From an optimization exercise on the open Yosys and OpenROAD flow, aimed at small area, a short achievable clock period and few clock cycles; shortcuts taken in it are not production practice.
The RTL was checked by simulation tests, not by an equivalence proof against the original design.
Power is estimated from default activity; no workload was simulated.

--- flow/design.v ---
module top (
    input wire sysclk,
    input wire [7:0] arduino_datain,
    output wire [7:0] arduino_dataout,
    input wire [1:0] arduino_databank,
    input wire arduino_readwrite,
    input wire arduino_clock,
    input wire arduino_reset,
    input wire arduino_execute,
    output wire arduino_isfinished,
    input wire [7:0] mem_src_douta,
    output wire mem_src_clka,
    output wire mem_src_ocea,
    output wire mem_src_cea,
    output wire mem_src_reseta,
    output wire mem_src_wrea,
    output wire [13:0] mem_src_ada,
    output wire [7:0] mem_src_dina,
    input wire [7:0] mem_src_doutb,
    output wire mem_src_clkb,
    output wire mem_src_oceb,
    output wire mem_src_ceb,
    output wire mem_src_resetb,
    output wire mem_src_wreb,
    output wire [13:0] mem_src_adb,
    output wire [7:0] mem_src_dinb,
    input wire [7:0] mem_key_douta,
    output wire mem_key_clka,
    output wire mem_key_ocea,
    output wire mem_key_cea,
    output wire mem_key_reseta,
    output wire mem_key_wrea,
    output wire [13:0] mem_key_ada,
    output wire [7:0] mem_key_dina,
    input wire [7:0] mem_key_doutb,
    output wire mem_key_clkb,
    output wire mem_key_oceb,
    output wire mem_key_ceb,
    output wire mem_key_resetb,
    output wire mem_key_wreb,
    output wire [13:0] mem_key_adb,
    output wire [7:0] mem_key_dinb,
    input wire [7:0] mem_cmd_douta,
    output wire mem_cmd_clka,
    output wire mem_cmd_ocea,
    output wire mem_cmd_cea,
    output wire mem_cmd_reseta,
    output wire mem_cmd_wrea,
    output wire [13:0] mem_cmd_ada,
    output wire [7:0] mem_cmd_dina,
    input wire [7:0] mem_cmd_doutb,
    output wire mem_cmd_clkb,
    output wire mem_cmd_oceb,
    output wire mem_cmd_ceb,
    output wire mem_cmd_resetb,
    output wire mem_cmd_wreb,
    output wire [13:0] mem_cmd_adb,
    output wire [7:0] mem_cmd_dinb,
    input wire [7:0] mem_dst_douta,
    output wire mem_dst_clka,
    output wire mem_dst_ocea,
    output wire mem_dst_cea,
    output wire mem_dst_reseta,
    output wire mem_dst_wrea,
    output wire [13:0] mem_dst_ada,
    output wire [7:0] mem_dst_dina,
    input wire [7:0] mem_dst_doutb,
    output wire mem_dst_clkb,
    output wire mem_dst_oceb,
    output wire mem_dst_ceb,
    output wire mem_dst_resetb,
    output wire mem_dst_wreb,
    output wire [13:0] mem_dst_adb,
    output wire [7:0] mem_dst_dinb,
    input wire [7:0] mem_ram_dout,
    output wire mem_ram_clk,
    output wire mem_ram_oce,
    output wire mem_ram_ce,
    output wire mem_ram_reset,
    output wire mem_ram_wre,
    output wire [13:0] mem_ram_ad,
    output wire [7:0] mem_ram_din
);
    arduino_io myarduino_io (
        .sysclk(sysclk),
        .arduino_datain(arduino_datain),
        .arduino_dataout(arduino_dataout),
        .arduino_databank(arduino_databank),
        .arduino_readwrite(arduino_readwrite),
        .arduino_clock(arduino_clock),
        .arduino_reset(arduino_reset),
        .mem_src_dout(mem_src_douta),
        .mem_src_clk(mem_src_clka),
        .mem_src_oce(mem_src_ocea),
        .mem_src_ce(mem_src_cea),
        .mem_src_reset(mem_src_reseta),
        .mem_src_wre(mem_src_wrea),
        .mem_src_ad(mem_src_ada),
        .mem_src_din(mem_src_dina),
        .mem_key_dout(mem_key_douta),
        .mem_key_clk(mem_key_clka),
        .mem_key_oce(mem_key_ocea),
        .mem_key_ce(mem_key_cea),
        .mem_key_reset(mem_key_reseta),
        .mem_key_wre(mem_key_wrea),
        .mem_key_ad(mem_key_ada),
        .mem_key_din(mem_key_dina),
        .mem_cmd_dout(mem_cmd_douta),
        .mem_cmd_clk(mem_cmd_clka),
        .mem_cmd_oce(mem_cmd_ocea),
        .mem_cmd_ce(mem_cmd_cea),
        .mem_cmd_reset(mem_cmd_reseta),
        .mem_cmd_wre(mem_cmd_wrea),
        .mem_cmd_ad(mem_cmd_ada),
        .mem_cmd_din(mem_cmd_dina),
        .mem_dst_dout(mem_dst_douta),
        .mem_dst_clk(mem_dst_clka),
        .mem_dst_oce(mem_dst_ocea),
        .mem_dst_ce(mem_dst_cea),
        .mem_dst_reset(mem_dst_reseta),
        .mem_dst_wre(mem_dst_wrea),
        .mem_dst_ad(mem_dst_ada),
        .mem_dst_din(mem_dst_dina)
    );
    central_processor mycentral_processor (
        .sysclk(sysclk),
        .arduino_execute(arduino_execute),
        .arduino_isfinished(arduino_isfinished),
        .arduino_reset(arduino_reset),
        .mem_src_dout(mem_src_doutb),
        .mem_src_clk(mem_src_clkb),
        .mem_src_oce(mem_src_oceb),
        .mem_src_ce(mem_src_ceb),
        .mem_src_reset(mem_src_resetb),
        .mem_src_wre(mem_src_wreb),
        .mem_src_ad(mem_src_adb),
        .mem_src_din(mem_src_dinb),
        .mem_key_dout(mem_key_doutb),
        .mem_key_clk(mem_key_clkb),
        .mem_key_oce(mem_key_oceb),
        .mem_key_ce(mem_key_ceb),
        .mem_key_reset(mem_key_resetb),
        .mem_key_wre(mem_key_wreb),
        .mem_key_ad(mem_key_adb),
        .mem_key_din(mem_key_dinb),
        .mem_cmd_dout(mem_cmd_doutb),
        .mem_cmd_clk(mem_cmd_clkb),
        .mem_cmd_oce(mem_cmd_oceb),
        .mem_cmd_ce(mem_cmd_ceb),
        .mem_cmd_reset(mem_cmd_resetb),
        .mem_cmd_wre(mem_cmd_wreb),
        .mem_cmd_ad(mem_cmd_adb),
        .mem_cmd_din(mem_cmd_dinb),
        .mem_dst_dout(mem_dst_doutb),
        .mem_dst_clk(mem_dst_clkb),
        .mem_dst_oce(mem_dst_oceb),
        .mem_dst_ce(mem_dst_ceb),
        .mem_dst_reset(mem_dst_resetb),
        .mem_dst_wre(mem_dst_wreb),
        .mem_dst_ad(mem_dst_adb),
        .mem_dst_din(mem_dst_dinb),
        .mem_ram_dout(mem_ram_dout),
        .mem_ram_clk(mem_ram_clk),
        .mem_ram_oce(mem_ram_oce),
        .mem_ram_ce(mem_ram_ce),
        .mem_ram_reset(mem_ram_reset),
        .mem_ram_wre(mem_ram_wre),
        .mem_ram_ad(mem_ram_ad),
        .mem_ram_din(mem_ram_din)
    );
endmodule
module arduino_io (
    input wire sysclk,
    input wire [7:0] arduino_datain,
    output reg [7:0] arduino_dataout,
    input wire [1:0] arduino_databank,
    input wire arduino_readwrite,
    input wire arduino_clock,
    input wire arduino_reset,
    input wire [7:0] mem_src_dout,
    output reg mem_src_clk,
    output reg mem_src_oce,
    output reg mem_src_ce,
    output reg mem_src_reset,
    output reg mem_src_wre,
    output reg [13:0] mem_src_ad,
    output reg [7:0] mem_src_din,
    input wire [7:0] mem_key_dout,
    output reg mem_key_clk,
    output reg mem_key_oce,
    output reg mem_key_ce,
    output reg mem_key_reset,
    output reg mem_key_wre,
    output reg [13:0] mem_key_ad,
    output reg [7:0] mem_key_din,
    input wire [7:0] mem_cmd_dout,
    output reg mem_cmd_clk,
    output reg mem_cmd_oce,
    output reg mem_cmd_ce,
    output reg mem_cmd_reset,
    output reg mem_cmd_wre,
    output reg [13:0] mem_cmd_ad,
    output reg [7:0] mem_cmd_din,
    input wire [7:0] mem_dst_dout,
    output reg mem_dst_clk,
    output reg mem_dst_oce,
    output reg mem_dst_ce,
    output reg mem_dst_reset,
    output reg mem_dst_wre,
    output reg [13:0] mem_dst_ad,
    output reg [7:0] mem_dst_din
);
    reg [13:0] addressregister_src;
    reg [13:0] addressregister_key;
    reg [13:0] addressregister_cmd;
    reg [13:0] addressregister_dst;
    reg [7:0] statemachine_arduino_clock;
    reg [7:0] statemachine_memory;
    always @(posedge sysclk) begin
        if (arduino_reset) begin
            addressregister_src <= 14'd0;
            addressregister_key <= 14'd0;
            addressregister_cmd <= 14'd0;
            addressregister_dst <= 14'd0;
            statemachine_arduino_clock <= 8'h00;
            statemachine_memory <= 8'h00;
            mem_src_reset <= 1'b1;
            mem_key_reset <= 1'b1;
            mem_cmd_reset <= 1'b1;
            mem_dst_reset <= 1'b1;
            mem_src_clk <= 1'b0;
            mem_src_oce <= 1'b0;
            mem_src_ce <= 1'b0;
            mem_src_wre <= 1'b0;
            mem_src_ad <= 14'd0;
            mem_src_din <= 8'd0;
            mem_key_clk <= 1'b0;
            mem_key_oce <= 1'b0;
            mem_key_ce <= 1'b0;
            mem_key_wre <= 1'b0;
            mem_key_ad <= 14'd0;
            mem_key_din <= 8'd0;
            mem_cmd_clk <= 1'b0;
            mem_cmd_oce <= 1'b0;
            mem_cmd_ce <= 1'b0;
            mem_cmd_wre <= 1'b0;
            mem_cmd_ad <= 14'd0;
            mem_cmd_din <= 8'd0;
            mem_dst_clk <= 1'b0;
            mem_dst_oce <= 1'b0;
            mem_dst_ce <= 1'b0;
            mem_dst_wre <= 1'b0;
            mem_dst_ad <= 14'd0;
            mem_dst_din <= 8'd0;
            arduino_dataout <= 8'd0;
        end
        else begin
            mem_src_reset <= 1'b0;
            mem_key_reset <= 1'b0;
            mem_cmd_reset <= 1'b0;
            mem_dst_reset <= 1'b0;
            case (statemachine_arduino_clock)
                8'h00 : begin
                    if (arduino_clock) statemachine_arduino_clock <= 8'h01;
                end
                8'h01 : begin
                    case ({arduino_databank[1],arduino_databank[0],arduino_readwrite})
                        3'b000 : begin
                            case (statemachine_memory)
                                8'h00 : begin
                                    mem_src_ad <= addressregister_src;
                                    mem_src_ce <= 1'b1;
                                    mem_src_oce <= 1'b1;
                                    statemachine_memory <= 8'h01;
                                end
                                8'h01 : begin
                                    mem_src_clk <= 1'b1;
                                    statemachine_memory <= 8'h02;
                                end
                                8'h02 : begin
                                    mem_src_clk <= 1'b0;
                                    statemachine_memory <= 8'h03;
                                end
                                8'h03 : begin
                                    arduino_dataout <= mem_src_dout;
                                    statemachine_memory <= 8'h04;
                                end
                                8'h04 : begin
                                    mem_src_ce <= 1'b0;
                                    mem_src_oce <= 1'b0;
                                    addressregister_src = addressregister_src + 1;
                                    statemachine_memory <= 8'h00;
                                    statemachine_arduino_clock <= 8'h02;
                                end
                            endcase
                        end
                        3'b001 : begin
                            case (statemachine_memory)
                                8'h00 : begin
                                    mem_src_ad <= addressregister_src;
                                    mem_src_din <= arduino_datain;
                                    mem_src_ce <= 1'b1;
                                    mem_src_wre <= 1'b1;
                                    statemachine_memory <= 8'h01;
                                end
                                8'h01 : begin
                                    mem_src_clk <= 1'b1;
                                    statemachine_memory <= 8'h02;
                                end
                                8'h02 : begin
                                    mem_src_clk <= 1'b0;
                                    statemachine_memory <= 8'h03;
                                end
                                8'h03 : begin
                                    mem_src_ce <= 1'b0;
                                    mem_src_wre <= 1'b0;
                                    addressregister_src = addressregister_src + 1;
                                    statemachine_memory <= 8'h00;
                                    statemachine_arduino_clock <= 8'h02;
                                end
                            endcase
                        end
                        3'b010 : begin
                            case (statemachine_memory)
                                8'h00 : begin
                                    mem_key_ad <= addressregister_key;
                                    mem_key_ce <= 1'b1;
                                    mem_key_oce <= 1'b1;
                                    statemachine_memory <= 8'h01;
                                end
                                8'h01 : begin
                                    mem_key_clk <= 1'b1;
                                    statemachine_memory <= 8'h02;
                                end
                                8'h02 : begin
                                    mem_key_clk <= 1'b0;
                                    statemachine_memory <= 8'h03;
                                end
                                8'h03 : begin
                                    arduino_dataout <= mem_key_dout;
                                    statemachine_memory <= 8'h04;
                                end
                                8'h04 : begin
                                    mem_key_ce <= 1'b0;
                                    mem_key_oce <= 1'b0;
                                    addressregister_key = addressregister_key + 1;
                                    statemachine_memory <= 8'h00;
                                    statemachine_arduino_clock <= 8'h02;
                                end
                            endcase
                        end
                        3'b011 : begin
                            case (statemachine_memory)
                                8'h00 : begin
                                    mem_key_ad <= addressregister_key;
                                    mem_key_din <= arduino_datain;
                                    mem_key_ce <= 1'b1;
                                    mem_key_wre <= 1'b1;
                                    statemachine_memory <= 8'h01;
                                end
                                8'h01 : begin
                                    mem_key_clk <= 1'b1;
                                    statemachine_memory <= 8'h02;
                                end
                                8'h02 : begin
                                    mem_key_clk <= 1'b0;
                                    statemachine_memory <= 8'h03;
                                end
                                8'h03 : begin
                                    mem_key_ce <= 1'b0;
                                    mem_key_wre <= 1'b0;
                                    addressregister_key = addressregister_key + 1;
                                    statemachine_memory <= 8'h00;
                                    statemachine_arduino_clock <= 8'h02;
                                end
                            endcase
                        end
                        3'b100 : begin
                            case (statemachine_memory)
                                8'h00 : begin
                                    mem_cmd_ad <= addressregister_cmd;
                                    mem_cmd_ce <= 1'b1;
                                    mem_cmd_oce <= 1'b1;
                                    statemachine_memory <= 8'h01;
                                end
                                8'h01 : begin
                                    mem_cmd_clk <= 1'b1;
                                    statemachine_memory <= 8'h02;
                                end
                                8'h02 : begin
                                    mem_cmd_clk <= 1'b0;
                                    statemachine_memory <= 8'h03;
                                end
                                8'h03 : begin
                                    arduino_dataout <= mem_cmd_dout;
                                    statemachine_memory <= 8'h04;
                                end
                                8'h04 : begin
                                    mem_cmd_ce <= 1'b0;
                                    mem_cmd_oce <= 1'b0;
                                    addressregister_cmd = addressregister_cmd + 1;
                                    statemachine_memory <= 8'h00;
                                    statemachine_arduino_clock <= 8'h02;
                                end
                            endcase
                        end
                        3'b101 : begin
                            case (statemachine_memory)
                                8'h00 : begin
                                    mem_cmd_ad <= addressregister_cmd;
                                    mem_cmd_din <= arduino_datain;
                                    mem_cmd_ce <= 1'b1;
                                    mem_cmd_wre <= 1'b1;
                                    statemachine_memory <= 8'h01;
                                end
                                8'h01 : begin
                                    mem_cmd_clk <= 1'b1;
                                    statemachine_memory <= 8'h02;
                                end
                                8'h02 : begin
                                    mem_cmd_clk <= 1'b0;
                                    statemachine_memory <= 8'h03;
                                end
                                8'h03 : begin
                                    mem_cmd_ce <= 1'b0;
                                    mem_cmd_wre <= 1'b0;
                                    addressregister_cmd = addressregister_cmd + 1;
                                    statemachine_memory <= 8'h00;
                                    statemachine_arduino_clock <= 8'h02;
                                end
                            endcase
                        end
                        3'b110 : begin
                            case (statemachine_memory)
                                8'h00 : begin
                                    mem_dst_ad <= addressregister_dst;
                                    mem_dst_ce <= 1'b1;
                                    mem_dst_oce <= 1'b1;
                                    statemachine_memory <= 8'h01;
                                end
                                8'h01 : begin
                                    mem_dst_clk <= 1'b1;
                                    statemachine_memory <= 8'h02;
                                end
                                8'h02 : begin
                                    mem_dst_clk <= 1'b0;
                                    statemachine_memory <= 8'h03;
                                end
                                8'h03 : begin
                                    arduino_dataout <= mem_dst_dout;
                                    statemachine_memory <= 8'h04;
                                end
                                8'h04 : begin
                                    mem_dst_ce <= 1'b0;
                                    mem_dst_oce <= 1'b0;
                                    addressregister_dst <= addressregister_dst + 1;
                                    statemachine_memory <= 8'h00;
                                    statemachine_arduino_clock <= 8'h02;
                                end
                            endcase
                        end
                        3'b111 : begin
                            case (statemachine_memory)
                                8'h00 : begin
                                    mem_dst_ad <= addressregister_dst;
                                    mem_dst_din <= arduino_datain;
                                    mem_dst_ce <= 1'b1;
                                    mem_dst_wre <= 1'b1;
                                    statemachine_memory <= 8'h01;
                                end
                                8'h01 : begin
                                    mem_dst_clk <= 1'b1;
                                    statemachine_memory <= 8'h02;
                                end
                                8'h02 : begin
                                    mem_dst_clk <= 1'b0;
                                    statemachine_memory <= 8'h03;
                                end
                                8'h03 : begin
                                    mem_dst_ce <= 1'b0;
                                    mem_dst_wre <= 1'b0;
                                    addressregister_dst = addressregister_dst + 1;
                                    statemachine_memory <= 8'h00;
                                    statemachine_arduino_clock <= 8'h02;
                                end
                            endcase
                        end
                    endcase
                end
                8'h02 : begin
                    if (!arduino_clock) statemachine_arduino_clock <= 8'h00;
                end
            endcase
        end
    end
endmodule
module central_processor (
    input wire sysclk,
    input wire arduino_execute,
    output reg arduino_isfinished,
    input wire arduino_reset,
    input wire [7:0] mem_src_dout,
    output reg mem_src_clk,
    output reg mem_src_oce,
    output reg mem_src_ce,
    output reg mem_src_reset,
    output reg mem_src_wre,
    output reg [13:0] mem_src_ad,
    output reg [7:0] mem_src_din,
    input wire [7:0] mem_key_dout,
    output reg mem_key_clk,
    output reg mem_key_oce,
    output reg mem_key_ce,
    output reg mem_key_reset,
    output reg mem_key_wre,
    output reg [13:0] mem_key_ad,
    output reg [7:0] mem_key_din,
    input wire [7:0] mem_cmd_dout,
    output reg mem_cmd_clk,
    output reg mem_cmd_oce,
    output reg mem_cmd_ce,
    output reg mem_cmd_reset,
    output reg mem_cmd_wre,
    output reg [13:0] mem_cmd_ad,
    output reg [7:0] mem_cmd_din,
    input wire [7:0] mem_dst_dout,
    output reg mem_dst_clk,
    output reg mem_dst_oce,
    output reg mem_dst_ce,
    output reg mem_dst_reset,
    output reg mem_dst_wre,
    output reg [13:0] mem_dst_ad,
    output reg [7:0] mem_dst_din,
    input wire [7:0] mem_ram_dout,
    output reg mem_ram_clk,
    output reg mem_ram_oce,
    output reg mem_ram_ce,
    output reg mem_ram_reset,
    output reg mem_ram_wre,
    output reg [13:0] mem_ram_ad,
    output reg [7:0] mem_ram_din
);
    reg [13:0] programcounter;
    reg [13:0] addressregisterA;
    reg [7:0] dataregisterA;
    reg [7:0] dataregisterB;
    reg [7:0] dataregisterC;
    reg [7:0] commandbuffer;
    reg [7:0] statemachine_program;
    reg [7:0] statemachine_command;
    reg [13:0] reg_int_address;
    reg [7:0]  reg_int_data;
    reg [15:0] reg_lfsr_single;
    always @(posedge sysclk) begin
        if (arduino_reset) begin
            programcounter <= 14'd0;
            addressregisterA <= 14'd0;
            dataregisterA <= 8'd0;
            dataregisterB <= 8'd0;
            dataregisterC <= 8'd0;
            commandbuffer <= 8'd0;
            statemachine_program <= 8'd0;
            statemachine_command <= 8'd0;
            arduino_isfinished <= 1'b0;
            mem_src_reset <= 1'b1;
            mem_key_reset <= 1'b1;
            mem_cmd_reset <= 1'b1;
            mem_dst_reset <= 1'b1;
            mem_ram_reset <= 1'b1;
            mem_src_clk <= 1'b0;
            mem_src_oce <= 1'b0;
            mem_src_ce <= 1'b0;
            mem_src_wre <= 1'b0;
            mem_src_ad <= 14'd0;
            mem_src_din <= 8'd0;
            mem_key_clk <= 1'b0;
            mem_key_oce <= 1'b0;
            mem_key_ce <= 1'b0;
            mem_key_wre <= 1'b0;
            mem_key_ad <= 14'd0;
            mem_key_din <= 8'd0;
            mem_cmd_clk <= 1'b0;
            mem_cmd_oce <= 1'b0;
            mem_cmd_ce <= 1'b0;
            mem_cmd_wre <= 1'b0;
            mem_cmd_ad <= 14'd0;
            mem_cmd_din <= 8'd0;
            mem_dst_clk <= 1'b0;
            mem_dst_oce <= 1'b0;
            mem_dst_ce <= 1'b0;
            mem_dst_wre <= 1'b0;
            mem_dst_ad <= 14'd0;
            mem_dst_din <= 8'd0;
            mem_ram_clk <= 1'b0;
            mem_ram_oce <= 1'b0;
            mem_ram_ce <= 1'b0;
            mem_ram_wre <= 1'b0;
            mem_ram_ad <= 14'd0;
            mem_ram_din <= 8'd0;
            reg_lfsr_single <= 16'd0;
            reg_int_address <= 14'd0;
            reg_int_data <= 8'd0;
        end
        else begin
            mem_src_reset <= 1'b0;
            mem_key_reset <= 1'b0;
            mem_cmd_reset <= 1'b0;
            mem_dst_reset <= 1'b0;
            mem_ram_reset <= 1'b0;
            case (statemachine_program)
                8'h00 : begin
                    if (arduino_execute) statemachine_program <= 8'h01;
                end
                8'h01 : begin
                    mem_cmd_ad <= programcounter;
                    mem_cmd_ce <= 1'b1;
                    mem_cmd_oce <= 1'b1;
                    arduino_isfinished <= 1'b0;
                    statemachine_program <= 8'h02;
                end
                8'h02 : begin
                    mem_cmd_clk <= 1'b1;
                    statemachine_program <= 8'h03;
                end
                8'h03 : begin
                    mem_cmd_clk <= 1'b0;
                    statemachine_program <= 8'h04;
                end
                8'h04 : begin
                    commandbuffer <= mem_cmd_dout;
                    mem_cmd_ce <= 1'b0;
                    mem_cmd_oce <= 1'b0;
                    statemachine_command <= 8'd0;
                    statemachine_program <= 8'h05;
                end
                8'h05 : begin
                    case (commandbuffer)
                        8'h00 : begin
                            statemachine_program <= 8'hFE;
                        end
                        8'h01 : begin
                            statemachine_program <= 8'hFF;
                        end
                        8'h02 : begin
                            case (statemachine_command)
                                8'h00 : begin
                                    mem_src_ad <= 14'd0;
                                    mem_src_ce <= 1'b1;
                                    mem_src_oce <= 1'b1;
                                    statemachine_command <= 8'h01;
                                end
                                8'h01 : begin
                                    mem_src_clk <= 1'b1;
                                    statemachine_command <= 8'h02;
                                end
                                8'h02 : begin
                                    mem_src_clk <= 1'b0;
                                    statemachine_command <= 8'h03;
                                end
                                8'h03 : begin
                                    reg_int_data <= mem_src_dout;
                                    mem_src_ce <= 1'b0;
                                    mem_src_oce <= 1'b0;
                                    statemachine_command <= 8'h04;
                                end
                                8'h04 : begin
                                    reg_int_address <= 14'd0;
                                    statemachine_command <= 8'h05;
                                end
                                8'h05 : begin
                                    mem_src_ad <= reg_int_address;
                                    mem_src_din <= reg_int_data;
                                    mem_src_ce <= 1'b1;
                                    mem_src_wre <= 1'b1;
                                    statemachine_command <= 8'h06;
                                end
                                8'h06 : begin
                                    mem_src_clk <= 1'b1;
                                    statemachine_command <= 8'h07;
                                end
                                8'h07 : begin
                                    mem_src_clk <= 1'b0;
                                    statemachine_command <= 8'h08;
                                end
                                8'h08 : begin
                                    mem_src_ce <= 1'b0;
                                    mem_src_wre <= 1'b0;
                                    statemachine_command <= 8'h09;
                                end
                                8'h09 : begin
                                    reg_int_address = reg_int_address + 1;
                                    statemachine_command <= 8'h0A;
                                end
                                8'h0A : begin
                                    if (reg_int_address != 0 ) statemachine_command <= 8'h05;
                                    else statemachine_command <= 8'h0B;
                                end
                                8'h0B : begin
                                    statemachine_program <= 8'hFE;
                                end
                            endcase
                        end
                        8'h03 : begin
                            case (statemachine_command)
                                8'h00 : begin
                                    mem_src_ad <= 14'd0;
                                    mem_src_ce <= 1'b1;
                                    mem_src_oce <= 1'b1;
                                    statemachine_command <= 8'h01;
                                end
                                8'h01 : begin
                                    mem_src_clk <= 1'b1;
                                    statemachine_command <= 8'h02;
                                end
                                8'h02 : begin
                                    mem_src_clk <= 1'b0;
                                    statemachine_command <= 8'h03;
                                end
                                8'h03 : begin
                                    reg_int_data <= mem_src_dout;
                                    mem_src_ce <= 1'b0;
                                    mem_src_oce <= 1'b0;
                                    statemachine_command <= 8'h04;
                                end
                                8'h04 : begin
                                    reg_int_address <= 14'd0;
                                    statemachine_command <= 8'h05;
                                end
                                8'h05 : begin
                                    mem_key_ad <= reg_int_address;
                                    mem_key_din <= reg_int_data;
                                    mem_key_ce <= 1'b1;
                                    mem_key_wre <= 1'b1;
                                    statemachine_command <= 8'h06;
                                end
                                8'h06 : begin
                                    mem_key_clk <= 1'b1;
                                    statemachine_command <= 8'h07;
                                end
                                8'h07 : begin
                                    mem_key_clk <= 1'b0;
                                    statemachine_command <= 8'h08;
                                end
                                8'h08 : begin
                                    mem_key_ce <= 1'b0;
                                    mem_key_wre <= 1'b0;
                                    statemachine_command <= 8'h09;
                                end
                                8'h09 : begin
                                    reg_int_address = reg_int_address + 1;
                                    statemachine_command <= 8'h0A;
                                end
                                8'h0A : begin
                                    if (reg_int_address != 0 ) statemachine_command <= 8'h05;
                                    else statemachine_command <= 8'h0B;
                                end
                                8'h0B : begin
                                    statemachine_program <= 8'hFE;
                                end
                            endcase
                        end
                        8'h04 : begin
                            case (statemachine_command)
                                8'h00 : begin
                                    mem_src_ad <= 14'd0;
                                    mem_src_ce <= 1'b1;
                                    mem_src_oce <= 1'b1;
                                    statemachine_command <= 8'h01;
                                end
                                8'h01 : begin
                                    mem_src_clk <= 1'b1;
                                    statemachine_command <= 8'h02;
                                end
                                8'h02 : begin
                                    mem_src_clk <= 1'b0;
                                    statemachine_command <= 8'h03;
                                end
                                8'h03 : begin
                                    reg_int_data <= mem_src_dout;
                                    mem_src_ce <= 1'b0;
                                    mem_src_oce <= 1'b0;
                                    statemachine_command <= 8'h04;
                                end
                                8'h04 : begin
                                    reg_int_address <= 14'd0;
                                    statemachine_command <= 8'h05;
                                end
                                8'h05 : begin
                                    mem_cmd_ad <= reg_int_address;
                                    mem_cmd_din <= reg_int_data;
                                    mem_cmd_ce <= 1'b1;
                                    mem_cmd_wre <= 1'b1;
                                    statemachine_command <= 8'h06;
                                end
                                8'h06 : begin
                                    mem_cmd_clk <= 1'b1;
                                    statemachine_command <= 8'h07;
                                end
                                8'h07 : begin
                                    mem_cmd_clk <= 1'b0;
                                    statemachine_command <= 8'h08;
                                end
                                8'h08 : begin
                                    mem_cmd_ce <= 1'b0;
                                    mem_cmd_wre <= 1'b0;
                                    statemachine_command <= 8'h09;
                                end
                                8'h09 : begin
                                    reg_int_address = reg_int_address + 1;
                                    statemachine_command <= 8'h0A;
                                end
                                8'h0A : begin
                                    if (reg_int_address != 0 ) statemachine_command <= 8'h05;
                                    else statemachine_command <= 8'h0B;
                                end
                                8'h0B : begin
                                    statemachine_program <= 8'hFF;
                                end
                            endcase
                        end
                        8'h05 : begin
                            case (statemachine_command)
                                8'h00 : begin
                                    mem_src_ad <= 14'd0;
                                    mem_src_ce <= 1'b1;
                                    mem_src_oce <= 1'b1;
                                    statemachine_command <= 8'h01;
                                end
                                8'h01 : begin
                                    mem_src_clk <= 1'b1;
                                    statemachine_command <= 8'h02;
                                end
                                8'h02 : begin
                                    mem_src_clk <= 1'b0;
                                    statemachine_command <= 8'h03;
                                end
                                8'h03 : begin
                                    reg_int_data <= mem_src_dout;
                                    mem_src_ce <= 1'b0;
                                    mem_src_oce <= 1'b0;
                                    statemachine_command <= 8'h04;
                                end
                                8'h04 : begin
                                    reg_int_address <= 14'd0;
                                    statemachine_command <= 8'h05;
                                end
                                8'h05 : begin
                                    mem_dst_ad <= reg_int_address;
                                    mem_dst_din <= reg_int_data;
                                    mem_dst_ce <= 1'b1;
                                    mem_dst_wre <= 1'b1;
                                    statemachine_command <= 8'h06;
                                end
                                8'h06 : begin
                                    mem_dst_clk <= 1'b1;
                                    statemachine_command <= 8'h07;
                                end
                                8'h07 : begin
                                    mem_dst_clk <= 1'b0;
                                    statemachine_command <= 8'h08;
                                end
                                8'h08 : begin
                                    mem_dst_ce <= 1'b0;
                                    mem_dst_wre <= 1'b0;
                                    statemachine_command <= 8'h09;
                                end
                                8'h09 : begin
                                    reg_int_address <= reg_int_address + 1;
                                    statemachine_command <= 8'h0A;
                                end
                                8'h0A : begin
                                    if (reg_int_address != 0 ) statemachine_command <= 8'h05;
                                    else statemachine_command <= 8'h0B;
                                end
                                8'h0B : begin
                                    statemachine_program <= 8'hFE;
                                end
                            endcase
                        end
                        8'h06 : begin
                            case (statemachine_command)
                                8'h00 : begin
                                    mem_src_ad <= 14'd0;
                                    mem_src_ce <= 1'b1;
                                    mem_src_oce <= 1'b1;
                                    statemachine_command <= 8'h01;
                                end
                                8'h01 : begin
                                    mem_src_clk <= 1'b1;
                                    statemachine_command <= 8'h02;
                                end
                                8'h02 : begin
                                    mem_src_clk <= 1'b0;
                                    statemachine_command <= 8'h03;
                                end
                                8'h03 : begin
                                    reg_int_data <= mem_src_dout;
                                    mem_src_ce <= 1'b0;
                                    mem_src_oce <= 1'b0;
                                    statemachine_command <= 8'h04;
                                end
                                8'h04 : begin
                                    reg_int_address <= 14'd0;
                                    statemachine_command <= 8'h05;
                                end
                                8'h05 : begin
                                    mem_ram_ad <= reg_int_address;
                                    mem_ram_din <= reg_int_data;
                                    mem_ram_ce <= 1'b1;
                                    mem_ram_wre <= 1'b1;
                                    statemachine_command <= 8'h06;
                                end
                                8'h06 : begin
                                    mem_ram_clk <= 1'b1;
                                    statemachine_command <= 8'h07;
                                end
                                8'h07 : begin
                                    mem_ram_clk <= 1'b0;
                                    statemachine_command <= 8'h08;
                                end
                                8'h08 : begin
                                    mem_ram_ce <= 1'b0;
                                    mem_ram_wre <= 1'b0;
                                    statemachine_command <= 8'h09;
                                end
                                8'h09 : begin
                                    reg_int_address = reg_int_address + 1;
                                    statemachine_command <= 8'h0A;
                                end
                                8'h0A : begin
                                    if (reg_int_address != 0 ) statemachine_command <= 8'h05;
                                    else statemachine_command <= 8'h0B;
                                end
                                8'h0B : begin
                                    statemachine_program <= 8'hFE;
                                end
                            endcase
                        end
                        8'h08 : begin
                            case (statemachine_command)
                                8'h00 : begin
                                    reg_int_address <= 14'd0;
                                    reg_int_data <= 8'd0;
                                    statemachine_command <= 8'h01;
                                end
                                8'h01 : begin
                                    mem_ram_ad <= reg_int_address;
                                    mem_ram_ce <= 1'b1;
                                    mem_ram_oce <= 1'b1;
                                    statemachine_command <= 8'h02;
                                end
                                8'h02 : begin
                                    mem_ram_clk <= 1'b1;
                                    statemachine_command <= 8'h03;
                                end
                                8'h03 : begin
                                    mem_ram_clk <= 1'b0;
                                    statemachine_command <= 8'h04;
                                end
                                8'h04 : begin
                                    reg_int_data <= mem_ram_dout;
                                    statemachine_command <= 8'h05;
                                end
                                8'h05 : begin
                                    mem_ram_ce <= 1'b0;
                                    mem_ram_oce <= 1'b0;
                                    statemachine_command <= 8'h06;
                                end
                                8'h06 : begin
                                    mem_dst_ad <= reg_int_address;
                                    mem_dst_din <= reg_int_data;
                                    mem_dst_ce <= 1'b1;
                                    mem_dst_wre <= 1'b1;
                                    statemachine_command <= 8'h07;
                                end
                                8'h07 : begin
                                    mem_dst_clk <= 1'b1;
                                    statemachine_command <= 8'h08;
                                end
                                8'h08 : begin
                                    mem_dst_clk <= 1'b0;
                                    statemachine_command <= 8'h09;
                                end
                                8'h09 : begin
                                    mem_dst_ce <= 1'b0;
                                    mem_dst_wre <= 1'b0;
                                    statemachine_command <= 8'h0A;
                                end
                                8'h0A : begin
                                    reg_int_address = reg_int_address + 1;
                                    statemachine_command <= 8'h0B;
                                end
                                8'h0B : begin
                                    if ( reg_int_address != 14'd0 ) statemachine_command <= 8'h01;
                                    else statemachine_command <= 8'h0C;
                                end
                                8'h0C : begin
                                    statemachine_program <= 8'hFE;
                                end
                            endcase
                        end
                        8'h10 : begin
                            case (statemachine_command)
                            8'h00 : begin
                                reg_int_address <= 14'd0;
                                mem_src_ce <= 1'b1;
                                mem_src_oce <= 1'b1;
                                mem_key_ce <= 1'b1;
                                mem_key_oce <= 1'b1;
                                mem_dst_ce <= 1'b1;
                                mem_dst_wre <= 1'b1;
                                statemachine_command <= 8'h01;
                            end
                            8'h01 : begin
                                mem_src_ad <= reg_int_address;
                                mem_key_ad <= reg_int_address;
                                mem_dst_ad <= reg_int_address;
                                statemachine_command <= 8'h02;
                            end
                            8'h02 : begin
                                mem_src_clk <= 1'b1;
                                mem_key_clk <= 1'b1;
                                statemachine_command <= 8'h03;
                            end
                            8'h03 : begin
                                mem_src_clk <= 1'b0;
                                mem_key_clk <= 1'b0;
                                statemachine_command <= 8'h04;
                            end
                            8'h04 : begin
                                mem_dst_din <= mem_src_dout ^ mem_key_dout;
                                statemachine_command <= 8'h05;
                            end
                            8'h05 : begin
                                mem_dst_clk <= 1'b1;
                                statemachine_command <= 8'h06;
                            end
                            8'h06 : begin
                                mem_dst_clk <= 1'b0;
                                statemachine_command <= 8'h07;
                            end
                            8'h07 : begin
                                reg_int_address = reg_int_address + 1;
                                statemachine_command <= 8'h08;
                            end
                            8'h08 : begin
                                if ( reg_int_address != 0 ) statemachine_command <= 8'h01;
                                else statemachine_command <= 8'h09;
                            end
                            8'h09 : begin
                                mem_src_ce <= 1'b0;
                                mem_src_oce <= 1'b0;
                                mem_key_ce <= 1'b0;
                                mem_key_oce <= 1'b0;
                                mem_dst_ce <= 1'b0;
                                mem_dst_wre <= 1'b0;
                                statemachine_program <= 8'hFE;
                            end
                            endcase
                        end
                        8'h20 : begin
                            case (statemachine_command)
                                8'h00 : begin
                                    mem_key_ce <= 1'b1;
                                    mem_key_oce <= 1'b1;
                                    statemachine_command <= 8'h01;
                                end
                                8'h01 : begin
                                    mem_key_ad <= 14'd0;
                                    statemachine_command <= 8'h02;
                                end
                                8'h02 : begin
                                    mem_key_clk <= 1'b1;
                                    statemachine_command <= 8'h03;
                                end
                                8'h03 : begin
                                    mem_key_clk <= 1'b0;
                                    statemachine_command <= 8'h04;
                                end
                                8'h04 : begin
                                    reg_lfsr_single[7:0] <= mem_key_dout;
                                    statemachine_command <= 8'h05;
                                end
                                8'h05 : begin
                                    mem_key_ad <= 14'd1;
                                    statemachine_command <= 8'h06;
                                end
                                8'h06 : begin
                                    mem_key_clk <= 1'b1;
                                    statemachine_command <= 8'h07;
                                end
                                8'h07 : begin
                                    mem_key_clk <= 1'b0;
                                    statemachine_command <= 8'h08;
                                end
                                8'h08 : begin
                                    reg_lfsr_single[15:8] <= mem_key_dout;
                                    statemachine_command <= 8'h09;
                                end
                                8'h09 : begin
                                    mem_key_ce <= 1'b0;
                                    mem_key_oce <= 1'b0;
                                    statemachine_program <= 8'hFE;
                                end
                            endcase
                        end
                        8'h21 : begin
                            case (statemachine_command)
                                8'h00 : begin
                                    reg_int_address <= 14'd0;
                                    reg_int_data <= 8'd0;
                                    statemachine_command <= 8'h01;
                                end
                                8'h01 : begin
                                    reg_lfsr_single[15:1] <= reg_lfsr_single[14:0];
                                    statemachine_command <= 8'h02;
                                end
                                8'h02 : begin
                                    reg_lfsr_single[0] <= (((reg_lfsr_single[15]^reg_lfsr_single[13])^reg_lfsr_single[12])^reg_lfsr_single[10]);
                                    statemachine_command <= 8'h03;
                                end
                                8'h03 : begin
                                    reg_int_data[0] <= reg_lfsr_single[0];
                                    statemachine_command <= 8'h04;
                                end
                                8'h04 : begin
                                    reg_lfsr_single[15:1] <= reg_lfsr_single[14:0];
                                    statemachine_command <= 8'h05;
                                end
                                8'h05 : begin
                                    reg_lfsr_single[0] <= (((reg_lfsr_single[15]^reg_lfsr_single[13])^reg_lfsr_single[12])^reg_lfsr_single[10]);
                                    statemachine_command <= 8'h06;
                                end
                                8'h06 : begin
                                    reg_int_data[1] <= reg_lfsr_single[0];
                                    statemachine_command <= 8'h07;
                                end
                                8'h07 : begin
                                    reg_lfsr_single[15:1] <= reg_lfsr_single[14:0];
                                    statemachine_command <= 8'h08;
                                end
                                8'h08 : begin
                                    reg_lfsr_single[0] <= (((reg_lfsr_single[15]^reg_lfsr_single[13])^reg_lfsr_single[12])^reg_lfsr_single[10]);
                                    statemachine_command <= 8'h09;
                                end
                                8'h09 : begin
                                    reg_int_data[2] <= reg_lfsr_single[0];
                                    statemachine_command <= 8'h0A;
                                end
                                8'h0A : begin
                                    reg_lfsr_single[15:1] <= reg_lfsr_single[14:0];
                                    statemachine_command <= 8'h0B;
                                end
                                8'h0B : begin
                                    reg_lfsr_single[0] <= (((reg_lfsr_single[15]^reg_lfsr_single[13])^reg_lfsr_single[12])^reg_lfsr_single[10]);
                                    statemachine_command <= 8'h0C;
                                end
                                8'h0C : begin
                                    reg_int_data[3] <= reg_lfsr_single[0];
                                    statemachine_command <= 8'h0D;
                                end
                                8'h0D : begin
                                    reg_lfsr_single[15:1] <= reg_lfsr_single[14:0];
                                    statemachine_command <= 8'h0E;
                                end
                                8'h0E : begin
                                    reg_lfsr_single[0] <= (((reg_lfsr_single[15]^reg_lfsr_single[13])^reg_lfsr_single[12])^reg_lfsr_single[10]);
                                    statemachine_command <= 8'h0F;
                                end
                                8'h0F : begin
                                    reg_int_data[4] <= reg_lfsr_single[0];
                                    statemachine_command <= 8'h10;
                                end
                                8'h10 : begin
                                    reg_lfsr_single[15:1] <= reg_lfsr_single[14:0];
                                    statemachine_command <= 8'h11;
                                end
                                8'h11 : begin
                                    reg_lfsr_single[0] <= (((reg_lfsr_single[15]^reg_lfsr_single[13])^reg_lfsr_single[12])^reg_lfsr_single[10]);
                                    statemachine_command <= 8'h12;
                                end
                                8'h12 : begin
                                    reg_int_data[5] <= reg_lfsr_single[0];
                                    statemachine_command <= 8'h13;
                                end
                                8'h13 : begin
                                    reg_lfsr_single[15:1] <= reg_lfsr_single[14:0];
                                    statemachine_command <= 8'h14;
                                end
                                8'h14 : begin
                                    reg_lfsr_single[0] <= (((reg_lfsr_single[15]^reg_lfsr_single[13])^reg_lfsr_single[12])^reg_lfsr_single[10]);
                                    statemachine_command <= 8'h15;
                                end
                                8'h15 : begin
                                    reg_int_data[6] <= reg_lfsr_single[0];
                                    statemachine_command <= 8'h16;
                                end
                                8'h16 : begin
                                    reg_lfsr_single[15:1] <= reg_lfsr_single[14:0];
                                    statemachine_command <= 8'h17;
                                end
                                8'h17 : begin
                                    reg_lfsr_single[0] <= (((reg_lfsr_single[15]^reg_lfsr_single[13])^reg_lfsr_single[12])^reg_lfsr_single[10]);
                                    statemachine_command <= 8'h18;
                                end
                                8'h18 : begin
                                    reg_int_data[7] <= reg_lfsr_single[0];
                                    statemachine_command <= 8'h19;
                                end
                                8'h19 : begin
                                    mem_src_ce <= 1'b1;
                                    mem_src_oce <= 1'b1;
                                    mem_src_ad <= reg_int_address;
                                    statemachine_command <= 8'h1A;
                                end
                                8'h1A : begin
                                    mem_src_clk <= 1'b1;
                                    statemachine_command <= 8'h1B;
                                end
                                8'h1B : begin
                                    mem_src_clk <= 1'b0;
                                    statemachine_command <= 8'h1C;
                                end
                                8'h1C : begin
                                    reg_int_data <= reg_int_data ^ mem_src_dout;
                                    statemachine_command <= 8'h1D;
                                end
                                8'h1D : begin
                                    mem_src_ce <= 1'b0;
                                    mem_src_oce <= 1'b0;
                                    statemachine_command <= 8'h1E;
                                end
                                8'h1E : begin
                                    mem_dst_ce <= 1'b1;
                                    mem_dst_wre <= 1'b1;
                                    mem_dst_ad <= reg_int_address;
                                    mem_dst_din <= reg_int_data;
                                    statemachine_command <= 8'h1F;
                                end
                                8'h1F : begin
                                    mem_dst_clk <= 1'b1;
                                    statemachine_command <= 8'h20;
                                end
                                8'h20 : begin
                                    mem_dst_clk <= 1'b0;
                                    statemachine_command <= 8'h21;
                                end
                                8'h21 : begin
                                    mem_dst_ce <= 1'b0;
                                    mem_dst_wre <= 1'b0;
                                    statemachine_command <= 8'h22;
                                end
                                8'h22 : begin
                                    reg_int_address <= reg_int_address + 1;
                                    statemachine_command <= 8'h23;
                                end
                                8'h23 : begin
                                    if ( reg_int_address != 0 ) statemachine_command <= 8'h01;
                                    else statemachine_command <= 8'h24;
                                end
                                8'h24 : begin
                                    statemachine_program <= 8'hFE;
                                end
                            endcase
                        end
                        8'h22 : begin
                            case (statemachine_command)
                                8'h00 : begin
                                    reg_lfsr_single[15:1] <= reg_lfsr_single[14:0];
                                    statemachine_command <= 8'h01;
                                end
                                8'h01 : begin
                                    reg_lfsr_single[0] <= (((reg_lfsr_single[15]^reg_lfsr_single[13])^reg_lfsr_single[12])^reg_lfsr_single[10]);
                                    statemachine_program <= 8'hFE;
                                end
                            endcase
                        end
                        8'h23 : begin
                            case (statemachine_command)
                                8'h00 : begin
                                    mem_dst_ce <= 1'b1;
                                    mem_dst_wre <= 1'b1;
                                    statemachine_command <= 8'h01;
                                end
                                8'h01 : begin
                                    mem_dst_ad <= 14'd0;
                                    mem_dst_din <= 8'hDE;
                                    statemachine_command <= 8'h02;
                                end
                                8'h02 : begin
                                    mem_dst_clk <= 1'b1;
                                    statemachine_command <= 8'h03;
                                end
                                8'h03 : begin
                                    mem_dst_clk <= 1'b0;
                                    statemachine_command <= 8'h04;
                                end
                                8'h04 : begin
                                    mem_dst_ad <= 14'd1;
                                    mem_dst_din <= 8'hAD;
                                    statemachine_command <= 8'h05;
                                end
                                8'h05 : begin
                                    mem_dst_clk <= 1'b1;
                                    statemachine_command <= 8'h06;
                                end
                                8'h06 : begin
                                    mem_dst_clk <= 1'b0;
                                    statemachine_command <= 8'h07;
                                end
                                8'h07 : begin
                                    mem_dst_ce <= 1'b0;
                                    mem_dst_wre <= 1'b0;
                                    statemachine_program <= 8'hFE;
                                end
                            endcase
                        end
                        8'hE0 : begin
                            case (statemachine_command)
                                8'h00 : begin
                                    reg_int_address <= 14'd0;
                                    mem_src_ce <= 1'b1;
                                    mem_src_oce <= 1'b1;
                                    mem_ram_ce <= 1'b1;
                                    mem_ram_wre <= 1'b1;
                                    statemachine_command <= 8'h01;
                                end
                                8'h01 : begin
                                    mem_src_ad <= reg_int_address;
                                    mem_ram_ad <= reg_int_address;
                                    statemachine_command <= 8'h02;
                                end
                                8'h02 : begin
                                    mem_src_clk <= 1'b1;
                                    statemachine_command <= 8'h03;
                                end
                                8'h03 : begin
                                    mem_src_clk <= 1'b0;
                                    mem_ram_din <= mem_src_dout;
                                    statemachine_command <= 8'h04;
                                end
                                8'h04 : begin
                                    mem_ram_clk <= 1'b1;
                                    statemachine_command <= 8'h05;
                                end
                                8'h05 : begin
                                    mem_ram_clk <= 1'b0;
                                    reg_int_address = reg_int_address + 1;
                                    statemachine_command <= 8'h06;
                                end
                                8'h06 : begin
                                    if ( reg_int_address != 0 ) statemachine_command <= 8'h01;
                                    else statemachine_command <= 8'h07;
                                end
                                8'h07 : begin
                                    mem_src_ce <= 1'b0;
                                    mem_src_oce <= 1'b0;
                                    mem_ram_ce <= 1'b0;
                                    mem_ram_wre <= 1'b0;
                                    statemachine_program <= 8'hFE;
                                end
                            endcase
                        end
                        8'hE1 : begin
                            case (statemachine_command)
                                8'h00 : begin
                                    reg_int_address <= 14'd0;
                                    mem_src_ce <= 1'b1;
                                    mem_src_oce <= 1'b1;
                                    mem_key_ce <= 1'b1;
                                    mem_key_wre <= 1'b1;
                                    statemachine_command <= 8'h01;
                                end
                                8'h01 : begin
                                    mem_src_ad <= reg_int_address;
                                    mem_key_ad <= reg_int_address;
                                    statemachine_command <= 8'h02;
                                end
                                8'h02 : begin
                                    mem_src_clk <= 1'b1;
                                    statemachine_command <= 8'h03;
                                end
                                8'h03 : begin
                                    mem_src_clk <= 1'b0;
                                    mem_key_din <= mem_src_dout;
                                    statemachine_command <= 8'h04;
                                end
                                8'h04 : begin
                                    mem_key_clk <= 1'b1;
                                    statemachine_command <= 8'h05;
                                end
                                8'h05 : begin
                                    mem_key_clk <= 1'b0;
                                    reg_int_address = reg_int_address + 1;
                                    statemachine_command <= 8'h06;
                                end
                                8'h06 : begin
                                    if ( reg_int_address != 0 ) statemachine_command <= 8'h01;
                                    else statemachine_command <= 8'h07;
                                end
                                8'h07 : begin
                                    mem_src_ce <= 1'b0;
                                    mem_src_oce <= 1'b0;
                                    mem_key_ce <= 1'b0;
                                    mem_key_wre <= 1'b0;
                                    statemachine_program <= 8'hFE;
                                end
                            endcase
                        end
                        8'hE2 : begin
                            case (statemachine_command)
                                8'h00 : begin
                                    reg_int_address <= 14'd0;
                                    mem_src_ce <= 1'b1;
                                    mem_src_oce <= 1'b1;
                                    mem_cmd_ce <= 1'b1;
                                    mem_cmd_wre <= 1'b1;
                                    statemachine_command <= 8'h01;
                                end
                                8'h01 : begin
                                    mem_src_ad <= reg_int_address;
                                    mem_cmd_ad <= reg_int_address;
                                    statemachine_command <= 8'h02;
                                end
                                8'h02 : begin
                                    mem_src_clk <= 1'b1;
                                    statemachine_command <= 8'h03;
                                end
                                8'h03 : begin
                                    mem_src_clk <= 1'b0;
                                    mem_cmd_din <= mem_src_dout;
                                    statemachine_command <= 8'h04;
                                end
                                8'h04 : begin
                                    mem_cmd_clk <= 1'b1;
                                    statemachine_command <= 8'h05;
                                end
                                8'h05 : begin
                                    mem_cmd_clk <= 1'b0;
                                    reg_int_address = reg_int_address + 1;
                                    statemachine_command <= 8'h06;
                                end
                                8'h06 : begin
                                    if ( reg_int_address != 0 ) statemachine_command <= 8'h01;
                                    else statemachine_command <= 8'h07;
                                end
                                8'h07 : begin
                                    mem_src_ce <= 1'b0;
                                    mem_src_oce <= 1'b0;
                                    mem_cmd_ce <= 1'b0;
                                    mem_cmd_wre <= 1'b0;
                                    statemachine_program <= 8'hFF;
                                end
                            endcase
                        end
                        8'hE3 : begin
                            case (statemachine_command)
                                8'h00 : begin
                                    reg_int_address <= 14'd0;
                                    mem_src_ce <= 1'b1;
                                    mem_src_oce <= 1'b1;
                                    mem_dst_ce <= 1'b1;
                                    mem_dst_wre <= 1'b1;
                                    statemachine_command <= 8'h01;
                                end
                                8'h01 : begin
                                    mem_src_ad <= reg_int_address;
                                    mem_dst_ad <= reg_int_address;
                                    statemachine_command <= 8'h02;
                                end
                                8'h02 : begin
                                    mem_src_clk <= 1'b1;
                                    statemachine_command <= 8'h03;
                                end
                                8'h03 : begin
                                    mem_src_clk <= 1'b0;
                                    mem_dst_din <= mem_src_dout;
                                    statemachine_command <= 8'h04;
                                end
                                8'h04 : begin
                                    mem_dst_clk <= 1'b1;
                                    statemachine_command <= 8'h05;
                                end
                                8'h05 : begin
                                    mem_dst_clk <= 1'b0;
                                    reg_int_address = reg_int_address + 1;
                                    statemachine_command <= 8'h06;
                                end
                                8'h06 : begin
                                    if ( reg_int_address != 0 ) statemachine_command <= 8'h01;
                                    else statemachine_command <= 8'h07;
                                end
                                8'h07 : begin
                                    mem_src_ce <= 1'b0;
                                    mem_src_oce <= 1'b0;
                                    mem_dst_ce <= 1'b0;
                                    mem_dst_wre <= 1'b0;
                                    statemachine_program <= 8'hFE;
                                end
                            endcase
                        end
                        8'hE4 : begin
                            case (statemachine_command)
                                8'h00 : begin
                                    reg_int_address <= 14'd0;
                                    mem_key_ce <= 1'b1;
                                    mem_key_oce <= 1'b1;
                                    mem_src_ce <= 1'b1;
                                    mem_src_wre <= 1'b1;
                                    statemachine_command <= 8'h01;
                                end
                                8'h01 : begin
                                    mem_key_ad <= reg_int_address;
                                    mem_src_ad <= reg_int_address;
                                    statemachine_command <= 8'h02;
                                end
                                8'h02 : begin
                                    mem_key_clk <= 1'b1;
                                    statemachine_command <= 8'h03;
                                end
                                8'h03 : begin
                                    mem_key_clk <= 1'b0;
                                    mem_src_din <= mem_key_dout;
                                    statemachine_command <= 8'h04;
                                end
                                8'h04 : begin
                                    mem_src_clk <= 1'b1;
                                    statemachine_command <= 8'h05;
                                end
                                8'h05 : begin
                                    mem_src_clk <= 1'b0;
                                    reg_int_address = reg_int_address + 1;
                                    statemachine_command <= 8'h06;
                                end
                                8'h06 : begin
                                    if ( reg_int_address != 0 ) statemachine_command <= 8'h01;
                                    else statemachine_command <= 8'h07;
                                end
                                8'h07 : begin
                                    mem_key_ce <= 1'b0;
                                    mem_key_oce <= 1'b0;
                                    mem_src_ce <= 1'b0;
                                    mem_src_wre <= 1'b0;
                                    statemachine_program <= 8'hFE;
                                end
                            endcase
                        end
                        8'hE5 : begin
                            case (statemachine_command)
                                8'h00 : begin
                                    reg_int_address <= 14'd0;
                                    mem_key_ce <= 1'b1;
                                    mem_key_oce <= 1'b1;
                                    mem_ram_ce <= 1'b1;
                                    mem_ram_wre <= 1'b1;
                                    statemachine_command <= 8'h01;
                                end
                                8'h01 : begin
                                    mem_key_ad <= reg_int_address;
                                    mem_ram_ad <= reg_int_address;
                                    statemachine_command <= 8'h02;
                                end
                                8'h02 : begin
                                    mem_key_clk <= 1'b1;
                                    statemachine_command <= 8'h03;
                                end
                                8'h03 : begin
                                    mem_key_clk <= 1'b0;
                                    mem_ram_din <= mem_key_dout;
                                    statemachine_command <= 8'h04;
                                end
                                8'h04 : begin
                                    mem_ram_clk <= 1'b1;
                                    statemachine_command <= 8'h05;
                                end
                                8'h05 : begin
                                    mem_ram_clk <= 1'b0;
                                    reg_int_address = reg_int_address + 1;
                                    statemachine_command <= 8'h06;
                                end
                                8'h06 : begin
                                    if ( reg_int_address != 0 ) statemachine_command <= 8'h01;
                                    else statemachine_command <= 8'h07;
                                end
                                8'h07 : begin
                                    mem_key_ce <= 1'b0;
                                    mem_key_oce <= 1'b0;
                                    mem_ram_ce <= 1'b0;
                                    mem_ram_wre <= 1'b0;
                                    statemachine_program <= 8'hFE;
                                end
                            endcase
                        end
                        8'hE6 : begin
                            case (statemachine_command)
                                8'h00 : begin
                                    reg_int_address <= 14'd0;
                                    mem_key_ce <= 1'b1;
                                    mem_key_oce <= 1'b1;
                                    mem_cmd_ce <= 1'b1;
                                    mem_cmd_wre <= 1'b1;
                                    statemachine_command <= 8'h01;
                                end
                                8'h01 : begin
                                    mem_key_ad <= reg_int_address;
                                    mem_cmd_ad <= reg_int_address;
                                    statemachine_command <= 8'h02;
                                end
                                8'h02 : begin
                                    mem_key_clk <= 1'b1;
                                    statemachine_command <= 8'h03;
                                end
                                8'h03 : begin
                                    mem_key_clk <= 1'b0;
                                    mem_cmd_din <= mem_key_dout;
                                    statemachine_command <= 8'h04;
                                end
                                8'h04 : begin
                                    mem_cmd_clk <= 1'b1;
                                    statemachine_command <= 8'h05;
                                end
                                8'h05 : begin
                                    mem_cmd_clk <= 1'b0;
                                    reg_int_address = reg_int_address + 1;
                                    statemachine_command <= 8'h06;
                                end
                                8'h06 : begin
                                    if ( reg_int_address != 0 ) statemachine_command <= 8'h01;
                                    else statemachine_command <= 8'h07;
                                end
                                8'h07 : begin
                                    mem_key_ce <= 1'b0;
                                    mem_key_oce <= 1'b0;
                                    mem_cmd_ce <= 1'b0;
                                    mem_cmd_wre <= 1'b0;
                                    statemachine_program <= 8'hFF;
                                end
                            endcase
                        end
                        8'hE7 : begin
                            case (statemachine_command)
                                8'h00 : begin
                                    reg_int_address <= 14'd0;
                                    mem_key_ce <= 1'b1;
                                    mem_key_oce <= 1'b1;
                                    mem_dst_ce <= 1'b1;
                                    mem_dst_wre <= 1'b1;
                                    statemachine_command <= 8'h01;
                                end
                                8'h01 : begin
                                    mem_key_ad <= reg_int_address;
                                    mem_dst_ad <= reg_int_address;
                                    statemachine_command <= 8'h02;
                                end
                                8'h02 : begin
                                    mem_key_clk <= 1'b1;
                                    statemachine_command <= 8'h03;
                                end
                                8'h03 : begin
                                    mem_key_clk <= 1'b0;
                                    mem_dst_din <= mem_key_dout;
                                    statemachine_command <= 8'h04;
                                end
                                8'h04 : begin
                                    mem_dst_clk <= 1'b1;
                                    statemachine_command <= 8'h05;
                                end
                                8'h05 : begin
                                    mem_dst_clk <= 1'b0;
                                    reg_int_address = reg_int_address + 1;
                                    statemachine_command <= 8'h06;
                                end
                                8'h06 : begin
                                    if ( reg_int_address != 0 ) statemachine_command <= 8'h01;
                                    else statemachine_command <= 8'h07;
                                end
                                8'h07 : begin
                                    mem_key_ce <= 1'b0;
                                    mem_key_oce <= 1'b0;
                                    mem_dst_ce <= 1'b0;
                                    mem_dst_wre <= 1'b0;
                                    statemachine_program <= 8'hFE;
                                end
                            endcase
                        end
                        8'hE8 : begin
                            case (statemachine_command)
                                8'h00 : begin
                                    reg_int_address <= 14'd0;
                                    mem_cmd_ce <= 1'b1;
                                    mem_cmd_oce <= 1'b1;
                                    mem_src_ce <= 1'b1;
                                    mem_src_wre <= 1'b1;
                                    statemachine_command <= 8'h01;
                                end
                                8'h01 : begin
                                    mem_cmd_ad <= reg_int_address;
                                    mem_src_ad <= reg_int_address;
                                    statemachine_command <= 8'h02;
                                end
                                8'h02 : begin
                                    mem_cmd_clk <= 1'b1;
                                    statemachine_command <= 8'h03;
                                end
                                8'h03 : begin
                                    mem_cmd_clk <= 1'b0;
                                    mem_src_din <= mem_cmd_dout;
                                    statemachine_command <= 8'h04;
                                end
                                8'h04 : begin
                                    mem_src_clk <= 1'b1;
                                    statemachine_command <= 8'h05;
                                end
                                8'h05 : begin
                                    mem_src_clk <= 1'b0;
                                    reg_int_address = reg_int_address + 1;
                                    statemachine_command <= 8'h06;
                                end
                                8'h06 : begin
                                    if ( reg_int_address != 0 ) statemachine_command <= 8'h01;
                                    else statemachine_command <= 8'h07;
                                end
                                8'h07 : begin
                                    mem_cmd_ce <= 1'b0;
                                    mem_cmd_oce <= 1'b0;
                                    mem_src_ce <= 1'b0;
                                    mem_src_wre <= 1'b0;
                                    statemachine_program <= 8'hFE;
                                end
                            endcase
                        end
                        8'hE9 : begin
                            case (statemachine_command)
                                8'h00 : begin
                                    reg_int_address <= 14'd0;
                                    mem_cmd_ce <= 1'b1;
                                    mem_cmd_oce <= 1'b1;
                                    mem_key_ce <= 1'b1;
                                    mem_key_wre <= 1'b1;
                                    statemachine_command <= 8'h01;
                                end
                                8'h01 : begin
                                    mem_cmd_ad <= reg_int_address;
                                    mem_key_ad <= reg_int_address;
                                    statemachine_command <= 8'h02;
                                end
                                8'h02 : begin
                                    mem_cmd_clk <= 1'b1;
                                    statemachine_command <= 8'h03;
                                end
                                8'h03 : begin
                                    mem_cmd_clk <= 1'b0;
                                    mem_key_din <= mem_cmd_dout;
                                    statemachine_command <= 8'h04;
                                end
                                8'h04 : begin
                                    mem_key_clk <= 1'b1;
                                    statemachine_command <= 8'h05;
                                end
                                8'h05 : begin
                                    mem_key_clk <= 1'b0;
                                    reg_int_address = reg_int_address + 1;
                                    statemachine_command <= 8'h06;
                                end
                                8'h06 : begin
                                    if ( reg_int_address != 0 ) statemachine_command <= 8'h01;
                                    else statemachine_command <= 8'h07;
                                end
                                8'h07 : begin
                                    mem_cmd_ce <= 1'b0;
                                    mem_cmd_oce <= 1'b0;
                                    mem_key_ce <= 1'b0;
                                    mem_key_wre <= 1'b0;
                                    statemachine_program <= 8'hFE;
                                end
                            endcase
                        end
                        8'hEA : begin
                            case (statemachine_command)
                                8'h00 : begin
                                    reg_int_address <= 14'd0;
                                    mem_cmd_ce <= 1'b1;
                                    mem_cmd_oce <= 1'b1;
                                    mem_ram_ce <= 1'b1;
                                    mem_ram_wre <= 1'b1;
                                    statemachine_command <= 8'h01;
                                end
                                8'h01 : begin
                                    mem_cmd_ad <= reg_int_address;
                                    mem_ram_ad <= reg_int_address;
                                    statemachine_command <= 8'h02;
                                end
                                8'h02 : begin
                                    mem_cmd_clk <= 1'b1;
                                    statemachine_command <= 8'h03;
                                end
                                8'h03 : begin
                                    mem_cmd_clk <= 1'b0;
                                    mem_ram_din <= mem_cmd_dout;
                                    statemachine_command <= 8'h04;
                                end
                                8'h04 : begin
                                    mem_ram_clk <= 1'b1;
                                    statemachine_command <= 8'h05;
                                end
                                8'h05 : begin
                                    mem_ram_clk <= 1'b0;
                                    reg_int_address = reg_int_address + 1;
                                    statemachine_command <= 8'h06;
                                end
                                8'h06 : begin
                                    if ( reg_int_address != 0 ) statemachine_command <= 8'h01;
                                    else statemachine_command <= 8'h07;
                                end
                                8'h07 : begin
                                    mem_cmd_ce <= 1'b0;
                                    mem_cmd_oce <= 1'b0;
                                    mem_ram_ce <= 1'b0;
                                    mem_ram_wre <= 1'b0;
                                    statemachine_program <= 8'hFE;
                                end
                            endcase
                        end
                        8'hEB : begin
                            case (statemachine_command)
                                8'h00 : begin
                                    reg_int_address <= 14'd0;
                                    mem_cmd_ce <= 1'b1;
                                    mem_cmd_oce <= 1'b1;
                                    mem_dst_ce <= 1'b1;
                                    mem_dst_wre <= 1'b1;
                                    statemachine_command <= 8'h01;
                                end
                                8'h01 : begin
                                    mem_cmd_ad <= reg_int_address;
                                    mem_dst_ad <= reg_int_address;
                                    statemachine_command <= 8'h02;
                                end
                                8'h02 : begin
                                    mem_cmd_clk <= 1'b1;
                                    statemachine_command <= 8'h03;
                                end
                                8'h03 : begin
                                    mem_cmd_clk <= 1'b0;
                                    mem_dst_din <= mem_cmd_dout;
                                    statemachine_command <= 8'h04;
                                end
                                8'h04 : begin
                                    mem_dst_clk <= 1'b1;
                                    statemachine_command <= 8'h05;
                                end
                                8'h05 : begin
                                    mem_dst_clk <= 1'b0;
                                    reg_int_address = reg_int_address + 1;
                                    statemachine_command <= 8'h06;
                                end
                                8'h06 : begin
                                    if ( reg_int_address != 0 ) statemachine_command <= 8'h01;
                                    else statemachine_command <= 8'h07;
                                end
                                8'h07 : begin
                                    mem_cmd_ce <= 1'b0;
                                    mem_cmd_oce <= 1'b0;
                                    mem_dst_ce <= 1'b0;
                                    mem_dst_wre <= 1'b0;
                                    statemachine_program <= 8'hFE;
                                end
                            endcase
                        end
                        8'hEC : begin
                            case (statemachine_command)
                                8'h00 : begin
                                    reg_int_address <= 14'd0;
                                    mem_dst_ce <= 1'b1;
                                    mem_dst_oce <= 1'b1;
                                    mem_src_ce <= 1'b1;
                                    mem_src_wre <= 1'b1;
                                    statemachine_command <= 8'h01;
                                end
                                8'h01 : begin
                                    mem_dst_ad <= reg_int_address;
                                    mem_src_ad <= reg_int_address;
                                    statemachine_command <= 8'h02;
                                end
                                8'h02 : begin
                                    mem_dst_clk <= 1'b1;
                                    statemachine_command <= 8'h03;
                                end
                                8'h03 : begin
                                    mem_dst_clk <= 1'b0;
                                    mem_src_din <= mem_dst_dout;
                                    statemachine_command <= 8'h04;
                                end
                                8'h04 : begin
                                    mem_src_clk <= 1'b1;
                                    statemachine_command <= 8'h05;
                                end
                                8'h05 : begin
                                    mem_src_clk <= 1'b0;
                                    reg_int_address = reg_int_address + 1;
                                    statemachine_command <= 8'h06;
                                end
                                8'h06 : begin
                                    if ( reg_int_address != 0 ) statemachine_command <= 8'h01;
                                    else statemachine_command <= 8'h07;
                                end
                                8'h07 : begin
                                    mem_dst_ce <= 1'b0;
                                    mem_dst_oce <= 1'b0;
                                    mem_src_ce <= 1'b0;
                                    mem_src_wre <= 1'b0;
                                    statemachine_program <= 8'hFE;
                                end
                            endcase
                        end
                        8'hED : begin
                            case (statemachine_command)
                                8'h00 : begin
                                    reg_int_address <= 14'd0;
                                    mem_dst_ce <= 1'b1;
                                    mem_dst_oce <= 1'b1;
                                    mem_key_ce <= 1'b1;
                                    mem_key_wre <= 1'b1;
                                    statemachine_command <= 8'h01;
                                end
                                8'h01 : begin
                                    mem_dst_ad <= reg_int_address;
                                    mem_key_ad <= reg_int_address;
                                    statemachine_command <= 8'h02;
                                end
                                8'h02 : begin
                                    mem_dst_clk <= 1'b1;
                                    statemachine_command <= 8'h03;
                                end
                                8'h03 : begin
                                    mem_dst_clk <= 1'b0;
                                    mem_key_din <= mem_dst_dout;
                                    statemachine_command <= 8'h04;
                                end
                                8'h04 : begin
                                    mem_key_clk <= 1'b1;
                                    statemachine_command <= 8'h05;
                                end
                                8'h05 : begin
                                    mem_key_clk <= 1'b0;
                                    reg_int_address = reg_int_address + 1;
                                    statemachine_command <= 8'h06;
                                end
                                8'h06 : begin
                                    if ( reg_int_address != 0 ) statemachine_command <= 8'h01;
                                    else statemachine_command <= 8'h07;
                                end
                                8'h07 : begin
                                    mem_dst_ce <= 1'b0;
                                    mem_dst_oce <= 1'b0;
                                    mem_key_ce <= 1'b0;
                                    mem_key_wre <= 1'b0;
                                    statemachine_program <= 8'hFE;
                                end
                            endcase
                        end
                        8'hEE : begin
                            case (statemachine_command)
                                8'h00 : begin
                                    reg_int_address <= 14'd0;
                                    mem_dst_ce <= 1'b1;
                                    mem_dst_oce <= 1'b1;
                                    mem_cmd_ce <= 1'b1;
                                    mem_cmd_wre <= 1'b1;
                                    statemachine_command <= 8'h01;
                                end
                                8'h01 : begin
                                    mem_dst_ad <= reg_int_address;
                                    mem_cmd_ad <= reg_int_address;
                                    statemachine_command <= 8'h02;
                                end
                                8'h02 : begin
                                    mem_dst_clk <= 1'b1;
                                    statemachine_command <= 8'h03;
                                end
                                8'h03 : begin
                                    mem_dst_clk <= 1'b0;
                                    mem_cmd_din <= mem_dst_dout;
                                    statemachine_command <= 8'h04;
                                end
                                8'h04 : begin
                                    mem_cmd_clk <= 1'b1;
                                    statemachine_command <= 8'h05;
                                end
                                8'h05 : begin
                                    mem_cmd_clk <= 1'b0;
                                    reg_int_address = reg_int_address + 1;
                                    statemachine_command <= 8'h06;
                                end
                                8'h06 : begin
                                    if ( reg_int_address != 0 ) statemachine_command <= 8'h01;
                                    else statemachine_command <= 8'h07;
                                end
                                8'h07 : begin
                                    mem_dst_ce <= 1'b0;
                                    mem_dst_oce <= 1'b0;
                                    mem_cmd_ce <= 1'b0;
                                    mem_cmd_wre <= 1'b0;
                                    statemachine_program <= 8'hFF;
                                end
                            endcase
                        end
                        8'hEF : begin
                            case (statemachine_command)
                                8'h00 : begin
                                    reg_int_address <= 14'd0;
                                    mem_dst_ce <= 1'b1;
                                    mem_dst_oce <= 1'b1;
                                    mem_ram_ce <= 1'b1;
                                    mem_ram_wre <= 1'b1;
                                    statemachine_command <= 8'h01;
                                end
                                8'h01 : begin
                                    mem_dst_ad <= reg_int_address;
                                    mem_ram_ad <= reg_int_address;
                                    statemachine_command <= 8'h02;
                                end
                                8'h02 : begin
                                    mem_dst_clk <= 1'b1;
                                    statemachine_command <= 8'h03;
                                end
                                8'h03 : begin
                                    mem_dst_clk <= 1'b0;
                                    mem_ram_din <= mem_dst_dout;
                                    statemachine_command <= 8'h04;
                                end
                                8'h04 : begin
                                    mem_ram_clk <= 1'b1;
                                    statemachine_command <= 8'h05;
                                end
                                8'h05 : begin
                                    mem_ram_clk <= 1'b0;
                                    reg_int_address = reg_int_address + 1;
                                    statemachine_command <= 8'h06;
                                end
                                8'h06 : begin
                                    if ( reg_int_address != 0 ) statemachine_command <= 8'h01;
                                    else statemachine_command <= 8'h07;
                                end
                                8'h07 : begin
                                    mem_dst_ce <= 1'b0;
                                    mem_dst_oce <= 1'b0;
                                    mem_ram_ce <= 1'b0;
                                    mem_ram_wre <= 1'b0;
                                    statemachine_program <= 8'hFE;
                                end
                            endcase
                        end
                        8'hF0 : begin
                            case (statemachine_command)
                                8'h00 : begin
                                    reg_int_address <= 14'd0;
                                    mem_ram_ce <= 1'b1;
                                    mem_ram_oce <= 1'b1;
                                    mem_src_ce <= 1'b1;
                                    mem_src_wre <= 1'b1;
                                    statemachine_command <= 8'h01;
                                end
                                8'h01 : begin
                                    mem_ram_ad <= reg_int_address;
                                    mem_src_ad <= reg_int_address;
                                    statemachine_command <= 8'h02;
                                end
                                8'h02 : begin
                                    mem_ram_clk <= 1'b1;
                                    statemachine_command <= 8'h03;
                                end
                                8'h03 : begin
                                    mem_ram_clk <= 1'b0;
                                    mem_src_din <= mem_ram_dout;
                                    statemachine_command <= 8'h04;
                                end
                                8'h04 : begin
                                    mem_src_clk <= 1'b1;
                                    statemachine_command <= 8'h05;
                                end
                                8'h05 : begin
                                    mem_src_clk <= 1'b0;
                                    reg_int_address = reg_int_address + 1;
                                    statemachine_command <= 8'h06;
                                end
                                8'h06 : begin
                                    if ( reg_int_address != 0 ) statemachine_command <= 8'h01;
                                    else statemachine_command <= 8'h07;
                                end
                                8'h07 : begin
                                    mem_ram_ce <= 1'b0;
                                    mem_ram_oce <= 1'b0;
                                    mem_src_ce <= 1'b0;
                                    mem_src_wre <= 1'b0;
                                    statemachine_program <= 8'hFE;
                                end
                            endcase
                        end
                        8'hF1 : begin
                            case (statemachine_command)
                                8'h00 : begin
                                    reg_int_address <= 14'd0;
                                    mem_ram_ce <= 1'b1;
                                    mem_ram_oce <= 1'b1;
                                    mem_key_ce <= 1'b1;
                                    mem_key_wre <= 1'b1;
                                    statemachine_command <= 8'h01;
                                end
                                8'h01 : begin
                                    mem_ram_ad <= reg_int_address;
                                    mem_key_ad <= reg_int_address;
                                    statemachine_command <= 8'h02;
                                end
                                8'h02 : begin
                                    mem_ram_clk <= 1'b1;
                                    statemachine_command <= 8'h03;
                                end
                                8'h03 : begin
                                    mem_ram_clk <= 1'b0;
                                    mem_key_din <= mem_ram_dout;
                                    statemachine_command <= 8'h04;
                                end
                                8'h04 : begin
                                    mem_key_clk <= 1'b1;
                                    statemachine_command <= 8'h05;
                                end
                                8'h05 : begin
                                    mem_key_clk <= 1'b0;
                                    reg_int_address = reg_int_address + 1;
                                    statemachine_command <= 8'h06;
                                end
                                8'h06 : begin
                                    if ( reg_int_address != 0 ) statemachine_command <= 8'h01;
                                    else statemachine_command <= 8'h07;
                                end
                                8'h07 : begin
                                    mem_ram_ce <= 1'b0;
                                    mem_ram_oce <= 1'b0;
                                    mem_key_ce <= 1'b0;
                                    mem_key_wre <= 1'b0;
                                    statemachine_program <= 8'hFE;
                                end
                            endcase
                        end
                        8'hF2 : begin
                            case (statemachine_command)
                                8'h00 : begin
                                    reg_int_address <= 14'd0;
                                    mem_ram_ce <= 1'b1;
                                    mem_ram_oce <= 1'b1;
                                    mem_cmd_ce <= 1'b1;
                                    mem_cmd_wre <= 1'b1;
                                    statemachine_command <= 8'h01;
                                end
                                8'h01 : begin
                                    mem_ram_ad <= reg_int_address;
                                    mem_cmd_ad <= reg_int_address;
                                    statemachine_command <= 8'h02;
                                end
                                8'h02 : begin
                                    mem_ram_clk <= 1'b1;
                                    statemachine_command <= 8'h03;
                                end
                                8'h03 : begin
                                    mem_ram_clk <= 1'b0;
                                    mem_cmd_din <= mem_ram_dout;
                                    statemachine_command <= 8'h04;
                                end
                                8'h04 : begin
                                    mem_cmd_clk <= 1'b1;
                                    statemachine_command <= 8'h05;
                                end
                                8'h05 : begin
                                    mem_cmd_clk <= 1'b0;
                                    reg_int_address = reg_int_address + 1;
                                    statemachine_command <= 8'h06;
                                end
                                8'h06 : begin
                                    if ( reg_int_address != 0 ) statemachine_command <= 8'h01;
                                    else statemachine_command <= 8'h07;
                                end
                                8'h07 : begin
                                    mem_ram_ce <= 1'b0;
                                    mem_ram_oce <= 1'b0;
                                    mem_cmd_ce <= 1'b0;
                                    mem_cmd_wre <= 1'b0;
                                    statemachine_program <= 8'hFF;
                                end
                            endcase
                        end
                        8'hF3 : begin
                            case (statemachine_command)
                                8'h00 : begin
                                    reg_int_address <= 14'd0;
                                    mem_ram_ce <= 1'b1;
                                    mem_ram_oce <= 1'b1;
                                    mem_dst_ce <= 1'b1;
                                    mem_dst_wre <= 1'b1;
                                    statemachine_command <= 8'h01;
                                end
                                8'h01 : begin
                                    mem_ram_ad <= reg_int_address;
                                    mem_dst_ad <= reg_int_address;
                                    statemachine_command <= 8'h02;
                                end
                                8'h02 : begin
                                    mem_ram_clk <= 1'b1;
                                    statemachine_command <= 8'h03;
                                end
                                8'h03 : begin
                                    mem_ram_clk <= 1'b0;
                                    mem_dst_din <= mem_ram_dout;
                                    statemachine_command <= 8'h04;
                                end
                                8'h04 : begin
                                    mem_dst_clk <= 1'b1;
                                    statemachine_command <= 8'h05;
                                end
                                8'h05 : begin
                                    mem_dst_clk <= 1'b0;
                                    reg_int_address = reg_int_address + 1;
                                    statemachine_command <= 8'h06;
                                end
                                8'h06 : begin
                                    if ( reg_int_address != 0 ) statemachine_command <= 8'h01;
                                    else statemachine_command <= 8'h07;
                                end
                                8'h07 : begin
                                    mem_ram_ce <= 1'b0;
                                    mem_ram_oce <= 1'b0;
                                    mem_dst_ce <= 1'b0;
                                    mem_dst_wre <= 1'b0;
                                    statemachine_program <= 8'hFE;
                                end
                            endcase
                        end
                    endcase
                end
                8'hFE : begin
                    programcounter <= programcounter + 1;
                    statemachine_program <= 8'h01;
                end
                8'hFF : begin
                    arduino_isfinished <= 1'b1;
                end
            endcase
        end
    end
endmodule
--- flow/run.sh ---
#!/bin/bash
# synth_recipe.tcl (not shown) runs the flow's synth.tcl, then flattens the netlist and writes it again
# the make line also repeats each setting of config.mk as NAME=value (left out here)
make -C /OpenROAD-flow-scripts/flow DESIGN_CONFIG=/design/flow/config.mk WORK_HOME=/design/flow/orfs CLKGATE_MAP_FILE= SYNTH_SCRIPT=/design/flow/synth_recipe.tcl finish
--- flow/config.mk ---
export PLATFORM = sky130hd
export DESIGN_NAME = top
export DESIGN_NICKNAME = top
export VERILOG_FILES = /design/flow/design.v
export SDC_FILE = /design/flow/constraint.sdc
export NUM_CORES = 4
export LEC_CHECK = 0
export CAP_MARGIN = 20
export CORE_MARGIN = 2
export CORE_UTILIZATION = 40
export PLACE_DENSITY = 0.6
export SLEW_MARGIN = 20
--- flow/constraint.sdc ---
create_clock -name core_clock -period 4.0 [get_ports {sysclk}]
set_input_delay 0.8000 -clock core_clock [delete_from_list [all_inputs] [get_ports {sysclk}]]
set_output_delay 0.8000 -clock core_clock [all_outputs]
set_load 0.01 [all_outputs]
==> results.txt <==
run status timing/DRC/antenna clean; drt first pass iters 9; leading cell types by count after synthesis dfxtp_1 (375), nor2_1 (350), nand2_1 (311); wire length per cell 23.17 um; Worst Path Class, Setup reg2reg; slew margin rel. 28.89%; setup tns final 0 ps; Antenna Nets Post-Route 0; DP HPWL 57,400 um; final core utilization 52.62%; Setup crit end kind flop; total via count in the routed design 20,380; Comb power frac 12.2%; Clk pwr share 43.8%; commonest cells after routing, fill and taps aside dfxtp_1 (375), nor2_1 (350), clkdlybuf4s50_1 (337); M1 wire length 32,880 um; gp weighted congestion 0.9844; sequential portion of the cell area 30.52%; mux contribution to synthesized area 2.424%; post-synthesis simple-gate area fraction 26.79%; clock-cell share of area 5.539%; fin. max-slew vios 0; FF+latch count 375; WL final 78,570 um; met2 usage 48.76%; Sw Ratio 26.78%; met2 wire length 35,370 um; most common cell after layout, fill and taps aside dfxtp_1; Hold-fix buffers, CTS 0; syn_nets 2,555; CP Launch Point mycentral_processor.statemachine_command[2]; Max Cap Viol 0; top cell type's share of synthesized area 39.52%; Reg area 7507 sq um; Clock group 3.88 mW; number of multi-input combinational cells 1,857; Hold Path Sink mycentral_processor.mem_dst_ad[8]; Synth Area in Compound Gates 21.93%; Fmax 289.3 MHz; leading area contributor after synthesis dfxtp_1; Largest Register mycentral_processor.reg_lfsr_single; inverter count 22; Worst Reg2Reg Path Length in Cells 7; combinational power 1.08 mW; VDD IR max 0.3212 mV; post-synthesis xor/xnor area fraction 3.643%; total of fill cells in the finished design 4,486; most instantiated library cell after synthesis dfxtp_1; leading power group registers; Hold Crit Start mycentral_processor.mem_dst_ad[8]; minimum clock period 3457 ps; PwrDens 360.1 nW/um^2; worst stage delay on the critical path 730 ps; Met3 Wirelength 7044 um; GR Layer Usage met3 7.381%; Largest register FFs 16; fraction of area in multi-input gates 43.00%; area of the multi-input gates 10,580 sq um; R2R Path End mycentral_processor.mem_src_ce; unrepaired setup endpoints after global routing false; synth warn 2; final setup violation count 0; clk slew on worst S/H paths 60 ps; worst r2r src mycentral_processor.statemachine_command[2]; DRT iter0 DRCs 2,137; CTS tree built; Avg Inst Size Synth 7.731 sq um; Initial Utilization 40.63%; H-tree levels 2; cells after synthesis 2,457; dpl cells 3,320; area grow syn2layout 29.51%; top cell family by delay on the critical path compound AO/OA/AOI/OAI gates; skew final 14.12 ps; synth top area cells dfxtp_1 (40%), nor2_1 (6.9%), a21oi_1 (6.2%); #FFs+latches synth 375; Sequential Power 3.89 mW; Int Pwr 6.487 mW; CTS Buf Count 41; Setup crit start kind flop; post-cts resize count 0; Post-Syn Area 18,990 sq um; total track usage 30.84%; CTS sink cnt 375; final instance area 24,600 sq um; Buffers excl. clock 459; Top class by area multi-input gates; Tcrit/Tclk final 86.41%; DP Worst Slack 550.7 ps; Synth Flop Type dfxtp_1; Crit path arrival time 3890 ps; Worst Tran Pin Value 1065 ps; main combinational cell family by area after synthesis simple AND/OR/NAND/NOR gates; number of setup buffers added after CTS 0; FP Rows 79; Die Area 49,250 sq um; Worst Path Max Fanout 28; max layer used met5; first-pass GRT wire length 119,600 um; Hold WC Path Type reg2reg; remaining routing DRC violations 0; Fin Hold WS 451.8 ps; GR peak layer met2; vias in the first global route 19,600; Root Buffer clkbuf_16; adder-cell share of the synthesized area 0.8300%; CP Data Required Time 4440 ps; buffering overhead 17.52%; share of flip-flops with an asynchronous set or reset 0%; Final Hold Fails 0
Testbench counts, summed over its fixed seeds: cycles 6,210,095.
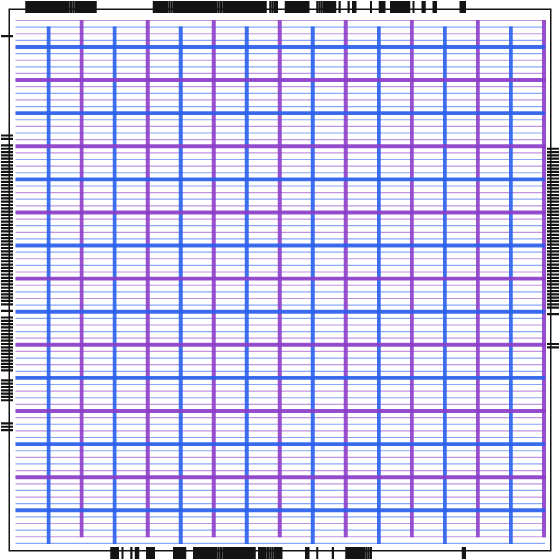
**Above:** PDN straps and rails.
Pins as bars on the die edge.
Blue stands for VSS. Purple stands for VDD.
339 signal pins sit on the boundary. 16 straps on met4. 80 met1 rails follow the rows. 15 straps on met5. The core has 79 rows.
Die Y: 221.9 um
Core ar.: 46,750 sq um

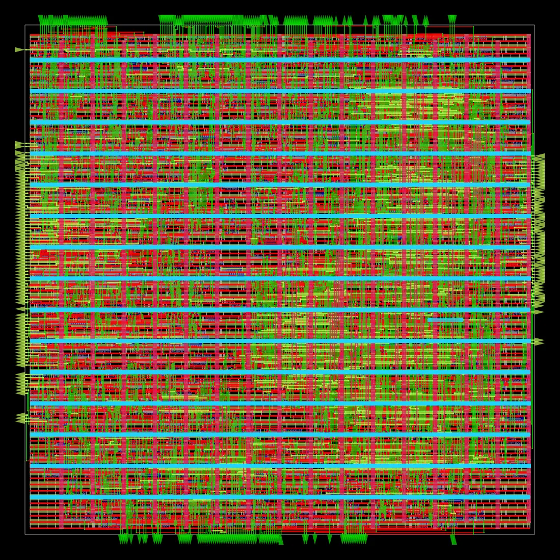
**Above:** full-chip view from the flow's report step.
Layout Cells excl Fill: 3,391
I/O pins: 339
Die X: 221.9 um

==> static timing again, ports no longer ideal <==
No port has a modelled driver above. Below, the same layout with a new extraction and two added sets of constraints. Step 1 (the two cells are an assumption about what drives the block):
set clk [get_ports {sysclk}]
set_driving_cell -lib_cell sky130_fd_sc_hd__clkbuf_16 $clk
set_driving_cell -lib_cell sky130_fd_sc_hd__buf_2 [delete_from_list [all_inputs] $clk]
Step 2 times the ports against the registers' clock, not the clock port: input delays grow and output delays shrink by t, the midpoint of the rising clock arrivals with the driver on. Three values: no drivers, after step 1, after step 2; two values: the first two.
t, ns: 0.639
slack for setup (ns): 0.543 / 0.544 / 0.532
hold WS [ns]: 0.452 / 0.452 / 0.452
worst setup path at the end: input to register
After both steps setup and hold are still met in this run. The setup slack of this run moves by +0.001 ns with the drivers and by -0.011 ns with both steps.
